This is an optimization exercise on Yosys and OpenROAD, whose aim is small area, not a production implementation.
RTL that was checked went through simulation tests only; none was proved equivalent to the original.
Not every run is shown, and edits may drop behaviour that the tests do not exercise.
Only the layout flow was run in runs 2 and 3; the RTL was not checked for function there.
Power and IR drop assume default switching activity.

==> flow/run.sh <==
#!/bin/bash
# synth_recipe.tcl (not shown) runs the flow's synth.tcl, then flattens the netlist and writes it again
# the make line also repeats each setting of config.mk as NAME=value (left out here)
make -C /OpenROAD-flow-scripts/flow DESIGN_CONFIG=/design/flow/config.mk WORK_HOME=/design/flow/orfs CLKGATE_MAP_FILE= SYNTH_SCRIPT=/design/flow/synth_recipe.tcl finish
==> flow/config.mk <==
export PLATFORM = sky130hd
export DESIGN_NAME = top
export DESIGN_NICKNAME = top
export VERILOG_FILES = /design/flow/design.v
export SDC_FILE = /design/flow/constraint.sdc
export NUM_CORES = 4
export LEC_CHECK = 0
export CAP_MARGIN = 20
export CORE_MARGIN = 2
export CORE_UTILIZATION = 40
export SLEW_MARGIN = 20
==> flow/constraint.sdc <==
create_clock -name core_clock -period 15.4 [get_ports {osc_clk}]
set_input_delay 3.0800 -clock core_clock [delete_from_list [all_inputs] [get_ports {osc_clk}]]
set_output_delay 3.0800 -clock core_clock [all_outputs]
set_load 0.01 [all_outputs]
==> flow/design.v <==
module nco_sig 
(input clk,
input rst,
input [63:0] phase_inc_carr,
output reg [63:0] phase_accum
);
always@(posedge clk) begin
	if (rst)
		phase_accum <= 64'b0;
	else
		phase_accum <= phase_accum + phase_inc_carr;
end
endmodule
module SinCos (
    input wire        Clock,
    input wire        ClkEn,
    input wire        Reset,
    input wire [9:0]  Theta,    
    output reg [9:0]  Sine,     
    output reg [9:0]  Cosine    
);
wire [1:0] quad = Theta[9:8];        
wire [7:0] phase = Theta[7:0];       
wire [7:0] lut_addr;                 
reg [9:0] lut_value;                
assign lut_addr = (quad == 2'b01 || quad == 2'b11) ? (8'd255 - phase) : phase;
reg [9:0] sin_lut [0:255];
initial begin
        sin_lut[0] = 10'd0;
        sin_lut[1] = 10'd3;
        sin_lut[2] = 10'd6;
        sin_lut[3] = 10'd9;
        sin_lut[4] = 10'd12;
        sin_lut[5] = 10'd15;
        sin_lut[6] = 10'd18;
        sin_lut[7] = 10'd21;
        sin_lut[8] = 10'd25;
        sin_lut[9] = 10'd28;
        sin_lut[10] = 10'd31;
        sin_lut[11] = 10'd34;
        sin_lut[12] = 10'd37;
        sin_lut[13] = 10'd40;
        sin_lut[14] = 10'd43;
        sin_lut[15] = 10'd46;
        sin_lut[16] = 10'd50;
        sin_lut[17] = 10'd53;
        sin_lut[18] = 10'd56;
        sin_lut[19] = 10'd59;
        sin_lut[20] = 10'd62;
        sin_lut[21] = 10'd65;
        sin_lut[22] = 10'd68;
        sin_lut[23] = 10'd71;
        sin_lut[24] = 10'd74;
        sin_lut[25] = 10'd78;
        sin_lut[26] = 10'd81;
        sin_lut[27] = 10'd84;
        sin_lut[28] = 10'd87;
        sin_lut[29] = 10'd90;
        sin_lut[30] = 10'd93;
        sin_lut[31] = 10'd96;
        sin_lut[32] = 10'd99;
        sin_lut[33] = 10'd102;
        sin_lut[34] = 10'd105;
        sin_lut[35] = 10'd108;
        sin_lut[36] = 10'd111;
        sin_lut[37] = 10'd115;
        sin_lut[38] = 10'd118;
        sin_lut[39] = 10'd121;
        sin_lut[40] = 10'd124;
        sin_lut[41] = 10'd127;
        sin_lut[42] = 10'd130;
        sin_lut[43] = 10'd133;
        sin_lut[44] = 10'd136;
        sin_lut[45] = 10'd139;
        sin_lut[46] = 10'd142;
        sin_lut[47] = 10'd145;
        sin_lut[48] = 10'd148;
        sin_lut[49] = 10'd151;
        sin_lut[50] = 10'd154;
        sin_lut[51] = 10'd157;
        sin_lut[52] = 10'd160;
        sin_lut[53] = 10'd163;
        sin_lut[54] = 10'd166;
        sin_lut[55] = 10'd169;
        sin_lut[56] = 10'd172;
        sin_lut[57] = 10'd175;
        sin_lut[58] = 10'd178;
        sin_lut[59] = 10'd180;
        sin_lut[60] = 10'd183;
        sin_lut[61] = 10'd186;
        sin_lut[62] = 10'd189;
        sin_lut[63] = 10'd192;
        sin_lut[64] = 10'd195;
        sin_lut[65] = 10'd198;
        sin_lut[66] = 10'd201;
        sin_lut[67] = 10'd204;
        sin_lut[68] = 10'd207;
        sin_lut[69] = 10'd209;
        sin_lut[70] = 10'd212;
        sin_lut[71] = 10'd215;
        sin_lut[72] = 10'd218;
        sin_lut[73] = 10'd221;
        sin_lut[74] = 10'd224;
        sin_lut[75] = 10'd226;
        sin_lut[76] = 10'd229;
        sin_lut[77] = 10'd232;
        sin_lut[78] = 10'd235;
        sin_lut[79] = 10'd238;
        sin_lut[80] = 10'd240;
        sin_lut[81] = 10'd243;
        sin_lut[82] = 10'd246;
        sin_lut[83] = 10'd249;
        sin_lut[84] = 10'd251;
        sin_lut[85] = 10'd254;
        sin_lut[86] = 10'd257;
        sin_lut[87] = 10'd260;
        sin_lut[88] = 10'd262;
        sin_lut[89] = 10'd265;
        sin_lut[90] = 10'd268;
        sin_lut[91] = 10'd270;
        sin_lut[92] = 10'd273;
        sin_lut[93] = 10'd276;
        sin_lut[94] = 10'd278;
        sin_lut[95] = 10'd281;
        sin_lut[96] = 10'd283;
        sin_lut[97] = 10'd286;
        sin_lut[98] = 10'd289;
        sin_lut[99] = 10'd291;
        sin_lut[100] = 10'd294;
        sin_lut[101] = 10'd296;
        sin_lut[102] = 10'd299;
        sin_lut[103] = 10'd301;
        sin_lut[104] = 10'd304;
        sin_lut[105] = 10'd306;
        sin_lut[106] = 10'd309;
        sin_lut[107] = 10'd311;
        sin_lut[108] = 10'd314;
        sin_lut[109] = 10'd316;
        sin_lut[110] = 10'd319;
        sin_lut[111] = 10'd321;
        sin_lut[112] = 10'd324;
        sin_lut[113] = 10'd326;
        sin_lut[114] = 10'd328;
        sin_lut[115] = 10'd331;
        sin_lut[116] = 10'd333;
        sin_lut[117] = 10'd336;
        sin_lut[118] = 10'd338;
        sin_lut[119] = 10'd340;
        sin_lut[120] = 10'd343;
        sin_lut[121] = 10'd345;
        sin_lut[122] = 10'd347;
        sin_lut[123] = 10'd350;
        sin_lut[124] = 10'd352;
        sin_lut[125] = 10'd354;
        sin_lut[126] = 10'd356;
        sin_lut[127] = 10'd359;
        sin_lut[128] = 10'd361;
        sin_lut[129] = 10'd363;
        sin_lut[130] = 10'd365;
        sin_lut[131] = 10'd367;
        sin_lut[132] = 10'd370;
        sin_lut[133] = 10'd372;
        sin_lut[134] = 10'd374;
        sin_lut[135] = 10'd376;
        sin_lut[136] = 10'd378;
        sin_lut[137] = 10'd380;
        sin_lut[138] = 10'd382;
        sin_lut[139] = 10'd384;
        sin_lut[140] = 10'd386;
        sin_lut[141] = 10'd388;
        sin_lut[142] = 10'd391;
        sin_lut[143] = 10'd393;
        sin_lut[144] = 10'd395;
        sin_lut[145] = 10'd396;
        sin_lut[146] = 10'd398;
        sin_lut[147] = 10'd400;
        sin_lut[148] = 10'd402;
        sin_lut[149] = 10'd404;
        sin_lut[150] = 10'd406;
        sin_lut[151] = 10'd408;
        sin_lut[152] = 10'd410;
        sin_lut[153] = 10'd412;
        sin_lut[154] = 10'd414;
        sin_lut[155] = 10'd415;
        sin_lut[156] = 10'd417;
        sin_lut[157] = 10'd419;
        sin_lut[158] = 10'd421;
        sin_lut[159] = 10'd423;
        sin_lut[160] = 10'd424;
        sin_lut[161] = 10'd426;
        sin_lut[162] = 10'd428;
        sin_lut[163] = 10'd430;
        sin_lut[164] = 10'd431;
        sin_lut[165] = 10'd433;
        sin_lut[166] = 10'd435;
        sin_lut[167] = 10'd436;
        sin_lut[168] = 10'd438;
        sin_lut[169] = 10'd439;
        sin_lut[170] = 10'd441;
        sin_lut[171] = 10'd443;
        sin_lut[172] = 10'd444;
        sin_lut[173] = 10'd446;
        sin_lut[174] = 10'd447;
        sin_lut[175] = 10'd449;
        sin_lut[176] = 10'd450;
        sin_lut[177] = 10'd452;
        sin_lut[178] = 10'd453;
        sin_lut[179] = 10'd455;
        sin_lut[180] = 10'd456;
        sin_lut[181] = 10'd457;
        sin_lut[182] = 10'd459;
        sin_lut[183] = 10'd460;
        sin_lut[184] = 10'd461;
        sin_lut[185] = 10'd463;
        sin_lut[186] = 10'd464;
        sin_lut[187] = 10'd465;
        sin_lut[188] = 10'd467;
        sin_lut[189] = 10'd468;
        sin_lut[190] = 10'd469;
        sin_lut[191] = 10'd470;
        sin_lut[192] = 10'd472;
        sin_lut[193] = 10'd473;
        sin_lut[194] = 10'd474;
        sin_lut[195] = 10'd475;
        sin_lut[196] = 10'd476;
        sin_lut[197] = 10'd477;
        sin_lut[198] = 10'd478;
        sin_lut[199] = 10'd480;
        sin_lut[200] = 10'd481;
        sin_lut[201] = 10'd482;
        sin_lut[202] = 10'd483;
        sin_lut[203] = 10'd484;
        sin_lut[204] = 10'd485;
        sin_lut[205] = 10'd486;
        sin_lut[206] = 10'd487;
        sin_lut[207] = 10'd488;
        sin_lut[208] = 10'd488;
        sin_lut[209] = 10'd489;
        sin_lut[210] = 10'd490;
        sin_lut[211] = 10'd491;
        sin_lut[212] = 10'd492;
        sin_lut[213] = 10'd493;
        sin_lut[214] = 10'd494;
        sin_lut[215] = 10'd494;
        sin_lut[216] = 10'd495;
        sin_lut[217] = 10'd496;
        sin_lut[218] = 10'd497;
        sin_lut[219] = 10'd497;
        sin_lut[220] = 10'd498;
        sin_lut[221] = 10'd499;
        sin_lut[222] = 10'd499;
        sin_lut[223] = 10'd500;
        sin_lut[224] = 10'd501;
        sin_lut[225] = 10'd501;
        sin_lut[226] = 10'd502;
        sin_lut[227] = 10'd502;
        sin_lut[228] = 10'd503;
        sin_lut[229] = 10'd504;
        sin_lut[230] = 10'd504;
        sin_lut[231] = 10'd504;
        sin_lut[232] = 10'd505;
        sin_lut[233] = 10'd505;
        sin_lut[234] = 10'd506;
        sin_lut[235] = 10'd506;
        sin_lut[236] = 10'd507;
        sin_lut[237] = 10'd507;
        sin_lut[238] = 10'd507;
        sin_lut[239] = 10'd508;
        sin_lut[240] = 10'd508;
        sin_lut[241] = 10'd508;
        sin_lut[242] = 10'd509;
        sin_lut[243] = 10'd509;
        sin_lut[244] = 10'd509;
        sin_lut[245] = 10'd509;
        sin_lut[246] = 10'd510;
        sin_lut[247] = 10'd510;
        sin_lut[248] = 10'd510;
        sin_lut[249] = 10'd510;
        sin_lut[250] = 10'd510;
        sin_lut[251] = 10'd510;
        sin_lut[252] = 10'd510;
        sin_lut[253] = 10'd510;
        sin_lut[254] = 10'd510;
        sin_lut[255] = 10'd510;
end
always @(posedge Clock) begin
    if (ClkEn) lut_value <= sin_lut[lut_addr];
end
wire [9:0] sin_raw = lut_value;
wire [9:0] cos_raw = sin_lut[8'd255 - lut_addr];
always @(posedge Clock) begin
    if (Reset) begin
        Sine   <= 10'd0;
        Cosine <= 10'd511;  
    end
    else if (ClkEn) begin
        case (quad)
            2'b00: Sine <=  sin_raw;        
            2'b01: Sine <=  sin_raw;        
            2'b10: Sine <= -sin_raw;        
            2'b11: Sine <= -sin_raw;        
        endcase
        case (quad)
            2'b00: Cosine <=  cos_raw;      
            2'b01: Cosine <= -cos_raw;      
            2'b10: Cosine <= -cos_raw;      
            2'b11: Cosine <=  cos_raw;      
        endcase
    end
end
endmodule
module CIC 
  (input wire clk,
   input wire rst,
   input wire [7:0]		Gain,
   input wire signed [19:0]  d_in,
   output reg signed [31:0]  d_out,
   output reg 				 d_clk);
  parameter WIDTH = 80;  
  parameter DECIMATION_RATIO = 4096;   
  reg signed [WIDTH-1:0] d_tmp, d_d_tmp;
  reg signed [WIDTH-1:0]  d_out1;
  reg signed [WIDTH-1:0] d1, d1_x;
  reg signed [WIDTH-1:0] d2;
  reg signed [WIDTH-1:0] d3;
  reg signed [WIDTH-1:0] d4;
  reg signed [WIDTH-1:0] d5;
  reg signed [WIDTH-1:0] d6, d_d6;
  reg signed [WIDTH-1:0] d7, d_d7;
  reg signed [WIDTH-1:0] d8, d_d8;
  reg signed [WIDTH-1:0] d9, d_d9;
  reg signed [WIDTH-1:0] d10;
  reg [15:0] count;
  reg v_comb;   
  reg d_clk_tmp;
  always @(posedge clk)
    begin
d1_x <=  $signed(d_in);   
      d1 <= (d1_x) + d1;
      d2 <= d1 + d2;
      d3 <= d2 + d3;
      d4 <= d3 + d4;
      d5 <= d4 + d5;
      if (rst)
        begin
          count <= 16'b0;
          d_clk_tmp <= 1'b0;
          v_comb <= 1'b0;
        end else if (count == DECIMATION_RATIO - 1)
        begin
          count <= 16'b0;
          d_tmp <= d5;
          d_clk_tmp <= 1'b1;
          v_comb <= 1'b1;
        end else if (count == DECIMATION_RATIO >> 1)
          begin
			d_clk_tmp <= 1'b0;
            count <= count + 16'd1;
            v_comb <= 1'b0;
          end else
            begin
			  d_clk_tmp <= 1'b0;
              count <= count + 16'd1;
              v_comb <= 1'b0;
            end
    end
  always @(posedge clk)   
    begin
      d_clk <= rst ? 1'b0 : d_clk_tmp;
      if (v_comb)
        begin
          d_d_tmp <= d_tmp;
          d6 <= d_tmp - d_d_tmp;
          d_d6 <= d6;
          d7 <= d6 - d_d6;
          d_d7 <= d7;
          d8 <= d7 - d_d7;
          d_d8 <= d8;
          d9 <= d8 - d_d8;
          d_d9 <= d9;
          d10 <= d9 - d_d9;
d_out <= (d10 >>> (WIDTH - 32 - Gain));
end
    end		
endmodule
module Hilbert (
 input  clk  ,
 input  data_ready  ,
 input  [31:0] Q_in,
 input  [31:0] I_in,
 output reg signed [31:0] Q_out,
 output reg signed [31:0] I_out
 );
integer TAPS;
integer TAPS_D;
parameter COEFF_WIDTH = 13;
parameter DATA_WIDTH = 32;
parameter N = 55;     
parameter DELAY_TAPS = 28;
reg signed [COEFF_WIDTH-1:0] k[0:N/2-1];
reg signed [DATA_WIDTH-1:0] v_Q[0:N-1];
reg signed [DATA_WIDTH-1:0] v_I[0:DELAY_TAPS ];
reg signed [DATA_WIDTH + COEFF_WIDTH + 2:0] sum[0:N/2-1];
reg signed [DATA_WIDTH+5+COEFF_WIDTH:0] mac_result;
reg [7:0] tap_counter;
initial begin
   k[0] = 8 ;
   k[1] = 10 ;
   k[2] = 15 ;
   k[3] = 23 ;
   k[4] = 36 ;
   k[5] = 55 ;
   k[6] = 80 ;
   k[7] = 114 ;
   k[8] = 159 ;
   k[9] = 223 ;
   k[10] = 319 ;
   k[11] = 482 ;
   k[12] = 845 ;
   k[13] = 2599 ;
end
always @(posedge clk)
 begin
              if (tap_counter < N/4+1) begin
                 mac_result <= mac_result + (sum[tap_counter]);
                 tap_counter <= tap_counter + 1;
             end
   if ((data_ready) && (tap_counter >= N/4+1))
       begin
                 Q_out <= mac_result[DATA_WIDTH + COEFF_WIDTH-2:COEFF_WIDTH-1];  
                 I_out <= v_I[0];
                 mac_result <= 0;
                 tap_counter <= 0;
        sum[0] <= (v_Q[0] - v_Q[54]) * k[0] ;
        sum[1] <= (v_Q[2] - v_Q[52]) * k[1] ;
        sum[2] <= (v_Q[4] - v_Q[50]) * k[2] ;
        sum[3] <= (v_Q[6] - v_Q[48]) * k[3] ;
        sum[4] <= (v_Q[8] - v_Q[46]) * k[4] ;
        sum[5] <= (v_Q[10] - v_Q[44]) * k[5] ;
        sum[6] <= (v_Q[12] - v_Q[42]) * k[6] ;
        sum[7] <= (v_Q[14] - v_Q[40]) * k[7] ;
        sum[8] <= (v_Q[16] - v_Q[38]) * k[8] ;
        sum[9] <= (v_Q[18] - v_Q[36]) * k[9] ;
        sum[10] <= (v_Q[20] - v_Q[34]) * k[10] ;
        sum[11] <= (v_Q[22] - v_Q[32]) * k[11] ;
        sum[12] <= (v_Q[24] - v_Q[30]) * k[12] ;
        sum[13] <= (v_Q[26] - v_Q[28]) * k[13] ;
 for (TAPS = 0 ; TAPS < N-1; TAPS = TAPS + 1) begin
                    v_Q[TAPS] <= v_Q[TAPS+1];
                 end
                 v_Q[N-1] <= Q_in;
 for (TAPS_D = 0 ; TAPS_D < DELAY_TAPS; TAPS_D = TAPS_D + 1) begin
                    v_I[TAPS_D] <= v_I[TAPS_D+1];
                 end
                 v_I[DELAY_TAPS] <= I_in;
      end
   end
endmodule
module SPI_Master (
	input              osc_clk  ,
	input              rst      ,
	input      [ 31:0] data_in  ,
	output reg [ 31:0] data_out ,
	input              MISO     , 
	input              StartSPI ,
	output reg         SCK      ,
	output             MOSI     ,
	output reg         SSEL     
);
	parameter BAUD_DIVISOR = 7;  
	reg  [15:0] SIO_count        ;
	reg  [31:0] MOSIdata         ;  
	reg  [31:0] MISOdata         ;  
	reg  [31:0] data_in_1        ;
	reg         StartSPI_synced  ;
	reg         clk_scaled_enable;
	reg  [ 7:0] clk_counter      ;
	reg  [ 2:0] SCKr             ;
	reg  [ 2:0] SSELr            ;
	wire        SCK_risingedge  ;
	wire        SSEL_fallingedge ;
	always @(posedge osc_clk )
		begin
			if (rst)
				begin
					SSEL            <= 1'b1;
					SIO_count       <= 16'h0;
					SCK             <= 1'b0;
				end
			else if (StartSPI) 
				begin  
					SSEL            <= 1'b0;
					SIO_count       <= 16'h 40 * 8 + 6;
					SCK             <= 1'b0;
					MOSIdata <= data_in;
				end
			else 
				begin
						if (SIO_count == 16'h0)   
							begin  
								SSEL     <= 1'b1;
								SCK      <= 1'b0;
								data_out <= MISOdata;
							end
						else
							begin  
								SIO_count <= SIO_count -16'b1;
								if (SIO_count[2:0] == 3'b 111)
									begin
										SCK <= ~SCK;
									end
								if (SIO_count[3:0] == 4'b 0111)
									begin
										MOSIdata[31:0] <= {MOSIdata[30:0], 1'b0};
									end
							end
				end
	end
always @(posedge osc_clk )
		begin
				begin		
					SCKr <= {SCKr[1:0], SCK};
				end
		end	
assign SCK_risingedge = (SCKr[1:0]==2'b01);
	assign MOSI = MOSIdata[31];   
	always @(posedge osc_clk)
		begin
			if (SCK_risingedge)
				begin
					MISOdata[31:0] <= {MISOdata[30:0], MISO};  
				end
		end
endmodule
module PWM
(input clk,
input rst,
input [11:0] DataIn,
output reg PWMOut
);
reg [9:0] counter;
reg [11:0] SimIn;
reg [11:0] DataInNoSign;
reg [11:0] DataInReg;
always @(posedge clk)
	begin
		if (rst)
			counter <= 10'b0;
		else
			counter <= counter + 1'b 1;
		if (counter == 0)
			DataInReg <= DataIn+  12'd 512;  
		if (counter > (DataInReg[9:0]))  
			PWMOut <= 1'b 0;
		else
			PWMOut <= 1'b 1;
	end
endmodule
module top
  (
	input osc_clk,
	input rst,
	input [63:0] tune,
   	output [7:0] MYLED,
	output TX_NCO,
	input  RFIn,
	output RFOut,
	output MOSI_I,
	input MISO_I,
	output SCK_I,
	output SSEL_I,
	output MOSI_Q,
	input MISO_Q,
	output SCK_Q,
	output SSEL_Q,
	output PWMOut
	);
wire signed[9:0] LOSine;
wire signed[9:0] LOCosine;
reg signed[63:0] phase_inc_carrGen;
reg signed[63:0] phase_inc_carrGen1;
wire [63:0] phase_accum;
wire CIC_out_clkI;   
wire CIC_out_clkQ;
reg [7:0] CICGain;
reg signed [19:0] MixerOutI;
reg signed [19:0] MixerOutQ;
wire [31:0] MOSI_Val_I;
wire [31:0] MOSI_Val_Q;
reg StartSPI_I;
wire [31:0] data_out_I;
reg StartSPI_Q;
wire [31:0] data_out_Q;
reg RFInR;
reg RFInR1;
wire signed [31:0] I_out;
wire signed [31:0] Q_out;
reg signed [31:0] audio_out;
  always @(posedge osc_clk)
    begin
      RFInR1 <= RFIn;
      RFInR <= RFInR1;
    end
  assign RFOut = RFInR1;
  always @(posedge osc_clk)
    begin
      if (RFInR == 1'b 0)
        begin
          MixerOutI <= LOSine <<< 10;
          MixerOutQ <= LOCosine <<< 10;
        end
      else
        begin
          MixerOutI <= -LOSine <<< 10;
          MixerOutQ <= -LOCosine <<< 10;
        end
    end
CIC  #(.WIDTH(80), .DECIMATION_RATIO(4096)) CIC_I (
.clk (osc_clk),
.rst (rst),
.Gain (CICGain[7:0]),
.d_in (MixerOutI[19:0]),
.d_out (MOSI_Val_I),
.d_clk (CIC_out_clkI)
);
CIC  #(.WIDTH(80), .DECIMATION_RATIO(4096)) CIC_Q (
.clk (osc_clk),
.rst (rst),
.Gain (CICGain[7:0]),
.d_in (MixerOutQ[19:0]),
.d_out (MOSI_Val_Q),
.d_clk (CIC_out_clkQ)
);
SinCos SinCos1 (
.Clock (osc_clk),
.ClkEn (1'b 1),
.Reset (1'b 0),
.Theta (phase_accum[63:54]),
.Sine (LOSine),
.Cosine (LOCosine)
);
nco_sig	 ncoGen (
.clk (osc_clk),
.rst (rst),
.phase_inc_carr ( phase_inc_carrGen1),
.phase_accum (phase_accum)
);
Hilbert Hilbert (
.clk (osc_clk),
.I_in (MOSI_Val_Q[31:0]),
.Q_in (MOSI_Val_I[31:0]),
.data_ready (CIC_out_clkI),
.I_out (I_out[31:0]),
.Q_out (Q_out[31:0])
);
assign MYLED[7:6] = 1;  
assign MYLED[5] = data_out_Q[0];  
assign MYLED[4] = data_out_I[0];  
assign MYLED[3] =  1;  
assign MYLED[2] = LOSine[4];  
assign MYLED[1] = LOSine[9]; 
assign MYLED[0] = 1;  
assign TX_NCO = phase_accum[43];
always @ (posedge (osc_clk))
	begin
	phase_inc_carrGen1 <= phase_inc_carrGen;
	CICGain <= 1;   
	audio_out <= Q_out + I_out;   
	phase_inc_carrGen <= tune;  
  end
always @(posedge osc_clk )
begin
		if (CIC_out_clkI)
			begin
				StartSPI_I <= 1'b1;
			end
			else
			begin
				StartSPI_I <= 1'b0;
			end
end
always @(posedge osc_clk )
begin
		if (CIC_out_clkQ)
			begin
				StartSPI_Q <= 1'b1;
			end
			else
			begin
				StartSPI_Q <= 1'b0;
			end
end
SPI_Master SPI_Master_I (
.osc_clk (osc_clk ),
.rst (rst),
.data_in (I_out),
.data_out (data_out_I),
.StartSPI (StartSPI_I),
.SCK (SCK_I),
.MOSI (MOSI_I),
.MISO (MISO_I),
.SSEL (SSEL_I)
);
SPI_Master SPI_Master_Q (
.osc_clk (osc_clk),
.rst (rst),
.data_in (Q_out),
.data_out (data_out_Q),
.StartSPI (StartSPI_Q),
.SCK (SCK_Q),
.MOSI (MOSI_Q),
.MISO (MISO_Q),
.SSEL (SSEL_Q)
);
PWM PWM1 (
.clk (osc_clk),
.rst (rst),
.DataIn (audio_out[31:20]),
.PWMOut (PWMOut)
);
endmodule
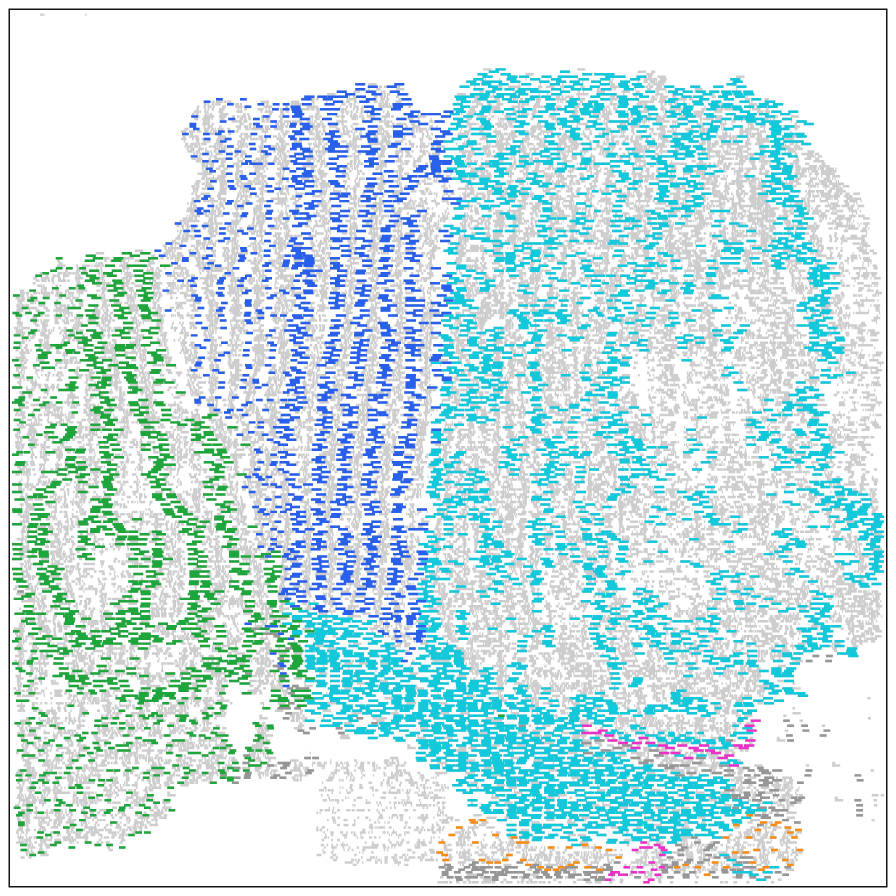
*Hierarchy map of the flops, run 1*
Other sequential cells in the stronger gray, the rest of the logic in the fainter gray.
[magenta] SPI_Master_Q | placed flops: 54 | where: lower right
[orange] ncoGen | placed flops: 64
[blue] CIC_I | placed flops: 1223
[cyan] Hilbert | placed flops: 3400
[green] CIC_Q | placed flops: 1231
not colored: 266

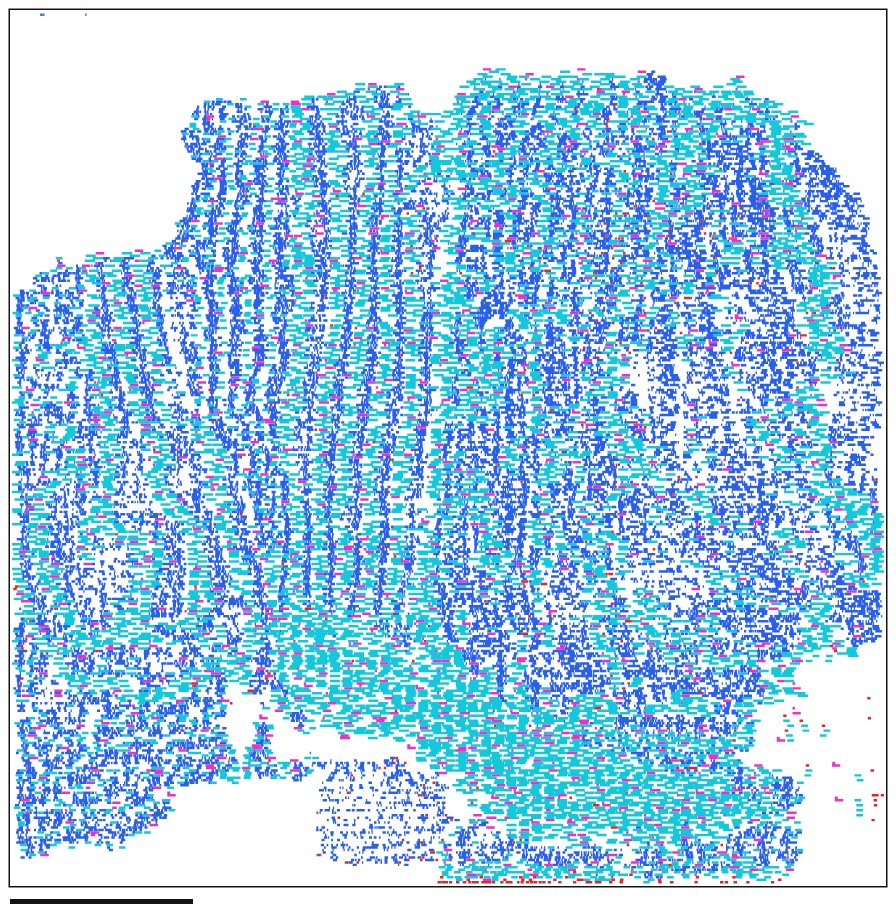
*Cell classes on the final placement, run 1*
Scale bar: 200 um.
[magenta] clock drivers and dummy loads | cells: 1270
[blue] remaining logic cells | cells: 25084
[red] remaining buffers and delay cells | cells: 324
[cyan] registers | cells: 6238

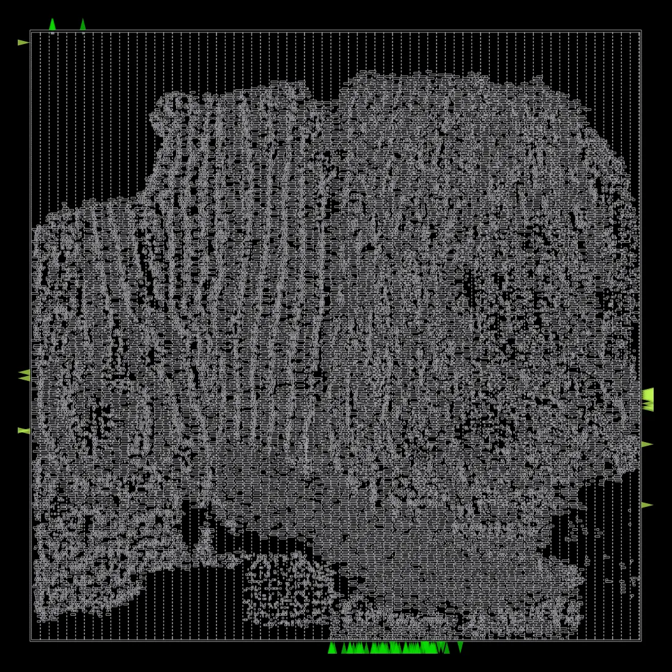
*Cell outlines without signal wires, run 1*
Core ar.: 0.908 mm^2
fin cells: 45100

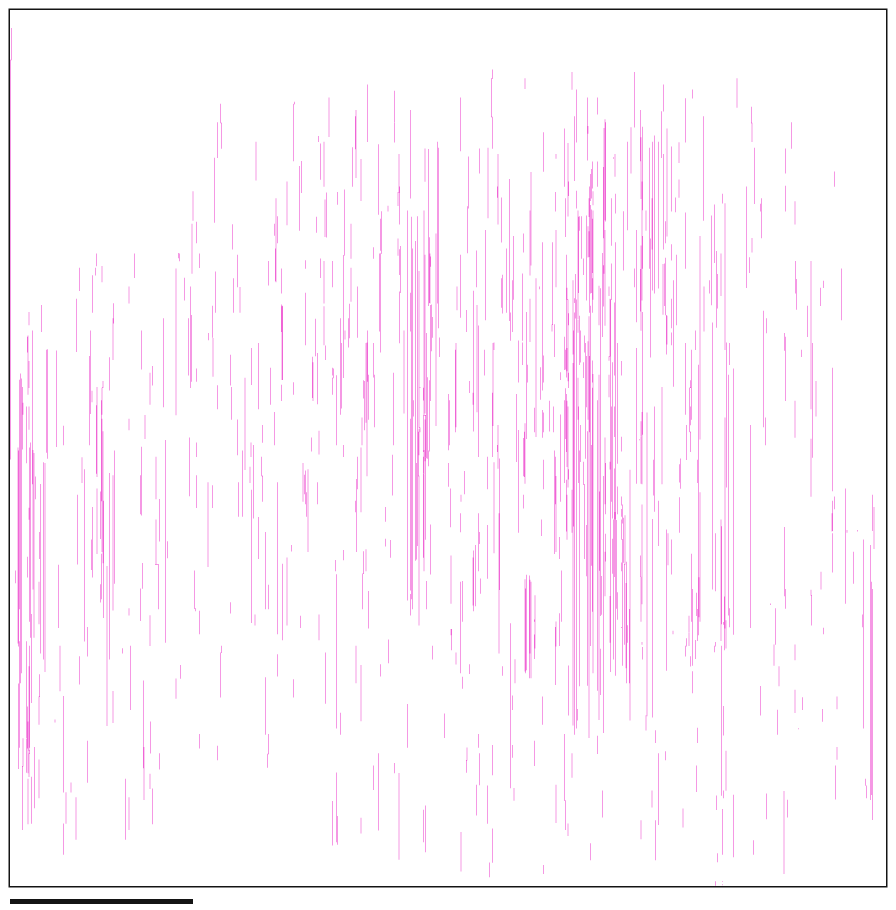
*Signal wires on met4, run 1*
Scale bar: 200 um.
longest straight run: 474 um
wire length on this layer: 56.0 mm

==> results.cfg, run 1 <==
[critical_path]
cpLargestDelayFamily = compound AO/OA/AOI/OAI gates
crit_buf_inv = 7
timing.rr.start = Hilbert.v_Q[24][0]
cp_slowest_stage_delay_ns = 0.79
cp_num_cells = 33
reg2regPathDepth = 33
endpoint_kind = flip-flop
critPathArrivalTime_ns = 11.26

[clock_network]
cts_sinks = 6238
clock_path_buffers = 5
cts_hold_buf = 0
cts_resized = 0
post_cts_buffers = 0
h-tree-depth = 6
clkLatencyLatePin_ns = 1.16
cts_made_buffers = 724

[power]
power_leader = sequential cells
seq_cell_power_w = 0.0209
p_int_w = 0.0384
powerClk_w = 0.0171
pwr-share-clk_pct = 29.1
total_leakage_power_nw = 169
swShare_pct = 34.7
p_comb_share_pct = 35.3

[global_route]
use_met1_pct = 24.0
antenna_found_initial = 66
overflow = 0
met3_usage_pct = 2.78
grt_max_degree = 200

[floorplanning]
tap_cells = 12100
num_rows = 350
io_pins = 86
die_y_um = 958
die_width_um = 958
floorplan.initialDensity_pct = 40.1

[worst_hold_path]
min_path_type = reg -> reg
hold_end = StartSPI_Q
hp-start = CIC_Q.d_clk

[final_layout]
final_common_cell = edfxtp_1
nFillCells = 83600
seq_share_pct = 43.6
diodes = 77
multi_input_area_mm2 = 0.172
clkbuf_count = 888
multiInputCombCellCount = 21100
largest_class = sequential cells
flops_and_latches = 6238
inverters = 3985
fin_area_mm2 = 0.404
multi_input_area_share_pct = 42.5

[synthesis]
synthAdderAreaFrac_pct = 19.2
async_flop_share_pct = 0
synth.distinct_cells = 105
synth_top_area_share_pct = 42.1
synth_top_family_by_area = adder cells
synthTopCellsByCount = edfxtp_1 (5110), inv_1 (3981), ha_1 (3872)
synth_area_leaders = edfxtp_1 (42%), ha_1 (13%), dfxtp_1 (6.2%)
synthMuxAreaShare_pct = 0.313

[placement]
dp_hpwl_um = 758000
gp_congestion = 0.956

[sta]
setup_slack_ns = 5.01
slew_headroom_pct = 11.6
worst_pin_slew_ns = 1.31
rsz0062_at_grt = no
finalHoldViolations = 0

[route]
drt_wl_total_um = 969000
topRoutingLayerUsed = met5
viasPerCell = 5.32
dr.pass1.iters = 6

[status]
status = complete, no violations
### Ports around the boundary, run 1

Scale bar: 200 um. Pins as bars across the die edge, other pins in gray.
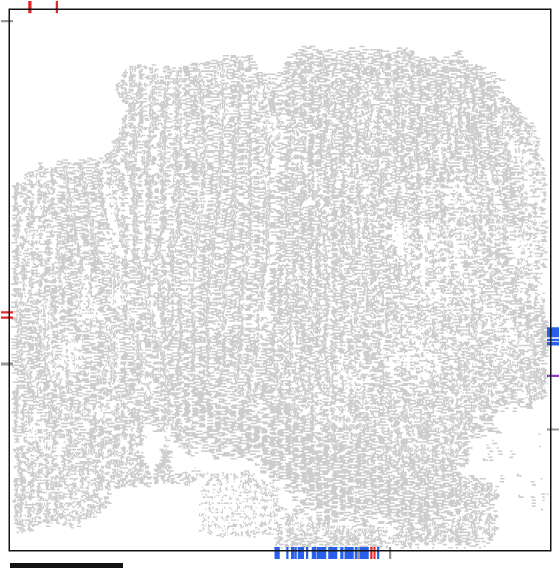

## Run 2: files that changed since run 1, shown whole
==> flow/design.v <==
module nco_sig (
  input         clk,
  input         rst,
  input  [63:0] tune,
  output reg [10:0] Pobs    
);
  reg [63:0] g0;
  reg [31:0] E, H;
  reg        cE;
  wire [31:0] sE, sH;
  wire        coE, coH;
  rca #(32) al (.a(rst ? g0[31:0] : E), .b(tune[31:0]), .ci(1'b0), .s(sE), .co(coE));
  rca #(32) ah (.a(rst ? 32'd0 : H), .b(g0[63:32]), .ci(~rst & cE), .s(sH), .co(coH));
  always @(posedge clk) begin
    g0   <= tune;
    E    <= sE;
    cE   <= coE;
    H    <= sH;
    Pobs <= rst ? 11'd0 : {H[31:22], H[11]};
  end
endmodule
module SinCos (
  input        Clock,
  input  [9:0] Theta,
  output reg       sin_neg,
  output reg [8:0] sin_mag,
  output reg       cos_neg,
  output reg [8:0] cos_mag
);
  wire [1:0] quad = Theta[9:8];
  wire [7:0] addr = quad[0] ? ~Theta[7:0] : Theta[7:0];
  wire [8:0] sv, cv;
  reg  [8:0] lut_value;
  sin_tbl ts (.a(addr),  .v(sv));
  sin_tbl tc (.a(~addr), .v(cv));
  always @(posedge Clock) begin
    lut_value <= sv;
    sin_neg   <= quad[1];
    sin_mag   <= lut_value;
    cos_neg   <= quad[1] ^ quad[0];
    cos_mag   <= cv;
  end
endmodule
module sin_tbl(input [7:0] a, output reg [8:0] v);
always @* begin
  case (a)
    8'd0: v = 9'd0;
    8'd1: v = 9'd3;
    8'd2: v = 9'd6;
    8'd3: v = 9'd9;
    8'd4: v = 9'd12;
    8'd5: v = 9'd15;
    8'd6: v = 9'd18;
    8'd7: v = 9'd21;
    8'd8: v = 9'd25;
    8'd9: v = 9'd28;
    8'd10: v = 9'd31;
    8'd11: v = 9'd34;
    8'd12: v = 9'd37;
    8'd13: v = 9'd40;
    8'd14: v = 9'd43;
    8'd15: v = 9'd46;
    8'd16: v = 9'd50;
    8'd17: v = 9'd53;
    8'd18: v = 9'd56;
    8'd19: v = 9'd59;
    8'd20: v = 9'd62;
    8'd21: v = 9'd65;
    8'd22: v = 9'd68;
    8'd23: v = 9'd71;
    8'd24: v = 9'd74;
    8'd25: v = 9'd78;
    8'd26: v = 9'd81;
    8'd27: v = 9'd84;
    8'd28: v = 9'd87;
    8'd29: v = 9'd90;
    8'd30: v = 9'd93;
    8'd31: v = 9'd96;
    8'd32: v = 9'd99;
    8'd33: v = 9'd102;
    8'd34: v = 9'd105;
    8'd35: v = 9'd108;
    8'd36: v = 9'd111;
    8'd37: v = 9'd115;
    8'd38: v = 9'd118;
    8'd39: v = 9'd121;
    8'd40: v = 9'd124;
    8'd41: v = 9'd127;
    8'd42: v = 9'd130;
    8'd43: v = 9'd133;
    8'd44: v = 9'd136;
    8'd45: v = 9'd139;
    8'd46: v = 9'd142;
    8'd47: v = 9'd145;
    8'd48: v = 9'd148;
    8'd49: v = 9'd151;
    8'd50: v = 9'd154;
    8'd51: v = 9'd157;
    8'd52: v = 9'd160;
    8'd53: v = 9'd163;
    8'd54: v = 9'd166;
    8'd55: v = 9'd169;
    8'd56: v = 9'd172;
    8'd57: v = 9'd175;
    8'd58: v = 9'd178;
    8'd59: v = 9'd180;
    8'd60: v = 9'd183;
    8'd61: v = 9'd186;
    8'd62: v = 9'd189;
    8'd63: v = 9'd192;
    8'd64: v = 9'd195;
    8'd65: v = 9'd198;
    8'd66: v = 9'd201;
    8'd67: v = 9'd204;
    8'd68: v = 9'd207;
    8'd69: v = 9'd209;
    8'd70: v = 9'd212;
    8'd71: v = 9'd215;
    8'd72: v = 9'd218;
    8'd73: v = 9'd221;
    8'd74: v = 9'd224;
    8'd75: v = 9'd226;
    8'd76: v = 9'd229;
    8'd77: v = 9'd232;
    8'd78: v = 9'd235;
    8'd79: v = 9'd238;
    8'd80: v = 9'd240;
    8'd81: v = 9'd243;
    8'd82: v = 9'd246;
    8'd83: v = 9'd249;
    8'd84: v = 9'd251;
    8'd85: v = 9'd254;
    8'd86: v = 9'd257;
    8'd87: v = 9'd260;
    8'd88: v = 9'd262;
    8'd89: v = 9'd265;
    8'd90: v = 9'd268;
    8'd91: v = 9'd270;
    8'd92: v = 9'd273;
    8'd93: v = 9'd276;
    8'd94: v = 9'd278;
    8'd95: v = 9'd281;
    8'd96: v = 9'd283;
    8'd97: v = 9'd286;
    8'd98: v = 9'd289;
    8'd99: v = 9'd291;
    8'd100: v = 9'd294;
    8'd101: v = 9'd296;
    8'd102: v = 9'd299;
    8'd103: v = 9'd301;
    8'd104: v = 9'd304;
    8'd105: v = 9'd306;
    8'd106: v = 9'd309;
    8'd107: v = 9'd311;
    8'd108: v = 9'd314;
    8'd109: v = 9'd316;
    8'd110: v = 9'd319;
    8'd111: v = 9'd321;
    8'd112: v = 9'd324;
    8'd113: v = 9'd326;
    8'd114: v = 9'd328;
    8'd115: v = 9'd331;
    8'd116: v = 9'd333;
    8'd117: v = 9'd336;
    8'd118: v = 9'd338;
    8'd119: v = 9'd340;
    8'd120: v = 9'd343;
    8'd121: v = 9'd345;
    8'd122: v = 9'd347;
    8'd123: v = 9'd350;
    8'd124: v = 9'd352;
    8'd125: v = 9'd354;
    8'd126: v = 9'd356;
    8'd127: v = 9'd359;
    8'd128: v = 9'd361;
    8'd129: v = 9'd363;
    8'd130: v = 9'd365;
    8'd131: v = 9'd367;
    8'd132: v = 9'd370;
    8'd133: v = 9'd372;
    8'd134: v = 9'd374;
    8'd135: v = 9'd376;
    8'd136: v = 9'd378;
    8'd137: v = 9'd380;
    8'd138: v = 9'd382;
    8'd139: v = 9'd384;
    8'd140: v = 9'd386;
    8'd141: v = 9'd388;
    8'd142: v = 9'd391;
    8'd143: v = 9'd393;
    8'd144: v = 9'd395;
    8'd145: v = 9'd396;
    8'd146: v = 9'd398;
    8'd147: v = 9'd400;
    8'd148: v = 9'd402;
    8'd149: v = 9'd404;
    8'd150: v = 9'd406;
    8'd151: v = 9'd408;
    8'd152: v = 9'd410;
    8'd153: v = 9'd412;
    8'd154: v = 9'd414;
    8'd155: v = 9'd415;
    8'd156: v = 9'd417;
    8'd157: v = 9'd419;
    8'd158: v = 9'd421;
    8'd159: v = 9'd423;
    8'd160: v = 9'd424;
    8'd161: v = 9'd426;
    8'd162: v = 9'd428;
    8'd163: v = 9'd430;
    8'd164: v = 9'd431;
    8'd165: v = 9'd433;
    8'd166: v = 9'd435;
    8'd167: v = 9'd436;
    8'd168: v = 9'd438;
    8'd169: v = 9'd439;
    8'd170: v = 9'd441;
    8'd171: v = 9'd443;
    8'd172: v = 9'd444;
    8'd173: v = 9'd446;
    8'd174: v = 9'd447;
    8'd175: v = 9'd449;
    8'd176: v = 9'd450;
    8'd177: v = 9'd452;
    8'd178: v = 9'd453;
    8'd179: v = 9'd455;
    8'd180: v = 9'd456;
    8'd181: v = 9'd457;
    8'd182: v = 9'd459;
    8'd183: v = 9'd460;
    8'd184: v = 9'd461;
    8'd185: v = 9'd463;
    8'd186: v = 9'd464;
    8'd187: v = 9'd465;
    8'd188: v = 9'd467;
    8'd189: v = 9'd468;
    8'd190: v = 9'd469;
    8'd191: v = 9'd470;
    8'd192: v = 9'd472;
    8'd193: v = 9'd473;
    8'd194: v = 9'd474;
    8'd195: v = 9'd475;
    8'd196: v = 9'd476;
    8'd197: v = 9'd477;
    8'd198: v = 9'd478;
    8'd199: v = 9'd480;
    8'd200: v = 9'd481;
    8'd201: v = 9'd482;
    8'd202: v = 9'd483;
    8'd203: v = 9'd484;
    8'd204: v = 9'd485;
    8'd205: v = 9'd486;
    8'd206: v = 9'd487;
    8'd207: v = 9'd488;
    8'd208: v = 9'd488;
    8'd209: v = 9'd489;
    8'd210: v = 9'd490;
    8'd211: v = 9'd491;
    8'd212: v = 9'd492;
    8'd213: v = 9'd493;
    8'd214: v = 9'd494;
    8'd215: v = 9'd494;
    8'd216: v = 9'd495;
    8'd217: v = 9'd496;
    8'd218: v = 9'd497;
    8'd219: v = 9'd497;
    8'd220: v = 9'd498;
    8'd221: v = 9'd499;
    8'd222: v = 9'd499;
    8'd223: v = 9'd500;
    8'd224: v = 9'd501;
    8'd225: v = 9'd501;
    8'd226: v = 9'd502;
    8'd227: v = 9'd502;
    8'd228: v = 9'd503;
    8'd229: v = 9'd504;
    8'd230: v = 9'd504;
    8'd231: v = 9'd504;
    8'd232: v = 9'd505;
    8'd233: v = 9'd505;
    8'd234: v = 9'd506;
    8'd235: v = 9'd506;
    8'd236: v = 9'd507;
    8'd237: v = 9'd507;
    8'd238: v = 9'd507;
    8'd239: v = 9'd508;
    8'd240: v = 9'd508;
    8'd241: v = 9'd508;
    8'd242: v = 9'd509;
    8'd243: v = 9'd509;
    8'd244: v = 9'd509;
    8'd245: v = 9'd509;
    8'd246: v = 9'd510;
    8'd247: v = 9'd510;
    8'd248: v = 9'd510;
    8'd249: v = 9'd510;
    8'd250: v = 9'd510;
    8'd251: v = 9'd510;
    8'd252: v = 9'd510;
    8'd253: v = 9'd510;
    8'd254: v = 9'd510;
    8'd255: v = 9'd510;
    default: v = 9'd0;
  endcase
end
endmodule
module rca #(parameter N = 8) (
  input  [N-1:0] a,
  input  [N-1:0] b,
  input          ci,
  output [N-1:0] s,
  output         co
);
  wire [N:0] c;
  assign c[0] = ci;
  genvar i;
  generate
    for (i = 0; i < N; i = i + 1) begin : g
      assign s[i]   = a[i] ^ b[i] ^ c[i];
      assign c[i+1] = (a[i] & b[i]) | (a[i] & c[i]) | (b[i] & c[i]);
    end
  endgenerate
  assign co = c[N];
endmodule
module cic_ch (
  input        clk,
  input        sgn,       
  input  [8:0] mag,
  input  [2:0] dump,      
  input        plo,       
  input        phi,       
  input        pfirst,    
  input        pout,      
  output       s_out
);
  localparam W = 23;
  reg [W-1:0] d1 [0:2];
  reg [W-1:0] d2 [0:2];
  reg [W-1:0] d3 [0:2];
  reg [W-1:0] d4 [0:2];
  reg [W-1:0] e5 [0:2];
  reg [1:0] c1r, c2r, c3r, c4r, c5r;
  wire [W-1:0] xs [0:2];
  assign xs[0] = {{(W-10){1'b0}}, ~sgn, mag ^ {9{sgn}}};
  assign xs[1] = {W{1'b0}};
  assign xs[2] = {W{1'b0}};
  genvar s;
  generate
    for (s = 0; s < 3; s = s + 1) begin : seg
      wire ci1 = (s == 0) ? sgn  : c1r[(s==0)?0:s-1];
      wire ci2 = (s == 0) ? 1'b0 : c2r[(s==0)?0:s-1];
      wire ci3 = (s == 0) ? 1'b0 : c3r[(s==0)?0:s-1];
      wire ci4 = (s == 0) ? 1'b0 : c4r[(s==0)?0:s-1];
      wire ci5 = (s == 0) ? 1'b0 : c5r[(s==0)?0:s-1];
      wire [W-1:0] s1, s2, s3, s4, s5;
      wire co1, co2, co3, co4, co5;
      wire [W-1:0] e5in = dump[s] ? {W{1'b0}} : e5[s];
      rca #(W) a1 (.a(d1[s]), .b(xs[s]), .ci(ci1), .s(s1), .co(co1));
      rca #(W) a2 (.a(d2[s]), .b(d1[s]), .ci(ci2), .s(s2), .co(co2));
      rca #(W) a3 (.a(d3[s]), .b(d2[s]), .ci(ci3), .s(s3), .co(co3));
      rca #(W) a4 (.a(d4[s]), .b(d3[s]), .ci(ci4), .s(s4), .co(co4));
      rca #(W) a5 (.a(e5in),  .b(d4[s]), .ci(ci5), .s(s5), .co(co5));
      always @(posedge clk) begin
        d1[s] <= s1;
        d2[s] <= s2;
        d3[s] <= s3;
        d4[s] <= s4;
        e5[s] <= s5;
      end
      if (s < 2) begin : cr
        always @(posedge clk) begin
          c1r[s] <= co1;
          c2r[s] <= co2;
          c3r[s] <= co3;
          c4r[s] <= co4;
          c5r[s] <= co5;
        end
      end
    end
  endgenerate
  wire [68:0] e5w = {e5[2], e5[1], e5[0]};
  reg  [63:0] dt;
  reg  [4:0]  dth;
  genvar p;
  generate
    for (p = 0; p < 64; p = p + 1) begin : dtp
      localparam integer J0 = (p - 29 + 128) % 64;    
      localparam integer J1 = (p - 28 + 128) % 64;    
      localparam integer J2 = (p - 27 + 128) % 64;    
      wire ld0 = dump[0] && (J0 < 23);
      wire ld1 = dump[1] && (J1 >= 23) && (J1 < 46);
      wire ld2 = dump[2] && (J2 >= 46);
      always @(posedge clk)
        dt[p] <= ld0 ? e5w[J0] : ld1 ? e5w[J1] : ld2 ? e5w[J2] : dt[(p + 1) % 64];
    end
  endgenerate
  always @(posedge clk)
    if (dump[2])  dth <= e5w[68:64];
    else if (phi) dth <= {1'b0, dth[4:1]};
  wire c1 = plo ? dt[0] : dth[0];
  reg [63:0] p1, p2, p3, p4;
  reg [4:0]  h1, h2, h3, h4;
  reg b2, b3, b4, b5;
  wire q1 = plo ? p1[0] : h1[0];
  wire q2 = plo ? p2[0] : h2[0];
  wire q3 = plo ? p3[0] : h3[0];
  wire q4 = plo ? p4[0] : h4[0];
  wire i2 = pfirst ? 1'b0 : b2;
  wire i3 = pfirst ? 1'b0 : b3;
  wire i4 = pfirst ? 1'b0 : b4;
  wire i5 = pfirst ? 1'b0 : b5;
  wire c2 = c1 ^ q1 ^ i2;
  wire c3 = c2 ^ q2 ^ i3;
  wire c4 = c3 ^ q3 ^ i4;
  wire c5 = c4 ^ q4 ^ i5;
  always @(posedge clk) begin
    b2 <= (~c1 & (q1 | i2)) | (q1 & i2);
    b3 <= (~c2 & (q2 | i3)) | (q2 & i3);
    b4 <= (~c3 & (q3 | i4)) | (q3 & i4);
    b5 <= (~c4 & (q4 | i5)) | (q4 & i5);
    p1 <= {plo ? c1 : p1[0], p1[63:1]};
    p2 <= {plo ? c2 : p2[0], p2[63:1]};
    p3 <= {plo ? c3 : p3[0], p3[63:1]};
    p4 <= {plo ? c4 : p4[0], p4[63:1]};
    if (phi) begin
      h1 <= {c1, h1[4:1]};
      h2 <= {c2, h2[4:1]};
      h3 <= {c3, h3[4:1]};
      h4 <= {c4, h4[4:1]};
    end
  end
  reg [31:0] S;
  always @(posedge clk)
    S <= {pout ? c5 : S[0], S[31:1]};
  assign s_out = S[0];
endmodule
module Hilbert (
  input             clk,
  input             rst,
  input      [11:0] count,
  input             sI,       
  input             sQ,       
  output            wrI,      
  output            wrQ,      
  output reg [31:0] accl,
  output reg [11:0] acch,
  output reg [31:0] Iout
);
  wire [4:0] b5   = count[4:0];
  wire       last = (b5 == 5'd31);
  wire       b0   = (b5 == 5'd0);
  wire       tick = (count == 12'd4000);
  reg [5:0] aI, aQ;
  always @(posedge clk) begin
    if (rst) begin
      aI <= 6'd0;
      aQ <= 6'd0;
    end else begin
      if (last)      aI <= (aI == 6'd0)  ? 6'd59 : aI - 6'd1;
      else if (tick) aI <= (aI == 6'd59) ? 6'd0  : aI + 6'd1;
      if (last)      aQ <= (aQ == 6'd0)  ? 6'd32 : aQ - 6'd1;
      else if (tick) aQ <= (aQ == 6'd32) ? 6'd0  : aQ + 6'd1;
    end
  end
  reg [11:0] cmag;
  reg        cneg;
  always @* begin
    cmag = 12'd0;
    case (aI)
      6'd0: cmag = 12'd8;
      6'd6: cmag = 12'd8;
      6'd8: cmag = 12'd10;
      6'd10: cmag = 12'd15;
      6'd12: cmag = 12'd23;
      6'd14: cmag = 12'd36;
      6'd16: cmag = 12'd55;
      6'd18: cmag = 12'd80;
      6'd20: cmag = 12'd114;
      6'd22: cmag = 12'd159;
      6'd24: cmag = 12'd223;
      6'd26: cmag = 12'd319;
      6'd28: cmag = 12'd482;
      6'd30: cmag = 12'd845;
      6'd32: cmag = 12'd2599;
      6'd34: cmag = 12'd2599;
      6'd36: cmag = 12'd845;
      6'd38: cmag = 12'd482;
      6'd40: cmag = 12'd319;
      6'd42: cmag = 12'd223;
      6'd44: cmag = 12'd159;
      6'd46: cmag = 12'd114;
      6'd48: cmag = 12'd80;
      6'd50: cmag = 12'd55;
      6'd52: cmag = 12'd36;
      6'd54: cmag = 12'd23;
      6'd56: cmag = 12'd15;
      6'd58: cmag = 12'd10;
      default: cmag = 12'd0;
    endcase
  end
  always @* begin
    cneg = 1'b0;
    case (aI)
      6'd6: cneg = 1'b1;
      6'd8: cneg = 1'b1;
      6'd10: cneg = 1'b1;
      6'd12: cneg = 1'b1;
      6'd14: cneg = 1'b1;
      6'd16: cneg = 1'b1;
      6'd18: cneg = 1'b1;
      6'd20: cneg = 1'b1;
      6'd22: cneg = 1'b1;
      6'd24: cneg = 1'b1;
      6'd26: cneg = 1'b1;
      6'd28: cneg = 1'b1;
      6'd30: cneg = 1'b1;
      6'd32: cneg = 1'b1;
      default: cneg = 1'b0;
    endcase
  end
  reg [1919:0] RI;
  wire bitI = RI[0];
  wire pass  = (count >= 12'd1056) && (count < 12'd2976);
  wire firstw = (count[11:5] == 7'd33);           
  assign wrI = pass && (aI == 6'd0);
  always @(posedge clk)
    RI <= {wrI ? sI : bitI, RI[1919:1]};
  wire        neg  = cneg ^ last;
  wire        xb   = pass & bitI;
  wire [13:0] opnd = {14{xb}} & ({2'b00, cmag} ^ {14{neg}});
  reg  [12:0] T;
  wire [13:0] tin  = b0 ? 14'd0 : {T[12], T};
  wire [13:0] tsum;
  wire        tco;
  rca #(14) at (.a(tin), .b(opnd), .ci(xb & neg), .s(tsum), .co(tco));
  reg  cy;
  wire ab  = firstw ? 1'b0 : accl[0];
  wire e   = tsum[0];
  wire ci  = b0 ? 1'b0 : cy;
  wire sb  = ab ^ e ^ ci;
  wire co  = (ab & e) | (ab & ci) | (e & ci);
  wire [11:0] hsum;
  wire        hco;
  wire hadd = b0 && (count >= 12'd1088) && (count <= 12'd2976);
  rca #(12) ah (.a((count == 12'd1088) ? 12'd0 : acch), .b(T[11:0]), .ci(cy),
                .s(hsum), .co(hco));
  always @(posedge clk) begin
    T    <= tsum[13:1];
    cy   <= co;
    accl <= {pass ? sb : accl[0], accl[31:1]};
    if (hadd) acch <= hsum;
  end
  reg [1055:0] RQ;
  wire bitQ = RQ[0];
  reg  qp;
  assign wrQ = qp && (aQ == 6'd0);
  always @(posedge clk) begin
    RQ   <= {wrQ ? sQ : bitQ, RQ[1055:1]};
    Iout <= {wrQ ? bitQ : Iout[0], Iout[31:1]};
    if (rst)                    qp <= 1'b0;
    else if (count == 12'd1055) qp <= 1'b1;
    else if (wrQ && last)       qp <= 1'b0;
  end
endmodule
module SPI_Master (
  input         osc_clk,
  input  [11:0] count,
  input  [31:0] rot,        
  input  [11:0] hi,         
  input         MISO,
  output        MOSI,
  output reg    led         
);
  parameter LO = 0;         
  wire       win = (count >= 12'd3) && (count <= 12'd514);
  wire [8:0] rem = 9'd2 - count[8:0];      
  wire [5:0] k   = {1'b0, rem[8:4]} + LO;  
  wire [4:0] pos = k[4:0] - count[4:0];
  assign MOSI = win & (k[5] ? hi[k[3:0]] : rot[pos]);
  reg m0;
  always @(posedge osc_clk) begin
    if (count == 12'd508) m0  <= MISO;
    if (count == 12'd521) led <= m0;
  end
endmodule
module SPI_Ctl (
  input  [11:0] count,
  output        SCK,
  output        SSEL
);
  wire [11:0] t = count - 12'd11;
  assign SSEL = !((count >= 12'd3) && (count <= 12'd521));
  assign SCK  = (count >= 12'd11) && (count <= 12'd514) && !t[3];
endmodule
module PWM (
  input         clk,
  input  [11:0] count,
  input  [31:0] a,
  input  [31:0] b,
  output reg    PWMOut
);
  wire [29:0] s;
  wire        co;
  rca #(30) ad (.a(a[29:0]), .b(b[29:0]), .ci(1'b0), .s(s), .co(co));
  reg [9:0] DataInReg;
  always @(posedge clk) begin
    if (count == 12'd1024) DataInReg <= {~s[29], s[28:20]};
    PWMOut <= !(count[9:0] > DataInReg);
  end
endmodule
module top
  (
	input osc_clk,
	input rst,
	input [63:0] tune,
	output [7:0] MYLED,
	output TX_NCO,
	input  RFIn,
	output RFOut,
	output MOSI_I,
	input MISO_I,
	output SCK_I,
	output SSEL_I,
	output MOSI_Q,
	input MISO_Q,
	output SCK_Q,
	output SSEL_Q,
	output PWMOut
	);
  reg [11:0] count;
  always @(posedge osc_clk)
    count <= rst ? 12'd0 : count + 12'd1;
  reg RFInR1, RFInR;
  always @(posedge osc_clk) begin
    RFInR1 <= RFIn;
    RFInR  <= RFInR1;
  end
  assign RFOut = RFInR1;
  wire [10:0] Pobs;
  nco_sig ncoGen (.clk(osc_clk), .rst(rst), .tune(tune), .Pobs(Pobs));
  wire sin_neg, cos_neg;
  wire [8:0] sin_mag, cos_mag;
  SinCos SinCos1 (.Clock(osc_clk), .Theta(Pobs[10:1]),
                  .sin_neg(sin_neg), .sin_mag(sin_mag),
                  .cos_neg(cos_neg), .cos_mag(cos_mag));
  assign TX_NCO = Pobs[0];
  assign MYLED[2] = sin_mag[4] ^ (sin_neg & (|sin_mag[3:0]));
  assign MYLED[1] = sin_neg & (|sin_mag);
  assign MYLED[7:6] = 2'b01;
  assign MYLED[3] = 1'b1;
  assign MYLED[0] = 1'b1;
  wire [2:0] dump = {count == 12'd4095, count == 12'd4094, count == 12'd4093};
  wire plo    = (count >= 12'd27) && (count <= 12'd90);
  wire phi    = (count >= 12'd91) && (count <= 12'd95);
  wire pfirst = (count == 12'd27);
  wire pout   = (count >= 12'd64) && (count <= 12'd95);
  wire sI, sQ, wrI, wrQ;
  cic_ch CIC_I (.clk(osc_clk), .sgn(RFInR ^ sin_neg), .mag(sin_mag), .dump(dump),
                .plo(plo), .phi(phi), .pfirst(pfirst), .pout(pout), .s_out(sI));
  cic_ch CIC_Q (.clk(osc_clk), .sgn(RFInR ^ cos_neg), .mag(cos_mag), .dump(dump),
                .plo(plo), .phi(phi), .pfirst(pfirst), .pout(pout), .s_out(sQ));
  wire [31:0] accl, Iout;
  wire [11:0] acch;
  Hilbert Hilbert (.clk(osc_clk), .rst(rst), .count(count), .sI(sI), .sQ(sQ),
                   .wrI(wrI), .wrQ(wrQ), .accl(accl), .acch(acch), .Iout(Iout));
  SPI_Master #(.LO(0)) SPI_Master_I (.osc_clk(osc_clk), .count(count), .rot(Iout),
                           .hi(12'd0), .MISO(MISO_I), .MOSI(MOSI_I), .led(MYLED[4]));
  SPI_Master #(.LO(12)) SPI_Master_Q (.osc_clk(osc_clk), .count(count), .rot(accl),
                           .hi(acch), .MISO(MISO_Q), .MOSI(MOSI_Q), .led(MYLED[5]));
  wire sck, ssel;
  SPI_Ctl spictl (.count(count), .SCK(sck), .SSEL(ssel));
  assign SCK_I = sck;
  assign SCK_Q = sck;
  assign SSEL_I = ssel;
  assign SSEL_Q = ssel;
  PWM PWM1 (.clk(osc_clk), .count(count), .a({acch, accl[31:12]}), .b(Iout),
            .PWMOut(PWMOut));
endmodule
==> flow/config.mk <==
export PLATFORM = sky130hd
export DESIGN_NAME = top
export DESIGN_NICKNAME = top
export VERILOG_FILES = /design/flow/design.v
export SDC_FILE = /design/flow/constraint.sdc
export NUM_CORES = 4
export LEC_CHECK = 0
export ABC_AREA = 1
export CAP_MARGIN = 20
export CORE_MARGIN = 2
export CORE_UTILIZATION = 40
export CTS_CLUSTER_DIAMETER = 60
export CTS_CLUSTER_SIZE = 30
export SLEW_MARGIN = 20
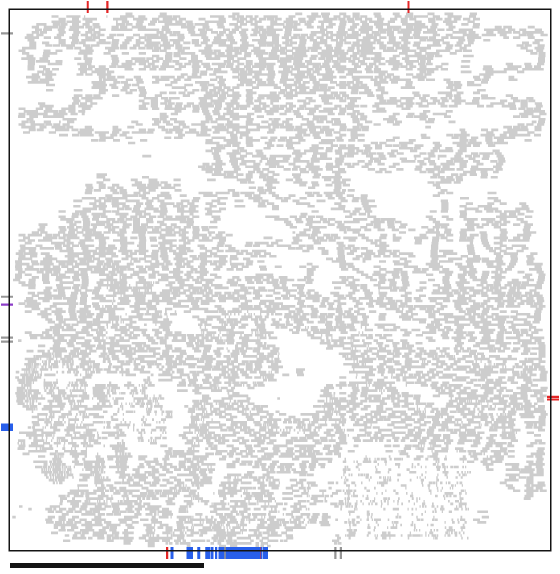
*Ports around the boundary, run 2*
Scale bar: 200 um. Pins as bars across the die edge, other pins in gray.
[blue] tune | pins: 64 | direction: input | edge: 59 bottom, 5 left
[purple] MOSI_Q | pins: 1 | direction: output | edge: left
[red] MYLED | pins: 8 | direction: output | edge: 3 top, 3 bottom, 2 right

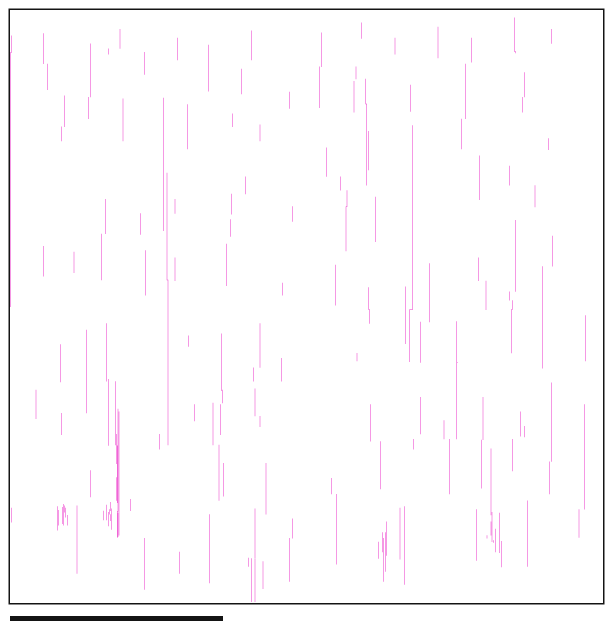
*Signal wires on met4, run 2*
Scale bar: 200 um.
share of all routed wire: 3.8%
main direction: vertical
wire length on this layer: 6070 um
longest straight run: 239 um

==> results.cfg, run 2 <==
[synthesis]
synthTopCellsByCount = dfxtp_1 (4685), fa_1 (660), nand2_1 (608)
synth_seq_cells = 4761
synth_top_family_by_area = adder cells
synth_simple_gate_area_share_pct = 3.14
synthAdderAreaFrac_pct = 12.4
async_flop_share_pct = 0
synth_top_area_share_pct = 76.5
synth_compound_area_share_pct = 1.95
synth_area_leaders = dfxtp_1 (77%), fa_1 (11%), edfxtp_1 (1.9%)
synthMuxAreaShare_pct = 1.22

[floorplanning]
die_y_um = 558
io_pins = 86
floorplan.initialDensity_pct = 40.1
die_width_um = 558
coreArea_mm2 = 0.305
num_rows = 203
tap_cells = 4100

[power]
total_leakage_power_nw = 59.1
p_comb_share_pct = 12.4
pwr-share-clk_pct = 34.3
powerClk_w = 0.00862
p_int_w = 0.0183
swShare_pct = 27.1
power_leader = sequential cells

[worst_hold_path]
min_path_type = reg -> reg
hp-start = Hilbert.RQ[602]
hold_end = Hilbert.RQ[601]

[route]
dr.pass1.iters = 6
topRoutingLayerUsed = met4
viasPerCell = 4.05
drtIter0Drc = 2298
drt_wl_total_um = 162000

[sta]
rsz0062_at_grt = no
worst_pin_slew_ns = 0.939
slew_headroom_pct = 37.3
finalHoldViolations = 0

[final_layout]
multiInputCombCellCount = 2387
fin_area_mm2 = 0.139
fin_cells = 12500
clockNetworkAreaShare_pct = 7.66
largest_class = sequential cells
nFillCells = 26600
final_common_cell = dfxtp_1
flops_and_latches = 4761
diodes = 7
seq_share_pct = 69.1
inverters = 580
multi_input_area_mm2 = 0.0239

[clock_network]
clkLatencyLatePin_ns = 0.90
cts_made_buffers = 289
cts_sinks = 4761
cts_resized = 0
post_cts_buffers = 0
clock_path_buffers = 4
cts_hold_buf = 0
h-tree-depth = 5

[critical_path]
cpLargestDelayFamily = adder cells
endpoint_kind = flip-flop
reg2regPathDepth = 35
crit_buf_inv = 2
cp_num_cells = 36
timing.rr.start = ncoGen.H[0]
cp_slowest_stage_delay_ns = 0.42
critPathArrivalTime_ns = 15.82

[global_route]
use_met1_pct = 16.3
met3_usage_pct = 1.94
antenna_found_initial = 4
overflow = 0
grt_max_degree = 97

[placement]
dp_hpwl_um = 97700
gp_congestion = 0.801

[status]
status = complete, no violations
### Cell outlines without signal wires, run 2

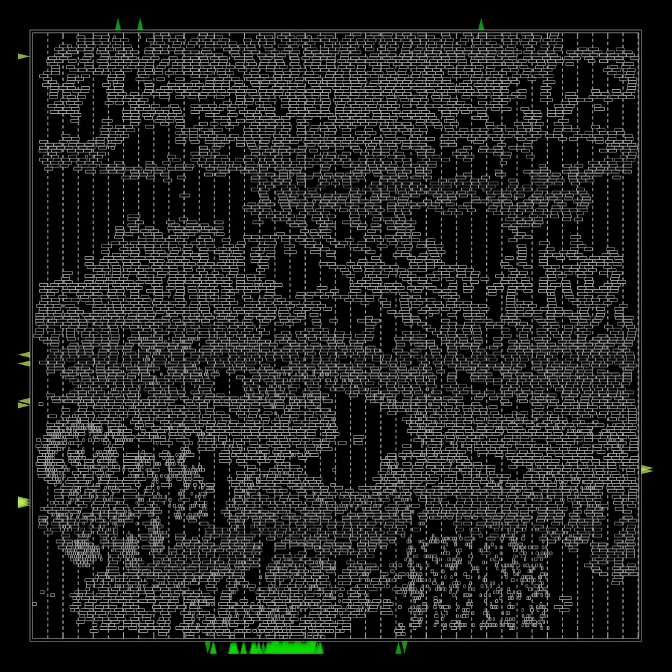

==> run 3: changes to the inputs <==
--- a/flow/config.mk
+++ b/flow/config.mk
@@ -10,5 +10,5 @@
 export CORE_MARGIN = 2
 export CORE_UTILIZATION = 40
-export CTS_CLUSTER_DIAMETER = 60
-export CTS_CLUSTER_SIZE = 30
+export CTS_CLUSTER_DIAMETER = 100
+export CTS_CLUSTER_SIZE = 24
 export SLEW_MARGIN = 20
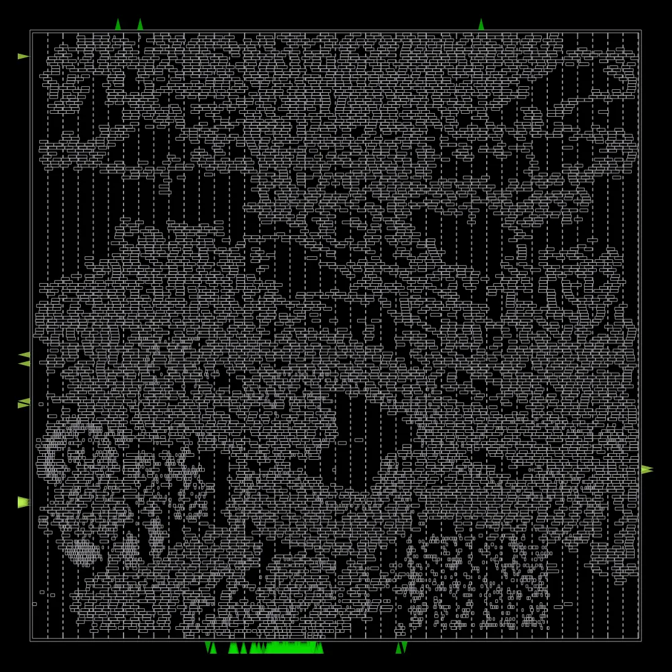
*Cell outlines without signal wires, run 3*
Seq cells: 4761
Core ar.: 0.305 mm^2

==> results.cfg, run 3 <==
[status]
status = complete, no violations

[synthesis]
synthMuxAreaShare_pct = 1.22
async_flop_share_pct = 0
synth_seq_cells = 4761
synth_top_area_share_pct = 76.5
synth.distinct_cells = 68
synthAdderAreaFrac_pct = 12.4
synth_area_leaders = dfxtp_1 (77%), fa_1 (11%), edfxtp_1 (1.9%)
synth_simple_gate_area_share_pct = 3.14
synth_compound_area_share_pct = 1.95
synth_top_family_by_area = adder cells

[sta]
rsz0062_at_grt = no
finalHoldViolations = 0
worst_pin_slew_ns = 0.936
setup_slack_ns = 0.323

[worst_hold_path]
min_path_type = reg -> reg
hold_end = Hilbert.RQ[263]

[floorplanning]
num_rows = 203
tap_cells = 4100
io_pins = 86
die_y_um = 558

[final_layout]
clockNetworkAreaShare_pct = 4.50
inverters = 580
fin_cells = 12200
nFillCells = 27000
largest_class = sequential cells
clkbuf_count = 246
multi_input_area_mm2 = 0.0239
fin_area_mm2 = 0.134
final_common_cell = dfxtp_1

[route]
topRoutingLayerUsed = met4
drt_wl_total_um = 159000

[clock_network]
cts_sinks = 4761
cts_hold_buf = 0
clock_path_buffers = 4
cts_made_buffers = 223
h-tree-depth = 4

[global_route]
antenna_found_initial = 4
met3_usage_pct = 2.04
overflow = 0

[placement]
gp_congestion = 0.801

[critical_path]
timing.rr.start = ncoGen.H[0]
cp_num_cells = 35
cpLargestDelayFamily = adder cells

[power]
power_leader = sequential cells
seq_cell_power_w = 0.0134
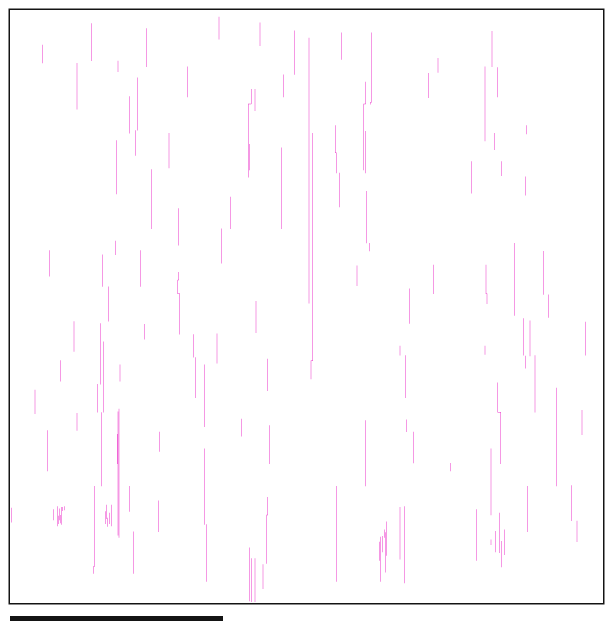
*Signal wires on met4, run 3*
Scale bar: 200 um.
share of all routed wire: 3.2%
nets with wire on the layer: 60
wire length on this layer: 5150 um
longest straight run: 250 um
main direction: vertical

### Cell classes on the final placement, run 3

Scale bar: 200 um.
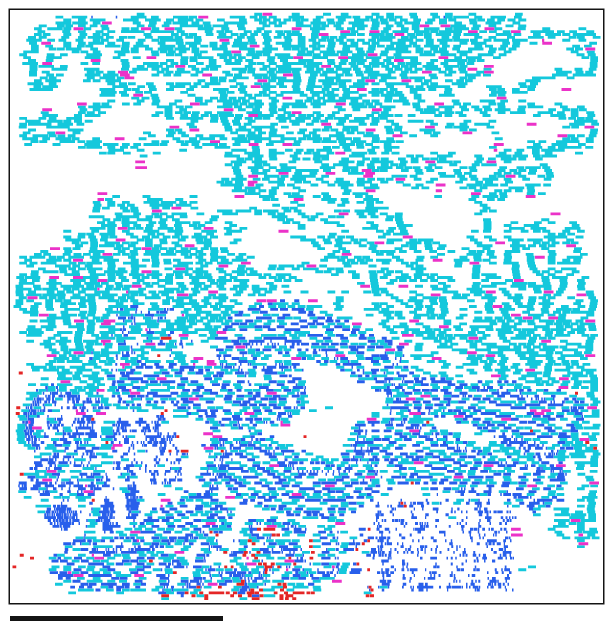

==> run 4: changes to the inputs <==
--- a/flow/design.v
+++ b/flow/design.v
@@ -3,20 +3,28 @@
   input         rst,
   input  [63:0] tune,
-  output reg [10:0] Pobs    
+  output [31:0] ph_hi     
 );
   reg [63:0] g0;
-  reg [31:0] E, H;
-  reg        cE;
-  wire [31:0] sE, sH;
-  wire        coE, coH;
-  rca #(32) al (.a(rst ? g0[31:0] : E), .b(tune[31:0]), .ci(1'b0), .s(sE), .co(coE));
-  rca #(32) ah (.a(rst ? 32'd0 : H), .b(g0[63:32]), .ci(~rst & cE), .s(sH), .co(coH));
+  reg [31:0] g1h;
+  reg [31:0] L, H;
+  reg        cL;
+  wire [31:0] sL, sH;
+  wire        coL, coH;
+  rca #(32) al (.a(L), .b(g0[31:0]), .ci(1'b0), .s(sL), .co(coL));
+  rca #(32) ah (.a(H), .b(g1h),      .ci(cL),   .s(sH), .co(coH));
   always @(posedge clk) begin
-    g0   <= tune;
-    E    <= sE;
-    cE   <= coE;
-    H    <= sH;
-    Pobs <= rst ? 11'd0 : {H[31:22], H[11]};
+    g0  <= tune;
+    g1h <= g0[63:32];
+    if (rst) begin
+      L  <= g0[31:0];
+      cL <= 1'b0;
+      H  <= 32'd0;
+    end else begin
+      L  <= sL;
+      cL <= coL;
+      H  <= sH;
+    end
   end
+  assign ph_hi = H;
 endmodule
 module SinCos (
@@ -328,8 +336,9 @@
   input  [8:0] mag,
   input  [2:0] dump,      
-  input        plo,       
-  input        phi,       
-  input        pfirst,    
-  input        pout,      
+  input        go,        
+  input  [6:0] ph,
+  input        ph_last,   
+  input        s_in_en,   
+  input        s_out_en,  
   output       s_out
 );
@@ -340,4 +349,5 @@
   reg [W-1:0] d4 [0:2];
   reg [W-1:0] e5 [0:2];
+  reg [W-1:0] dt [0:2];
   reg [1:0] c1r, c2r, c3r, c4r, c5r;
   wire [W-1:0] xs [0:2];
@@ -367,4 +377,5 @@
         d4[s] <= s4;
         e5[s] <= s5;
+        if (dump[s]) dt[s] <= e5[s];
       end
       if (s < 2) begin : cr
@@ -379,58 +390,30 @@
     end
   endgenerate
-  wire [68:0] e5w = {e5[2], e5[1], e5[0]};
-  reg  [63:0] dt;
-  reg  [4:0]  dth;
-  genvar p;
-  generate
-    for (p = 0; p < 64; p = p + 1) begin : dtp
-      localparam integer J0 = (p - 29 + 128) % 64;    
-      localparam integer J1 = (p - 28 + 128) % 64;    
-      localparam integer J2 = (p - 27 + 128) % 64;    
-      wire ld0 = dump[0] && (J0 < 23);
-      wire ld1 = dump[1] && (J1 >= 23) && (J1 < 46);
-      wire ld2 = dump[2] && (J2 >= 46);
-      always @(posedge clk)
-        dt[p] <= ld0 ? e5w[J0] : ld1 ? e5w[J1] : ld2 ? e5w[J2] : dt[(p + 1) % 64];
-    end
-  endgenerate
-  always @(posedge clk)
-    if (dump[2])  dth <= e5w[68:64];
-    else if (phi) dth <= {1'b0, dth[4:1]};
-  wire c1 = plo ? dt[0] : dth[0];
-  reg [63:0] p1, p2, p3, p4;
-  reg [4:0]  h1, h2, h3, h4;
+  wire [68:0] dtw = {dt[2], dt[1], dt[0]};
+  wire c1 = dtw[ph];
+  reg [68:0] p1, p2, p3, p4;
   reg b2, b3, b4, b5;
-  wire q1 = plo ? p1[0] : h1[0];
-  wire q2 = plo ? p2[0] : h2[0];
-  wire q3 = plo ? p3[0] : h3[0];
-  wire q4 = plo ? p4[0] : h4[0];
-  wire i2 = pfirst ? 1'b0 : b2;
-  wire i3 = pfirst ? 1'b0 : b3;
-  wire i4 = pfirst ? 1'b0 : b4;
-  wire i5 = pfirst ? 1'b0 : b5;
-  wire c2 = c1 ^ q1 ^ i2;
-  wire c3 = c2 ^ q2 ^ i3;
-  wire c4 = c3 ^ q3 ^ i4;
-  wire c5 = c4 ^ q4 ^ i5;
+  wire q1 = p1[0], q2 = p2[0], q3 = p3[0], q4 = p4[0];
+  wire c2 = c1 ^ q1 ^ b2;
+  wire c3 = c2 ^ q2 ^ b3;
+  wire c4 = c3 ^ q3 ^ b4;
+  wire c5 = c4 ^ q4 ^ b5;
+  wire o2 = (~c1 & (q1 | b2)) | (q1 & b2);
+  wire o3 = (~c2 & (q2 | b3)) | (q2 & b3);
+  wire o4 = (~c3 & (q3 | b4)) | (q3 & b4);
+  wire o5 = (~c4 & (q4 | b5)) | (q4 & b5);
   always @(posedge clk) begin
-    b2 <= (~c1 & (q1 | i2)) | (q1 & i2);
-    b3 <= (~c2 & (q2 | i3)) | (q2 & i3);
-    b4 <= (~c3 & (q3 | i4)) | (q3 & i4);
-    b5 <= (~c4 & (q4 | i5)) | (q4 & i5);
-    p1 <= {plo ? c1 : p1[0], p1[63:1]};
-    p2 <= {plo ? c2 : p2[0], p2[63:1]};
-    p3 <= {plo ? c3 : p3[0], p3[63:1]};
-    p4 <= {plo ? c4 : p4[0], p4[63:1]};
-    if (phi) begin
-      h1 <= {c1, h1[4:1]};
-      h2 <= {c2, h2[4:1]};
-      h3 <= {c3, h3[4:1]};
-      h4 <= {c4, h4[4:1]};
-    end
+    b2 <= ph_last ? 1'b0 : o2;
+    b3 <= ph_last ? 1'b0 : o3;
+    b4 <= ph_last ? 1'b0 : o4;
+    b5 <= ph_last ? 1'b0 : o5;
+    p1 <= {go ? c1 : q1, p1[68:1]};
+    p2 <= {go ? c2 : q2, p2[68:1]};
+    p3 <= {go ? c3 : q3, p3[68:1]};
+    p4 <= {go ? c4 : q4, p4[68:1]};
   end
   reg [31:0] S;
   always @(posedge clk)
-    S <= {pout ? c5 : S[0], S[31:1]};
+    if (s_in_en | s_out_en) S <= {c5, S[31:1]};
   assign s_out = S[0];
 endmodule
@@ -637,12 +620,12 @@
   end
   assign RFOut = RFInR1;
-  wire [10:0] Pobs;
-  nco_sig ncoGen (.clk(osc_clk), .rst(rst), .tune(tune), .Pobs(Pobs));
+  wire [31:0] ph_hi;
+  nco_sig ncoGen (.clk(osc_clk), .rst(rst), .tune(tune), .ph_hi(ph_hi));
   wire sin_neg, cos_neg;
   wire [8:0] sin_mag, cos_mag;
-  SinCos SinCos1 (.Clock(osc_clk), .Theta(Pobs[10:1]),
+  SinCos SinCos1 (.Clock(osc_clk), .Theta(ph_hi[31:22]),
                   .sin_neg(sin_neg), .sin_mag(sin_mag),
                   .cos_neg(cos_neg), .cos_mag(cos_mag));
-  assign TX_NCO = Pobs[0];
+  assign TX_NCO = ph_hi[11];
   assign MYLED[2] = sin_mag[4] ^ (sin_neg & (|sin_mag[3:0]));
   assign MYLED[1] = sin_neg & (|sin_mag);
@@ -651,13 +634,27 @@
   assign MYLED[0] = 1'b1;
   wire [2:0] dump = {count == 12'd4095, count == 12'd4094, count == 12'd4093};
-  wire plo    = (count >= 12'd27) && (count <= 12'd90);
-  wire phi    = (count >= 12'd91) && (count <= 12'd95);
-  wire pfirst = (count == 12'd27);
-  wire pout   = (count >= 12'd64) && (count <= 12'd95);
+  reg [6:0] ph;
+  reg go, pend;
+  wire ph_last = (ph == 7'd68);
+  always @(posedge osc_clk) begin
+    if (rst) begin
+      ph <= 7'd0;
+      go <= 1'b0;
+      pend <= 1'b0;
+    end else begin
+      ph <= ph_last ? 7'd0 : ph + 7'd1;
+      if (ph_last) go <= pend;
+      if (count == 12'd4095) pend <= 1'b1;
+      else if (ph_last) pend <= 1'b0;
+    end
+  end
+  wire s_in_en = go && (ph >= 7'd37);
   wire sI, sQ, wrI, wrQ;
   cic_ch CIC_I (.clk(osc_clk), .sgn(RFInR ^ sin_neg), .mag(sin_mag), .dump(dump),
-                .plo(plo), .phi(phi), .pfirst(pfirst), .pout(pout), .s_out(sI));
+                .go(go), .ph(ph), .ph_last(ph_last), .s_in_en(s_in_en),
+                .s_out_en(wrI), .s_out(sI));
   cic_ch CIC_Q (.clk(osc_clk), .sgn(RFInR ^ cos_neg), .mag(cos_mag), .dump(dump),
-                .plo(plo), .phi(phi), .pfirst(pfirst), .pout(pout), .s_out(sQ));
+                .go(go), .ph(ph), .ph_last(ph_last), .s_in_en(s_in_en),
+                .s_out_en(wrQ), .s_out(sQ));
   wire [31:0] accl, Iout;
   wire [11:0] acch;
--- a/flow/config.mk
+++ b/flow/config.mk
@@ -6,9 +6,6 @@
 export NUM_CORES = 4
 export LEC_CHECK = 0
-export ABC_AREA = 1
 export CAP_MARGIN = 20
 export CORE_MARGIN = 2
 export CORE_UTILIZATION = 40
-export CTS_CLUSTER_DIAMETER = 100
-export CTS_CLUSTER_SIZE = 24
 export SLEW_MARGIN = 20
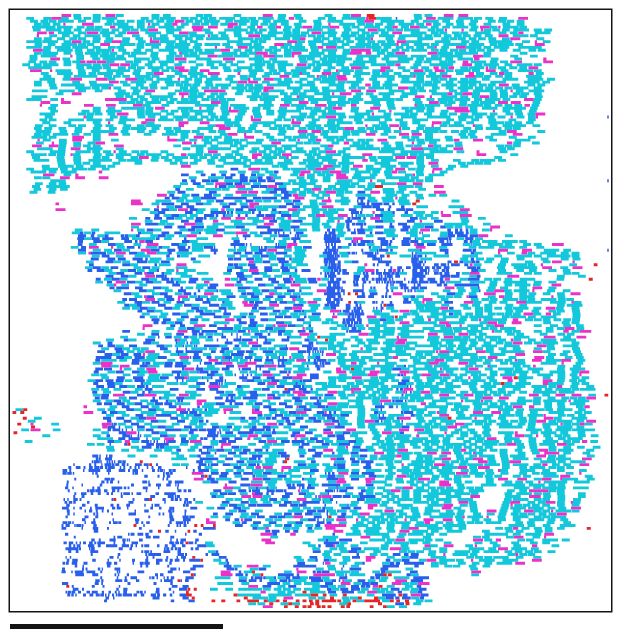
*Cell classes on the final placement, run 4*
Scale bar: 200 um.
[cyan] registers | cells: 4791
[blue] remaining logic cells | cells: 2542
[red] remaining buffers and delay cells | cells: 120
[magenta] clock drivers and dummy loads | cells: 803

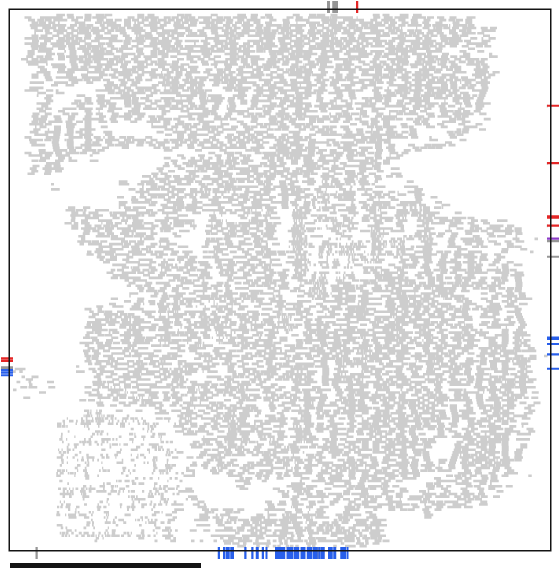
*Ports around the boundary, run 4*
Scale bar: 200 um. Pins as bars across the die edge, other pins in gray.
[blue] tune | pins: 64 | direction: input | edge: 56 bottom, 5 right, 3 left
[purple] MOSI_Q | pins: 1 | direction: output | edge: right
[red] MYLED | pins: 8 | direction: output | edge: 5 right, 2 left, 1 top
all pins by edge: 59 bottom, 13 right, 7 top, 7 left

==> results.cfg, run 4 <==
[final_layout]
multi_input_area_mm2 = 0.0258
fin_cells = 12400
largest_class = sequential cells
final_common_cell = dfxtp_1
nFillCells = 26300
inverters = 243
largest_register_ffs = 1920
fin_area_mm2 = 0.146
clkbuf_count = 630
multiInputCombCellCount = 2299
clockNetworkAreaShare_pct = 10.3
multi_input_area_share_pct = 17.6
seq_share_pct = 67.1

[clock_network]
cts_sinks = 4791
cts_hold_buf = 0
post_cts_buffers = 0
h-tree-depth = 5
clock_path_buffers = 4
clkLatencyLatePin_ns = 0.91
cts_resized = 0

[critical_path]
timing.rr.start = ncoGen.L[0]
reg2regPathDepth = 34
critPathArrivalTime_ns = 15.62
cp_num_cells = 34
crit_buf_inv = 1
endpoint_kind = flip-flop
cpLargestDelayFamily = adder cells

[floorplanning]
floorplan.initialDensity_pct = 40.2
tap_cells = 4140
die_width_um = 564
io_pins = 86
coreArea_mm2 = 0.312
dieArea_mm2 = 0.318
die_y_um = 564
num_rows = 205

[synthesis]
synth_compound_area_share_pct = 2.82
synthAdderAreaFrac_pct = 12.2
synthMuxAreaShare_pct = 1.85
synth_simple_gate_area_share_pct = 2.81
synth_top_family_by_area = adder cells
synth_top_area_share_pct = 72.8
synth.distinct_cells = 90
async_flop_share_pct = 0
synth_seq_cells = 4791

[power]
p_comb_share_pct = 14.6
p_int_w = 0.0212
powerClk_w = 0.0109
power_leader = sequential cells
swShare_pct = 26.0
total_leakage_power_nw = 59.4
pwr-share-clk_pct = 38.0
seq_cell_power_w = 0.0136

[route]
drt_wl_total_um = 176000
topRoutingLayerUsed = met5
viasPerCell = 4.21
drtIter0Drc = 2375

[sta]
slew_headroom_pct = 33.5
setup_slack_ns = 0.582
worst_pin_slew_ns = 0.973
rsz0062_at_grt = no
finalHoldViolations = 0

[global_route]
met3_usage_pct = 2.61
antenna_found_initial = 11
use_met1_pct = 16.8
grt_max_degree = 69
overflow = 0

[placement]
gp_congestion = 0.830

[status]
status = complete, no violations

[worst_hold_path]
hold_end = Hilbert.RI[961]
min_path_type = reg -> reg
hp-start = Hilbert.RI[962]
### Signal wires on met4, run 4

Scale bar: 200 um.
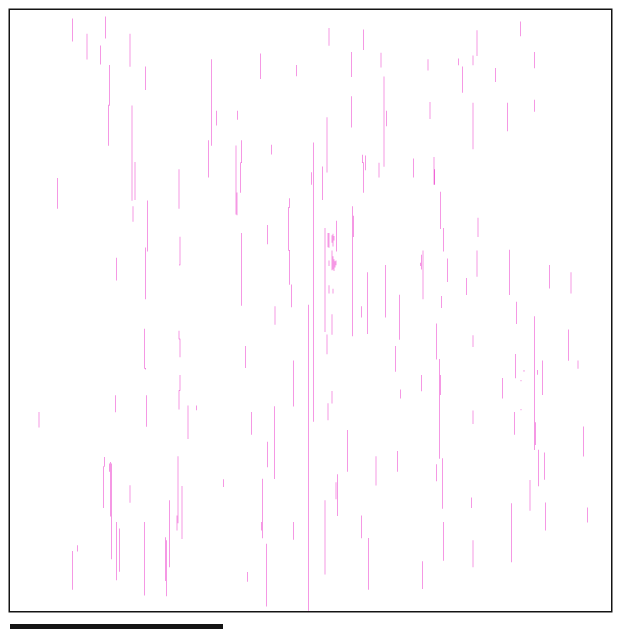

## Run 5: large edit since run 4, in outline
flow/design.v: 675 -> 582 lines; modules unchanged: 4
  nco_sig: edited, 29 -> 21 lines
  SinCos: edited, 22 -> 21 lines
  sc_tbl: new, 139 lines
  cic_ch: edited, 87 -> 110 lines
  Hilbert: edited, 128 -> 132 lines
  top: edited, 82 -> 69 lines
  comb_ctl: new, 26 lines
  removed: sin_tbl
==> module top as of run 5 <==
module top
  (
	input osc_clk,
	input rst,
	input [63:0] tune,
	output [7:0] MYLED,
	output TX_NCO,
	input  RFIn,
	output RFOut,
	output MOSI_I,
	input MISO_I,
	output SCK_I,
	output SSEL_I,
	output MOSI_Q,
	input MISO_Q,
	output SCK_Q,
	output SSEL_Q,
	output PWMOut
	);
  reg [11:0] count;
  always @(posedge osc_clk)
    count <= rst ? 12'd0 : count + 12'd1;
  reg RFInR1, RFInR;
  always @(posedge osc_clk) begin
    RFInR1 <= RFIn;
    RFInR  <= RFInR1;
  end
  assign RFOut = RFInR1;
  wire [10:0] Pobs;
  nco_sig ncoGen (.clk(osc_clk), .rst(rst), .tune(tune), .Pobs(Pobs));
  wire sin_neg, cos_neg;
  wire [8:0] sin_mag, cos_mag;
  SinCos SinCos1 (.Clock(osc_clk), .Theta(Pobs[10:1]),
                  .sin_neg(sin_neg), .sin_mag(sin_mag),
                  .cos_neg(cos_neg), .cos_mag(cos_mag));
  assign TX_NCO = Pobs[0];
  assign MYLED[2] = sin_mag[4] ^ (sin_neg & (|sin_mag[3:0]));
  assign MYLED[1] = sin_neg & (|sin_mag);
  assign MYLED[7:6] = 2'b01;
  assign MYLED[3] = 1'b1;
  assign MYLED[0] = 1'b1;
  wire [2:0] dump = {count == 12'd4095, count == 12'd4094, count == 12'd4093};
  wire sI, sQ, wrI, wrQ, stI, stQ;
  wire ploI, phiI, pfI, altI, ploQ, phiQ, pfQ, altQ;
  comb_ctl ctlI (.clk(osc_clk), .rst(rst), .start(stI), .count5(count[5]),
                 .plo(ploI), .phi(phiI), .pfirst(pfI), .alt(altI));
  comb_ctl ctlQ (.clk(osc_clk), .rst(rst), .start(stQ), .count5(count[5]),
                 .plo(ploQ), .phi(phiQ), .pfirst(pfQ), .alt(altQ));
  cic_ch CIC_I (.clk(osc_clk), .sgn(RFInR ^ sin_neg), .mag(sin_mag), .dump(dump),
                .plo(ploI), .phi(phiI), .pfirst(pfI), .alt(altI), .c5(sI));
  cic_ch CIC_Q (.clk(osc_clk), .sgn(RFInR ^ cos_neg), .mag(cos_mag), .dump(dump),
                .plo(ploQ), .phi(phiQ), .pfirst(pfQ), .alt(altQ), .c5(sQ));
  wire [31:0] accl, Iout;
  wire [11:0] acch;
  Hilbert Hilbert (.clk(osc_clk), .rst(rst), .count(count), .sI(sI), .sQ(sQ),
                   .wrI(wrI), .wrQ(wrQ), .stI(stI), .stQ(stQ), .accl(accl), .acch(acch), .Iout(Iout));
  SPI_Master #(.LO(0)) SPI_Master_I (.osc_clk(osc_clk), .count(count), .rot(Iout),
                           .hi(12'd0), .MISO(MISO_I), .MOSI(MOSI_I), .led(MYLED[4]));
  SPI_Master #(.LO(12)) SPI_Master_Q (.osc_clk(osc_clk), .count(count), .rot(accl),
                           .hi(acch), .MISO(MISO_Q), .MOSI(MOSI_Q), .led(MYLED[5]));
  wire sck, ssel;
  SPI_Ctl spictl (.count(count), .SCK(sck), .SSEL(ssel));
  assign SCK_I = sck;
  assign SCK_Q = sck;
  assign SSEL_I = ssel;
  assign SSEL_Q = ssel;
  PWM PWM1 (.clk(osc_clk), .count(count), .a({acch, accl[31:12]}), .b(Iout),
            .PWMOut(PWMOut));
endmodule
==> module nco_sig as of run 5 <==
module nco_sig (
  input         clk,
  input         rst,
  input  [63:0] tune,
  output reg [10:0] Pobs    
);
  reg [63:0] g0;
  reg [31:0] E, H;
  reg        cE;
  wire [31:0] sE, sH;
  wire        coE, coH;
  rca #(32) al (.a(rst ? g0[31:0] : E), .b(tune[31:0]), .ci(1'b0), .s(sE), .co(coE));
  rca #(32) ah (.a(rst ? 32'd0 : H), .b(g0[63:32]), .ci(~rst & cE), .s(sH), .co(coH));
  always @(posedge clk) begin
    g0   <= tune;
    E    <= sE;
    cE   <= coE;
    H    <= sH;
    Pobs <= rst ? 11'd0 : {H[31:22], H[11]};
  end
endmodule
==> module comb_ctl as of run 5 <==
module comb_ctl (
  input  clk,
  input  rst,
  input  start,
  input  count5,    
  output plo,
  output phi,
  output pfirst,
  output alt
);
  reg       act, alt_r;
  reg [6:0] k;
  wire      run = act | start;
  wire [6:0] kk = start ? 7'd0 : k;
  always @(posedge clk) begin
    if (rst)              act <= 1'b0;
    else if (start)       act <= 1'b1;
    else if (k == 7'd68)  act <= 1'b0;
    k <= kk + 7'd1;
    if (start) alt_r <= count5;
  end
  assign alt    = start ? count5 : alt_r;
  assign plo    = run && (kk < 7'd64);
  assign phi    = run && (kk >= 7'd64);
  assign pfirst = start;
endmodule
==> module SinCos as of run 5 <==
module SinCos (
  input        Clock,
  input  [9:0] Theta,
  output reg       sin_neg,
  output reg [8:0] sin_mag,
  output reg       cos_neg,
  output reg [8:0] cos_mag
);
  wire [1:0] quad = Theta[9:8];
  wire [7:0] addr = quad[0] ? ~Theta[7:0] : Theta[7:0];
  wire [8:0] sv, cv;
  reg  [8:0] lut_value;
  sc_tbl t (.a(addr), .s(sv), .c(cv));
  always @(posedge Clock) begin
    lut_value <= sv;
    sin_neg   <= quad[1];
    sin_mag   <= lut_value;
    cos_neg   <= quad[1] ^ quad[0];
    cos_mag   <= cv;
  end
endmodule
==> module Hilbert as of run 5 <==
module Hilbert (
  input             clk,
  input             rst,
  input      [11:0] count,
  input             sI,       
  input             sQ,       
  output            wrI,      
  output            wrQ,      
  output            stI,      
  output            stQ,      
  output reg [31:0] accl,
  output reg [11:0] acch,
  output reg [31:0] Iout
);
  wire [4:0] b5   = count[4:0];
  wire       last = (b5 == 5'd31);
  wire       b0   = (b5 == 5'd0);
  wire       tick = (count == 12'd4000);
  reg [5:0] aI, aQ;
  always @(posedge clk) begin
    if (rst) begin
      aI <= 6'd0;
      aQ <= 6'd0;
    end else begin
      if (last)      aI <= (aI == 6'd0)  ? 6'd59 : aI - 6'd1;
      else if (tick) aI <= (aI == 6'd59) ? 6'd0  : aI + 6'd1;
      if (last)      aQ <= (aQ == 6'd0)  ? 6'd32 : aQ - 6'd1;
      else if (tick) aQ <= (aQ == 6'd32) ? 6'd0  : aQ + 6'd1;
    end
  end
  reg [11:0] cmag;
  reg        cneg;
  always @* begin
    cmag = 12'd0;
    case (aI)
      6'd0: cmag = 12'd8;
      6'd6: cmag = 12'd8;
      6'd8: cmag = 12'd10;
      6'd10: cmag = 12'd15;
      6'd12: cmag = 12'd23;
      6'd14: cmag = 12'd36;
      6'd16: cmag = 12'd55;
      6'd18: cmag = 12'd80;
      6'd20: cmag = 12'd114;
      6'd22: cmag = 12'd159;
      6'd24: cmag = 12'd223;
      6'd26: cmag = 12'd319;
      6'd28: cmag = 12'd482;
      6'd30: cmag = 12'd845;
      6'd32: cmag = 12'd2599;
      6'd34: cmag = 12'd2599;
      6'd36: cmag = 12'd845;
      6'd38: cmag = 12'd482;
      6'd40: cmag = 12'd319;
      6'd42: cmag = 12'd223;
      6'd44: cmag = 12'd159;
      6'd46: cmag = 12'd114;
      6'd48: cmag = 12'd80;
      6'd50: cmag = 12'd55;
      6'd52: cmag = 12'd36;
      6'd54: cmag = 12'd23;
      6'd56: cmag = 12'd15;
      6'd58: cmag = 12'd10;
      default: cmag = 12'd0;
    endcase
  end
  always @* begin
    cneg = 1'b0;
    case (aI)
      6'd6: cneg = 1'b1;
      6'd8: cneg = 1'b1;
      6'd10: cneg = 1'b1;
      6'd12: cneg = 1'b1;
      6'd14: cneg = 1'b1;
      6'd16: cneg = 1'b1;
      6'd18: cneg = 1'b1;
      6'd20: cneg = 1'b1;
      6'd22: cneg = 1'b1;
      6'd24: cneg = 1'b1;
      6'd26: cneg = 1'b1;
      6'd28: cneg = 1'b1;
      6'd30: cneg = 1'b1;
      6'd32: cneg = 1'b1;
      default: cneg = 1'b0;
    endcase
  end
  assign stI = (aI == 6'd2) && (b5 == 5'd27) && (count >= 12'd1019) && (count < 12'd2939);
  assign stQ = (aQ == 6'd2) && (b5 == 5'd27) && (count >= 12'd1019) && (count < 12'd2075);
  reg [1919:0] RI;
  wire bitI = RI[0];
  wire pass  = (count >= 12'd1056) && (count < 12'd2976);
  wire firstw = (count[11:5] == 7'd33);           
  assign wrI = pass && (aI == 6'd0);
  always @(posedge clk)
    RI <= {wrI ? sI : bitI, RI[1919:1]};
  wire        neg  = cneg ^ last;
  wire        xb   = pass & bitI;
  wire [13:0] opnd = {14{xb}} & ({2'b00, cmag} ^ {14{neg}});
  reg  [12:0] T;
  wire [13:0] tin  = b0 ? 14'd0 : {T[12], T};
  wire [13:0] tsum;
  wire        tco;
  rca #(14) at (.a(tin), .b(opnd), .ci(xb & neg), .s(tsum), .co(tco));
  reg  cy;
  wire ab  = firstw ? 1'b0 : accl[0];
  wire e   = tsum[0];
  wire ci  = b0 ? 1'b0 : cy;
  wire sb  = ab ^ e ^ ci;
  wire co  = (ab & e) | (ab & ci) | (e & ci);
  wire [11:0] hsum;
  wire        hco;
  wire hadd = b0 && (count >= 12'd1088) && (count <= 12'd2976);
  rca #(12) ah (.a((count == 12'd1088) ? 12'd0 : acch), .b(T[11:0]), .ci(cy),
                .s(hsum), .co(hco));
  always @(posedge clk) begin
    T    <= tsum[13:1];
    cy   <= co;
    accl <= {pass ? sb : accl[0], accl[31:1]};
    if (hadd) acch <= hsum;
  end
  reg [1055:0] RQ;
  wire bitQ = RQ[0];
  reg  qp;
  assign wrQ = qp && (aQ == 6'd0);
  always @(posedge clk) begin
    RQ   <= {wrQ ? sQ : bitQ, RQ[1055:1]};
    Iout <= {wrQ ? bitQ : Iout[0], Iout[31:1]};
    if (rst)                    qp <= 1'b0;
    else if (count == 12'd1055) qp <= 1'b1;
    else if (wrQ && last)       qp <= 1'b0;
  end
endmodule
--- a/flow/config.mk
+++ b/flow/config.mk
@@ -6,6 +6,9 @@
 export NUM_CORES = 4
 export LEC_CHECK = 0
+export ABC_AREA = 1
 export CAP_MARGIN = 20
 export CORE_MARGIN = 2
-export CORE_UTILIZATION = 40
+export CORE_UTILIZATION = 55
+export CTS_CLUSTER_DIAMETER = 150
+export CTS_CLUSTER_SIZE = 28
 export SLEW_MARGIN = 20
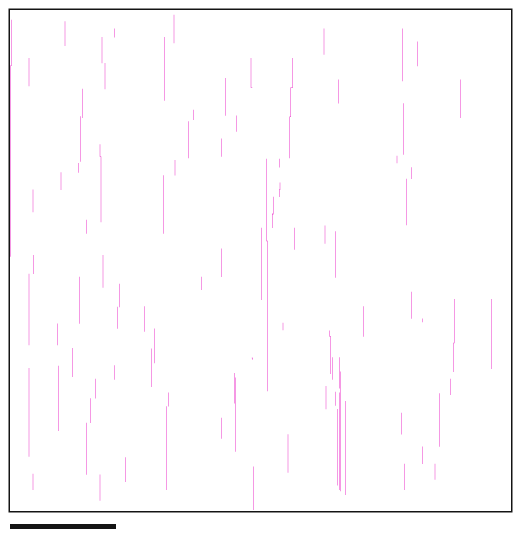
*Signal wires on met4, run 5*
Scale bar: 100 um.
nets with wire on the layer: 32
share of all routed wire: 2.4%
longest straight run: 181 um
wire length on this layer: 3430 um

==> results.cfg, run 5 <==
[route]
topRoutingLayerUsed = met4
viasPerCell = 4.43
drtIter0Drc = 2146
dr.pass1.iters = 7

[clock_network]
clock_path_buffers = 3
cts_resized = 0
post_cts_buffers = 0
cts_sinks = 4715
clkLatencyLatePin_ns = 0.86
cts_made_buffers = 187
h-tree-depth = 4

[global_route]
grt_max_degree = 62
overflow = 0
antenna_found_initial = 15
use_met1_pct = 21.5

[critical_path]
reg2regPathDepth = 36
cp_slowest_stage_delay_ns = 0.44
endpoint_kind = flip-flop
cp_num_cells = 36
crit_buf_inv = 2
timing.rr.start = ncoGen.cE
cpLargestDelayFamily = adder cells

[power]
seq_cell_power_w = 0.0133
swShare_pct = 26.0
p_int_w = 0.0164
p_comb_share_pct = 14.6
pwr-share-clk_pct = 25.6
powerClk_w = 0.00568
total_leakage_power_nw = 56.1

[floorplanning]
dieArea_mm2 = 0.224

[final_layout]
largest_register_ffs = 1920
diodes = 2
largest_class = sequential cells
seq_share_pct = 72.8
multi_input_area_mm2 = 0.0236
inverters = 570
clockNetworkAreaShare_pct = 3.95
nFillCells = 16800
multi_input_area_share_pct = 18.0

[synthesis]
synth_area_leaders = dfxtp_1 (77%), fa_1 (11%), edfxtp_1 (1.9%)
synth_compound_area_share_pct = 1.59
synth_top_family_by_area = adder cells
synth_top_area_share_pct = 76.6
synthAdderAreaFrac_pct = 12.6
synth.distinct_cells = 59
synthTopCellsByCount = dfxtp_1 (4639), fa_1 (660), nand2_1 (591)
synth_seq_cells = 4715

[status]
status = complete, no violations

[sta]
slew_headroom_pct = 36.5
worst_pin_slew_ns = 0.949
setup_slack_ns = 0.454

[worst_hold_path]
hold_end = Hilbert.RQ[1014]

[placement]
dp_hpwl_um = 90600
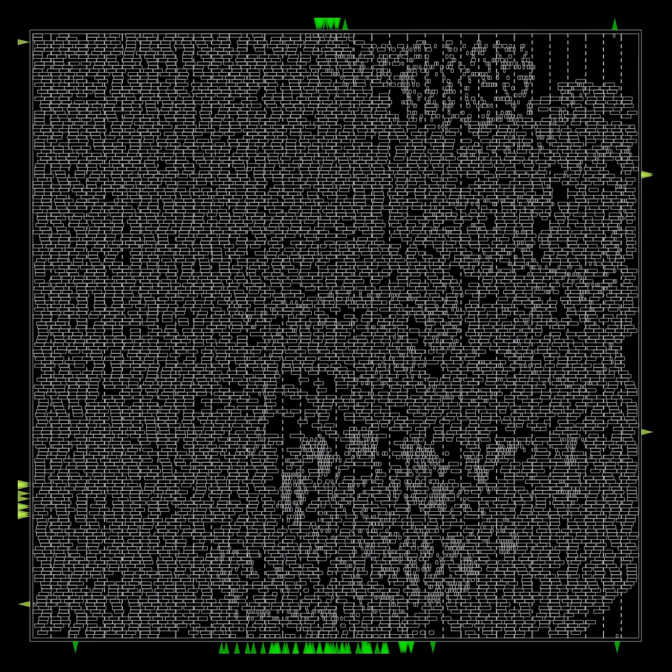
*Cell outlines without signal wires, run 5*
fin cells: 10800
# Taps: 2871

### Cell classes on the final placement, run 5

Scale bar: 100 um.
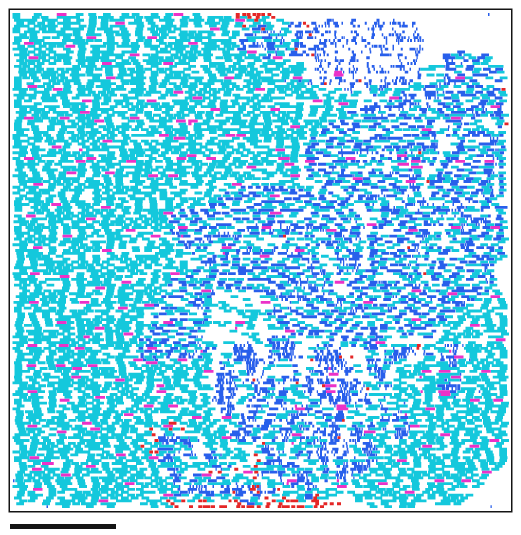

==> run 6: changes to the inputs <==
--- a/flow/config.mk
+++ b/flow/config.mk
@@ -9,6 +9,6 @@
 export CAP_MARGIN = 20
 export CORE_MARGIN = 2
-export CORE_UTILIZATION = 55
-export CTS_CLUSTER_DIAMETER = 150
-export CTS_CLUSTER_SIZE = 28
+export CORE_UTILIZATION = 65
+export CTS_CLUSTER_DIAMETER = 200
+export CTS_CLUSTER_SIZE = 30
 export SLEW_MARGIN = 20
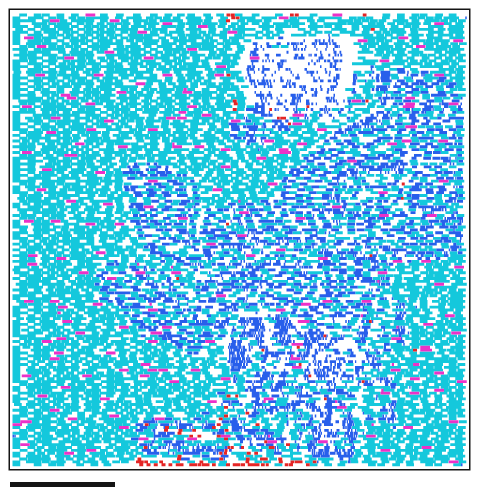
*Cell classes on the final placement, run 6*
Scale bar: 100 um.
[blue] remaining logic cells | cells: 2908
[red] remaining buffers and delay cells | cells: 111
[cyan] registers | cells: 4715
[magenta] clock drivers and dummy loads | cells: 206

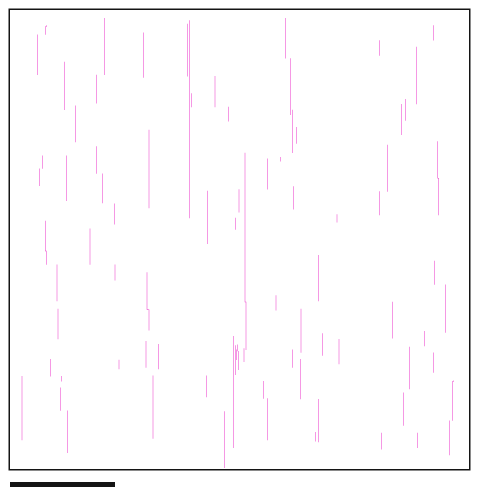
*Signal wires on met4, run 6*
Scale bar: 100 um.
share of all routed wire: 1.9%
longest straight run: 188 um
nets with wire on the layer: 29

==> results.cfg, run 6 <==
[synthesis]
synthTopCellsByCount = dfxtp_1 (4639), fa_1 (660), nand2_1 (591)
synth_top_area_share_pct = 76.6
synth_area_leaders = dfxtp_1 (77%), fa_1 (11%), edfxtp_1 (1.9%)
synth_top_family_by_area = adder cells
async_flop_share_pct = 0
synth_compound_area_share_pct = 1.59
synthAdderAreaFrac_pct = 12.6
synthMuxAreaShare_pct = 1.21
synth_seq_cells = 4715
synth.distinct_cells = 59
ys_seq_area_share_pct = 78.5
synth_simple_gate_area_share_pct = 3.21

[critical_path]
timing.rr.start = ncoGen.cE
cp_num_cells = 35
critPathArrivalTime_ns = 15.79
reg2reg_slack_ns = 2.49
critPathMaxFanout = 2
startpoint = tune[0]
slowest_stage = clkdlybuf4s50_1
cpLargestDelayFamily = adder cells
cp_slowest_stage_delay_ns = 0.42
crit_buf_inv = 3
endpoint_kind = flip-flop
path_common_cell = fa_1
reg2regPathDepth = 36
r2r_end = ncoGen.H[31]

[power]
p_comb_share_pct = 14.7
power_leader = sequential cells
powerClk_w = 0.00551
total_leakage_power_nw = 55.9
p_int_w = 0.0163
seq_cell_power_w = 0.0133
pwr-share-clk_pct = 25.0
power_w = 0.0220
power_density_mw_per_mm2 = 170
swShare_pct = 26.1

[sta]
layout_min_cycle_time_ns = 14.97
worst_pin_slew_ns = 0.927
clock_skew_ns = 0.0403
slew_headroom_pct = 38.0
finalHoldViolations = 0
setup_slack_ns = 0.433
setup_viol = 0
rsz0062_at_grt = no

[clock_network]
clk_pin_slew_ns = 0.11
clk_root_buffer_cell = clkbuf_16
h-tree-depth = 4
cts_hold_buf = 0
cts_resized = 0
cts_sinks = 4715
clock_path_buffers = 3
clkLatencyLatePin_ns = 0.86
post_cts_buffers = 0
cts_made_buffers = 175

[floorplanning]
coreArea_mm2 = 0.185
dieArea_mm2 = 0.190
num_rows = 158
die_width_um = 436
die_y_um = 436
io_pins = 86
floorplan.initialDensity_pct = 65.4
tap_cells = 2480

[final_layout]
clockNetworkAreaShare_pct = 3.71
multiInputCombCellCount = 2338
clkbuf_count = 192
final_common_cell = dfxtp_1
inverters = 570
buffers_excl_clock = 111
multi_input_area_share_pct = 18.2
fin_area_mm2 = 0.130
seq_area_mm2 = 0.0952
multi_input_area_mm2 = 0.0236
drive_gt1_share_pct = 5.30
layout_common_cells = dfxtp_1 (4639), fa_1 (643), nand2_1 (590), inv_1 (553), nor2_1 (192)
flops_and_latches = 4715
largest_register_ffs = 1920
diodes = 2
nFillCells = 12400
syn_to_final_growth_pct = 7.08
final_util_pct = 70.0
seq_share_pct = 73.3
largest_class = sequential cells
fin_cells = 10400

[global_route]
met3_usage_pct = 2.78
grt_usage_pct = 16.6
antenna_found_initial = 3
use_met1_pct = 25.2
grt_max_degree = 59
overflow = 0

[status]
status = complete, no violations

[route]
dr.pass1.iters = 8
m1WireLength_um = 75100
ant_nets = 0
vias = 48000
topRoutingLayerUsed = met4
drt_wl_total_um = 149000
viasPerCell = 4.60
drtIter0Drc = 2402

[worst_hold_path]
min_path_cells = 0
hold_end = Hilbert.RI[1907]
hp-start = Hilbert.RI[1908]
min_path_type = reg -> reg

[job]
maxCapViolCount = 0

[placement]
preCtsSetupSlack_ns = -0.409
dpl_cell_area_mm2 = 0.125
dp_hpwl_um = 91900
gp_congestion = 0.813
dpl.cell_count = 10200
portBuffers = 81
### Ports around the boundary, run 6

Scale bar: 100 um. Pins as bars across the die edge, other pins in gray.
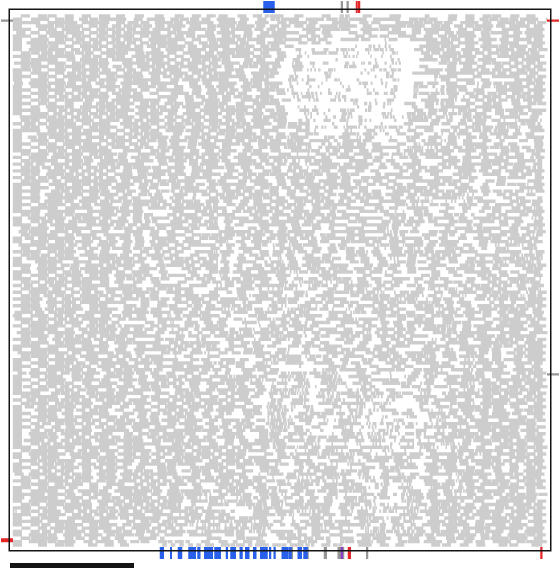

==> run 7: changes to the inputs <==
--- a/flow/config.mk
+++ b/flow/config.mk
@@ -9,6 +9,6 @@
 export CAP_MARGIN = 20
 export CORE_MARGIN = 2
-export CORE_UTILIZATION = 65
-export CTS_CLUSTER_DIAMETER = 200
-export CTS_CLUSTER_SIZE = 30
+export CORE_UTILIZATION = 40
+export CTS_CLUSTER_DIAMETER = 100
+export CTS_CLUSTER_SIZE = 24
 export SLEW_MARGIN = 20
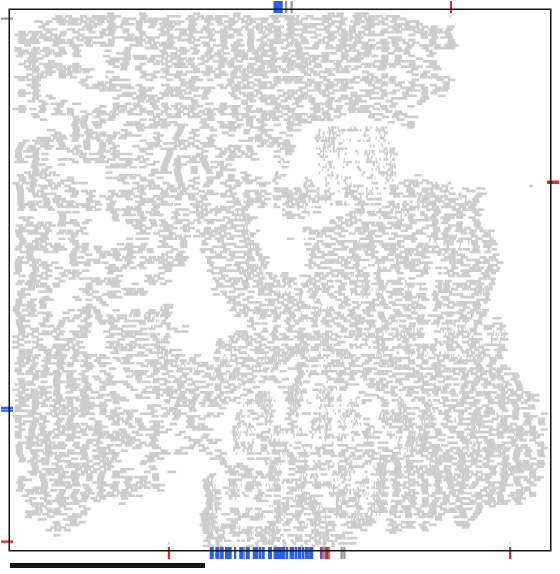
*Ports around the boundary, run 7*
Scale bar: 200 um. Pins as bars across the die edge, other pins in gray.
[purple] MOSI_Q | pins: 1 | direction: output | edge: bottom
[red] MYLED | pins: 8 | direction: output | edge: 4 bottom, 2 right, 1 left, 1 top
[blue] tune | pins: 64 | direction: input | edge: 53 bottom, 9 top, 2 left
all pins by edge: 68 bottom, 12 top, 4 left, 2 right

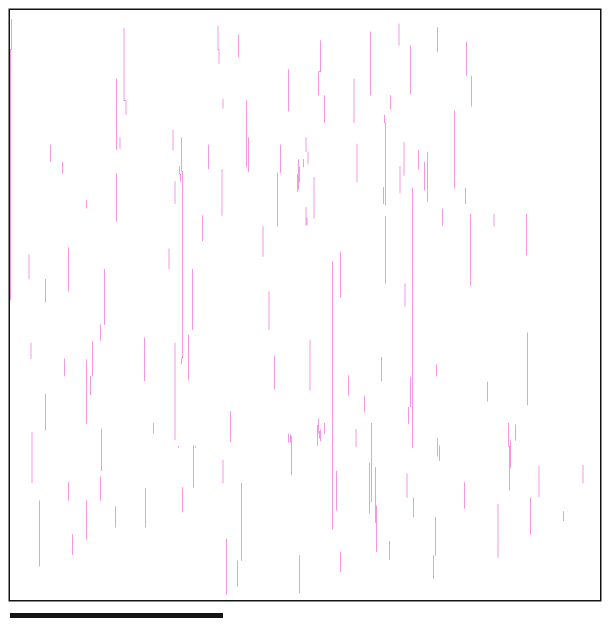
*Signal wires on met4, run 7*
Scale bar: 200 um.
longest straight run: 252 um
share of all routed wire: 3.4%
wire length on this layer: 5120 um

==> results.cfg, run 7 <==
[floorplanning]
tap_cells = 3978
num_rows = 202
dieArea_mm2 = 0.308
die_width_um = 555
io_pins = 86
coreArea_mm2 = 0.302
floorplan.initialDensity_pct = 40.1
die_y_um = 555

[final_layout]
flops_and_latches = 4715
final_common_cell = dfxtp_1
buffers_excl_clock = 109
largest_class = sequential cells
clockNetworkAreaShare_pct = 4.60
multi_input_area_share_pct = 17.7
layout_common_cells = dfxtp_1 (4639), fa_1 (643), nand2_1 (590), inv_1 (553), clkbuf_16 (225)
fin_cells = 12000
syn_to_final_growth_pct = 9.69
nFillCells = 26600
clkbuf_count = 237
inverters = 570
regMostFlops = Hilbert.RI
multiInputCombCellCount = 2338
final_util_pct = 44.0
multi_input_area_mm2 = 0.0236
diodes = 1
largest_register_ffs = 1920
seq_area_mm2 = 0.0952
seq_share_pct = 71.5
fin_area_mm2 = 0.133
drive_gt1_share_pct = 5.98

[synthesis]
synth_top_family_by_area = adder cells
yosysTopAreaCell = dfxtp_1
synth_ff_type = dfxtp_1
async_flop_share_pct = 0
synthTopCellsByCount = dfxtp_1 (4639), fa_1 (660), nand2_1 (591)
synth_seq_cells = 4715
synthAdderAreaFrac_pct = 12.6
synth_top_area_share_pct = 76.6
synth_compound_area_share_pct = 1.59
ys_seq_area_share_pct = 78.5
synth.distinct_cells = 59
synth_area_leaders = dfxtp_1 (77%), fa_1 (11%), edfxtp_1 (1.9%)
synthMuxAreaShare_pct = 1.21
synth_simple_gate_area_share_pct = 3.21

[critical_path]
critPathMaxFanout = 2
timing.rr.start = ncoGen.H[0]
cpLargestDelayFamily = adder cells
r2r_end = ncoGen.H[31]
critPathArrivalTime_ns = 15.82
slowest_stage = fa_1
cp_num_cells = 35
endpoint_kind = flip-flop
path_common_cell = fa_1
reg2reg_slack_ns = 2.56
reg2regPathDepth = 36
crit_buf_inv = 3
startpoint = tune[0]

[worst_hold_path]
min_path_type = reg -> reg
hp-start = Hilbert.RQ[411]
hold_end = Hilbert.RQ[410]

[placement]
dp_hpwl_um = 93400
dpl.cell_count = 11700
portBuffers = 81
preCtsSetupSlack_ns = -0.472
gp_congestion = 0.777

[power]
p_int_w = 0.0168
power_density_mw_per_mm2 = 171
swShare_pct = 26.0
seq_cell_power_w = 0.0133
powerClk_w = 0.00626
total_leakage_power_nw = 56.6
power_w = 0.0228
pwr-share-clk_pct = 27.5
power_leader = sequential cells

[clock_network]
clk_root_buffer_cell = clkbuf_16
clock_path_buffers = 4
cts_sinks = 4715
clkLatencyLatePin_ns = 0.92
clk_pin_slew_ns = 0.09
h-tree-depth = 4
post_cts_buffers = 0
cts_made_buffers = 224
cts_hold_buf = 0

[job]
maxCapViolCount = 0

[sta]
clock_skew_ns = 0.108
rsz0062_at_grt = no
setup_slack_ns = 0.431
finalHoldViolations = 0
slew_headroom_pct = 29.8
worst_pin_slew_ns = 1.05
setup_viol = 0
layout_min_cycle_time_ns = 14.97
post-route-period-util_pct = 97.2

[global_route]
grt_usage_pct = 10.2
antenna_found_initial = 13
grt_max_degree = 54
use_met1_pct = 15.0
met3_usage_pct = 1.74
overflow = 0

[route]
vias = 48400
m1WireLength_um = 76500
viasPerCell = 4.05
dr.pass1.iters = 7
ant_nets = 0
topRoutingLayerUsed = met5
drtIter0Drc = 2353
drt_wl_total_um = 151000

[status]
status = complete, no violations
### Cell classes on the final placement, run 7

Scale bar: 200 um.
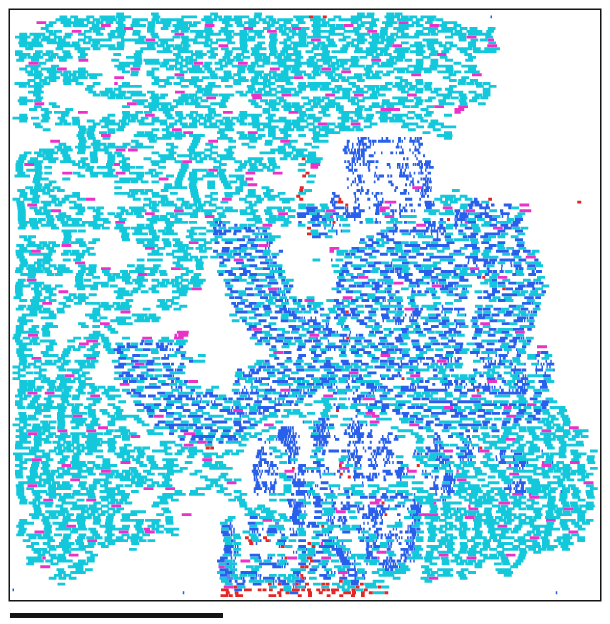

==> run 8: too many edits to list; what changed since run 7 <==
flow/design.v: 582 -> 580 lines; modules unchanged: 7
  Hilbert: edited, 132 -> 120 lines
  SPI_Master: edited, 21 -> 30 lines
  top: edited, 69 -> 69 lines
  comb_ctl: edited, 26 -> 27 lines
==> module comb_ctl as of run 8 <==
module comb_ctl (
  input        clk,
  input        rst,
  input        start,
  input  [5:0] cnt,     
  output       plo,
  output       phi,
  output       pfirst,
  output       alt
);
  reg       act, alt_r;
  reg [1:0] blk;
  wire      run = act | start;
  wire [1:0] b  = start ? 2'd0 : blk;
  always @(posedge clk) begin
    if (rst)                                     act <= 1'b0;
    else if (start)                              act <= 1'b1;
    else if (blk == 2'd2 && cnt[4:0] == 5'd31)   act <= 1'b0;
    if (start)                    blk <= 2'd0;
    else if (cnt[4:0] == 5'd26)   blk <= blk + 2'd1;
    if (start) alt_r <= cnt[5];
  end
  assign alt    = start ? cnt[5] : alt_r;
  assign plo    = run && (b != 2'd2);
  assign phi    = run && (b == 2'd2);
  assign pfirst = start;
endmodule
==> module SPI_Master as of run 8 <==
module SPI_Master (
  input         osc_clk,
  input  [11:0] count,
  input  [31:0] rot,        
  input  [11:0] hi,         
  input         MISO,
  output        MOSI,
  output reg    led         
);
  parameter LO = 0;         
  wire        win = (count >= 12'd3) && (count <= 12'd514);
  wire [11:0] r   = 12'd514 - count;
  wire [4:0]  idx = r[8:4];                  
  wire [7:0]  w   = r[11:4];                 
  wire [4:0]  i   = w[4:0] - 5'd1;
  wire [5:0]  j   = {1'b0, i} + LO;          
  wire [4:0]  d   = j[4:0] - count[4:0];
  wire        cat = (w >= 8'd1) && (w <= 8'd32) && !j[5] && (count[3:0] == j[3:0]);
  wire        tap = d[4] ? rot[16] : rot[0];
  reg  [1:0]  m;
  always @(posedge osc_clk)
    if (cat) m[i[0]] <= tap;
  wire [5:0]  k   = {1'b0, idx} + LO;
  assign MOSI = win & (k[5] ? hi[k[3:0]] : m[idx[0]]);
  reg m0;
  always @(posedge osc_clk) begin
    if (count == 12'd508) m0  <= MISO;
    if (count == 12'd521) led <= m0;
  end
endmodule
--- a/flow/config.mk
+++ b/flow/config.mk
@@ -9,6 +9,6 @@
 export CAP_MARGIN = 20
 export CORE_MARGIN = 2
-export CORE_UTILIZATION = 40
-export CTS_CLUSTER_DIAMETER = 100
-export CTS_CLUSTER_SIZE = 24
+export CORE_UTILIZATION = 62
+export CTS_CLUSTER_DIAMETER = 120
+export CTS_CLUSTER_SIZE = 28
 export SLEW_MARGIN = 20
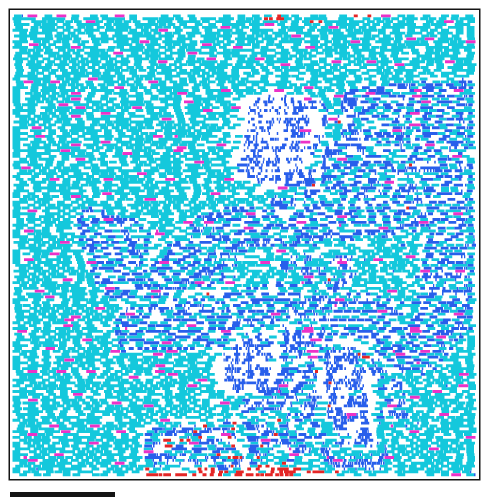
*Cell classes on the final placement, run 8*
Scale bar: 100 um.
[blue] remaining logic cells | cells: 2810
[cyan] registers | cells: 4697
[magenta] clock drivers and dummy loads | cells: 215
[red] remaining buffers and delay cells | cells: 99

==> results.cfg, run 8 <==
[status]
status = complete, no violations

[final_layout]
clockNetworkAreaShare_pct = 3.89
flops_and_latches = 4697
largest_register_ffs = 1920
seq_area_mm2 = 0.0948
regMostFlops = Hilbert.RI
nFillCells = 13500
diodes = 0
seq_share_pct = 73.4
inverters = 579
largest_class = sequential cells

[critical_path]
timing.rr.start = ncoGen.cE
crit_buf_inv = 1
reg2reg_slack_ns = 2.41
reg2regPathDepth = 35
endpoint_kind = flip-flop
critPathMaxFanout = 6

[worst_hold_path]
min_path_type = reg -> reg

[synthesis]
synth_top_area_share_pct = 76.7
synth_ff_type = dfxtp_1
async_flop_share_pct = 0
synth_simple_gate_area_share_pct = 3.11
synth_seq_cells = 4697

[power]
pwr-share-clk_pct = 25.3
swShare_pct = 25.7
seq_cell_power_w = 0.0132
powerClk_w = 0.00558

[sta]
clock_skew_ns = 0.0443
layout_min_cycle_time_ns = 15.04
slew_headroom_pct = 26.2
setup_slack_ns = 0.362

[global_route]
antenna_found_initial = 4
grt_usage_pct = 15.1
use_met1_pct = 23.6

[clock_network]
clk_pin_slew_ns = 0.10
h-tree-depth = 4
cts_sinks = 4697

[floorplanning]
floorplan.initialDensity_pct = 62.5
coreArea_mm2 = 0.193
dieArea_mm2 = 0.198

[route]
ant_nets = 0
dr.pass1.iters = 5

[placement]
gp_congestion = 0.807
dpl.cell_count = 10100
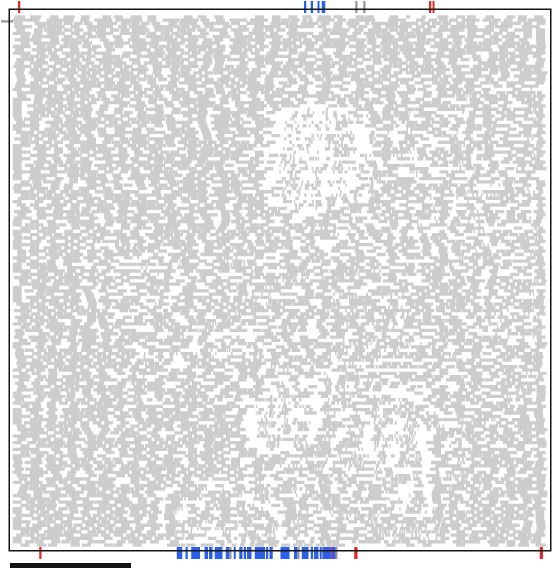
*Ports around the boundary, run 8*
Scale bar: 100 um. Pins as bars across the die edge, other pins in gray.
[purple] MOSI_Q | pins: 1 | direction: output | edge: bottom
[blue] tune | pins: 64 | direction: input | edge: 59 bottom, 5 top
[red] MYLED | pins: 8 | direction: output | edge: 5 bottom, 3 top


## Gallery

Hierarchy map of the flops.
Other sequential cells in the stronger gray, the rest of the logic in the fainter gray.
panel A
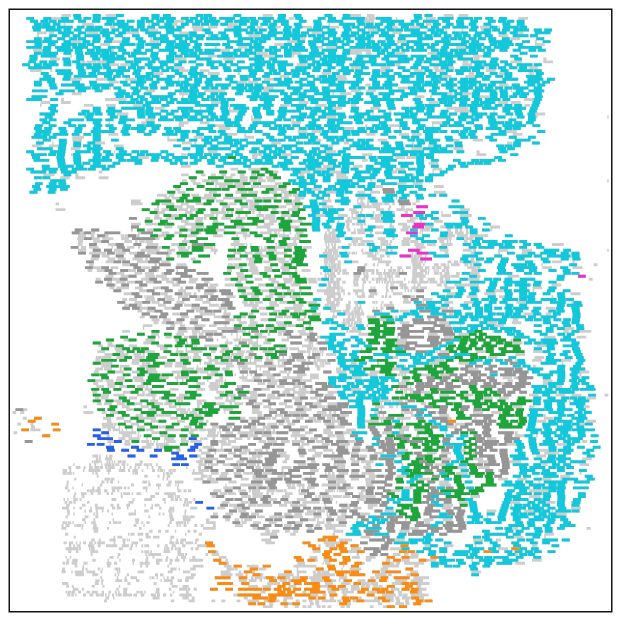
panel B
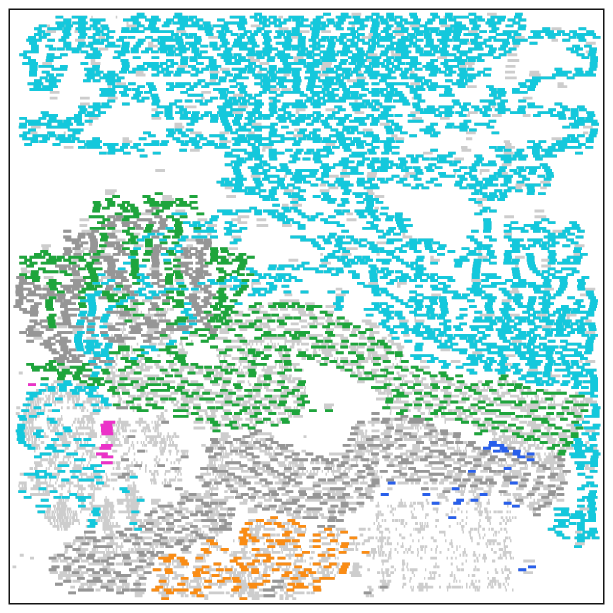
panel C
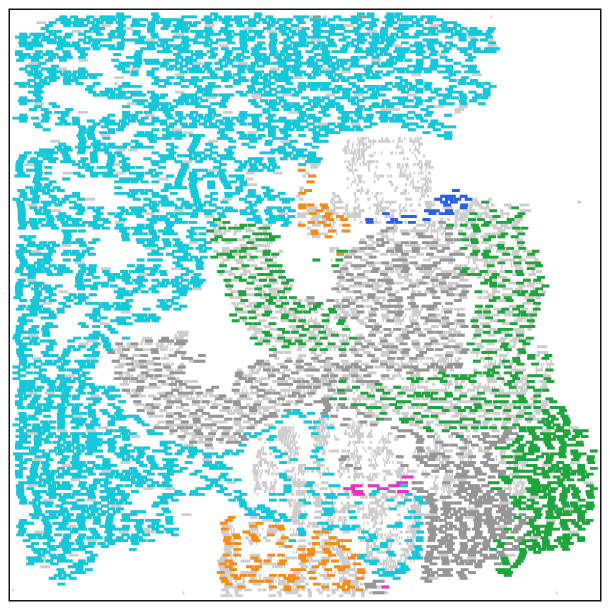
panel D
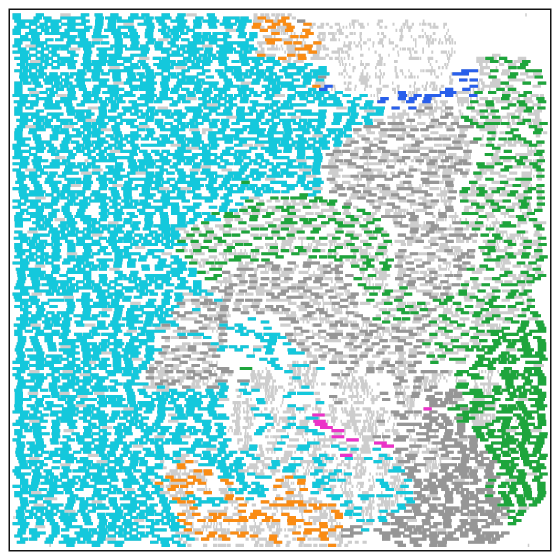
panel E
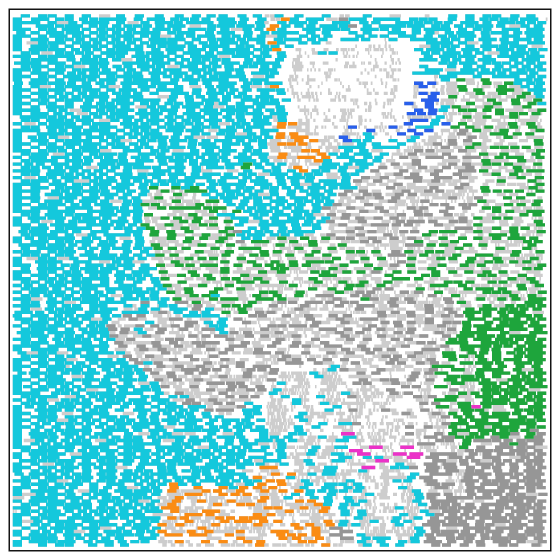
panel F
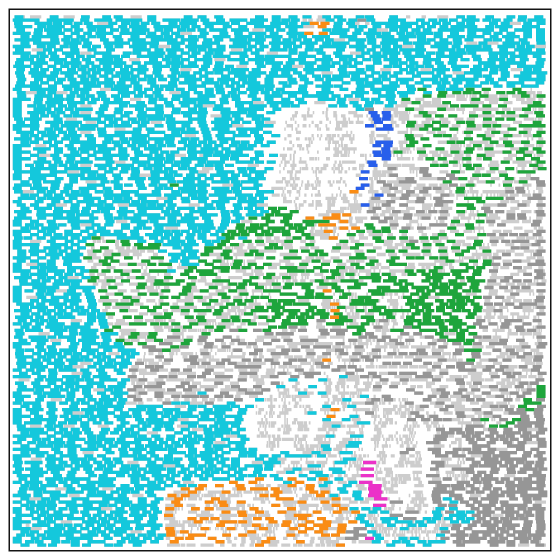
Panel C comes from run 7.
Panel E comes from run 6.
Panel F comes from run 8.
Panel A comes from run 4.
Panel D comes from run 5.
Panel B comes from run 2.

Key to panel E:
[blue] SinCos1 | placed flops: 29 | where: upper right
[cyan] Hilbert | placed flops: 3091
[magenta] PWM1 | placed flops: 11
[green] CIC_I | placed flops: 704
[orange] ncoGen | placed flops: 140 | where: a column down the middle
not colored: 740

-- re-timing with driven ports --
The results above use ideal ports. As a check the final layouts listed here were re-extracted and re-timed, cells and wires unchanged.
Step 1 assumes that a clkbuf_16 drives the clock port and a buf_2 every other input.
Step 2 adds t to the input delays and takes it off the output delays; t is the mean of the earliest and latest rising clock arrival at the registers after step 1. Input paths then give back, and output paths get back, about the clock's delay inside the block.
a / b / c = ideal ports / drivers / drivers and shift; a / b = the first two.
run | t (ns) | setup WS [ns] | clock arrival spread, ns
run 1 | 1.239 | 5.005 / 5.005 / 5.005 | 0.147 / 0.147
run 2 | 0.953 | 0.332 / 0.202 / -0.751 | 0.066 / 0.067
run 3 | 0.982 | 0.323 / 0.235 / -0.747 | 0.095 / 0.096
run 4 | 0.984 | 0.582 / 0.582 / 0.582 | 0.113 / 0.114
run 5 | 0.910 | 0.454 / 0.506 / -0.404 | 0.065 / 0.064
run 6 | 0.935 | 0.433 / 0.488 / -0.447 | 0.058 / 0.059
run 7 | 0.953 | 0.431 / 0.493 / -0.459 | 0.168 / 0.167
run 8 | 0.908 | 0.362 / 0.414 / -0.494 | 0.049 / 0.050
Met with ideal ports but missed after step 2: setup timing in 6 of these runs. For run 2, which loses most, drivers alone change the setup slack by -0.130 ns; drivers and shift together by -1.083 ns.
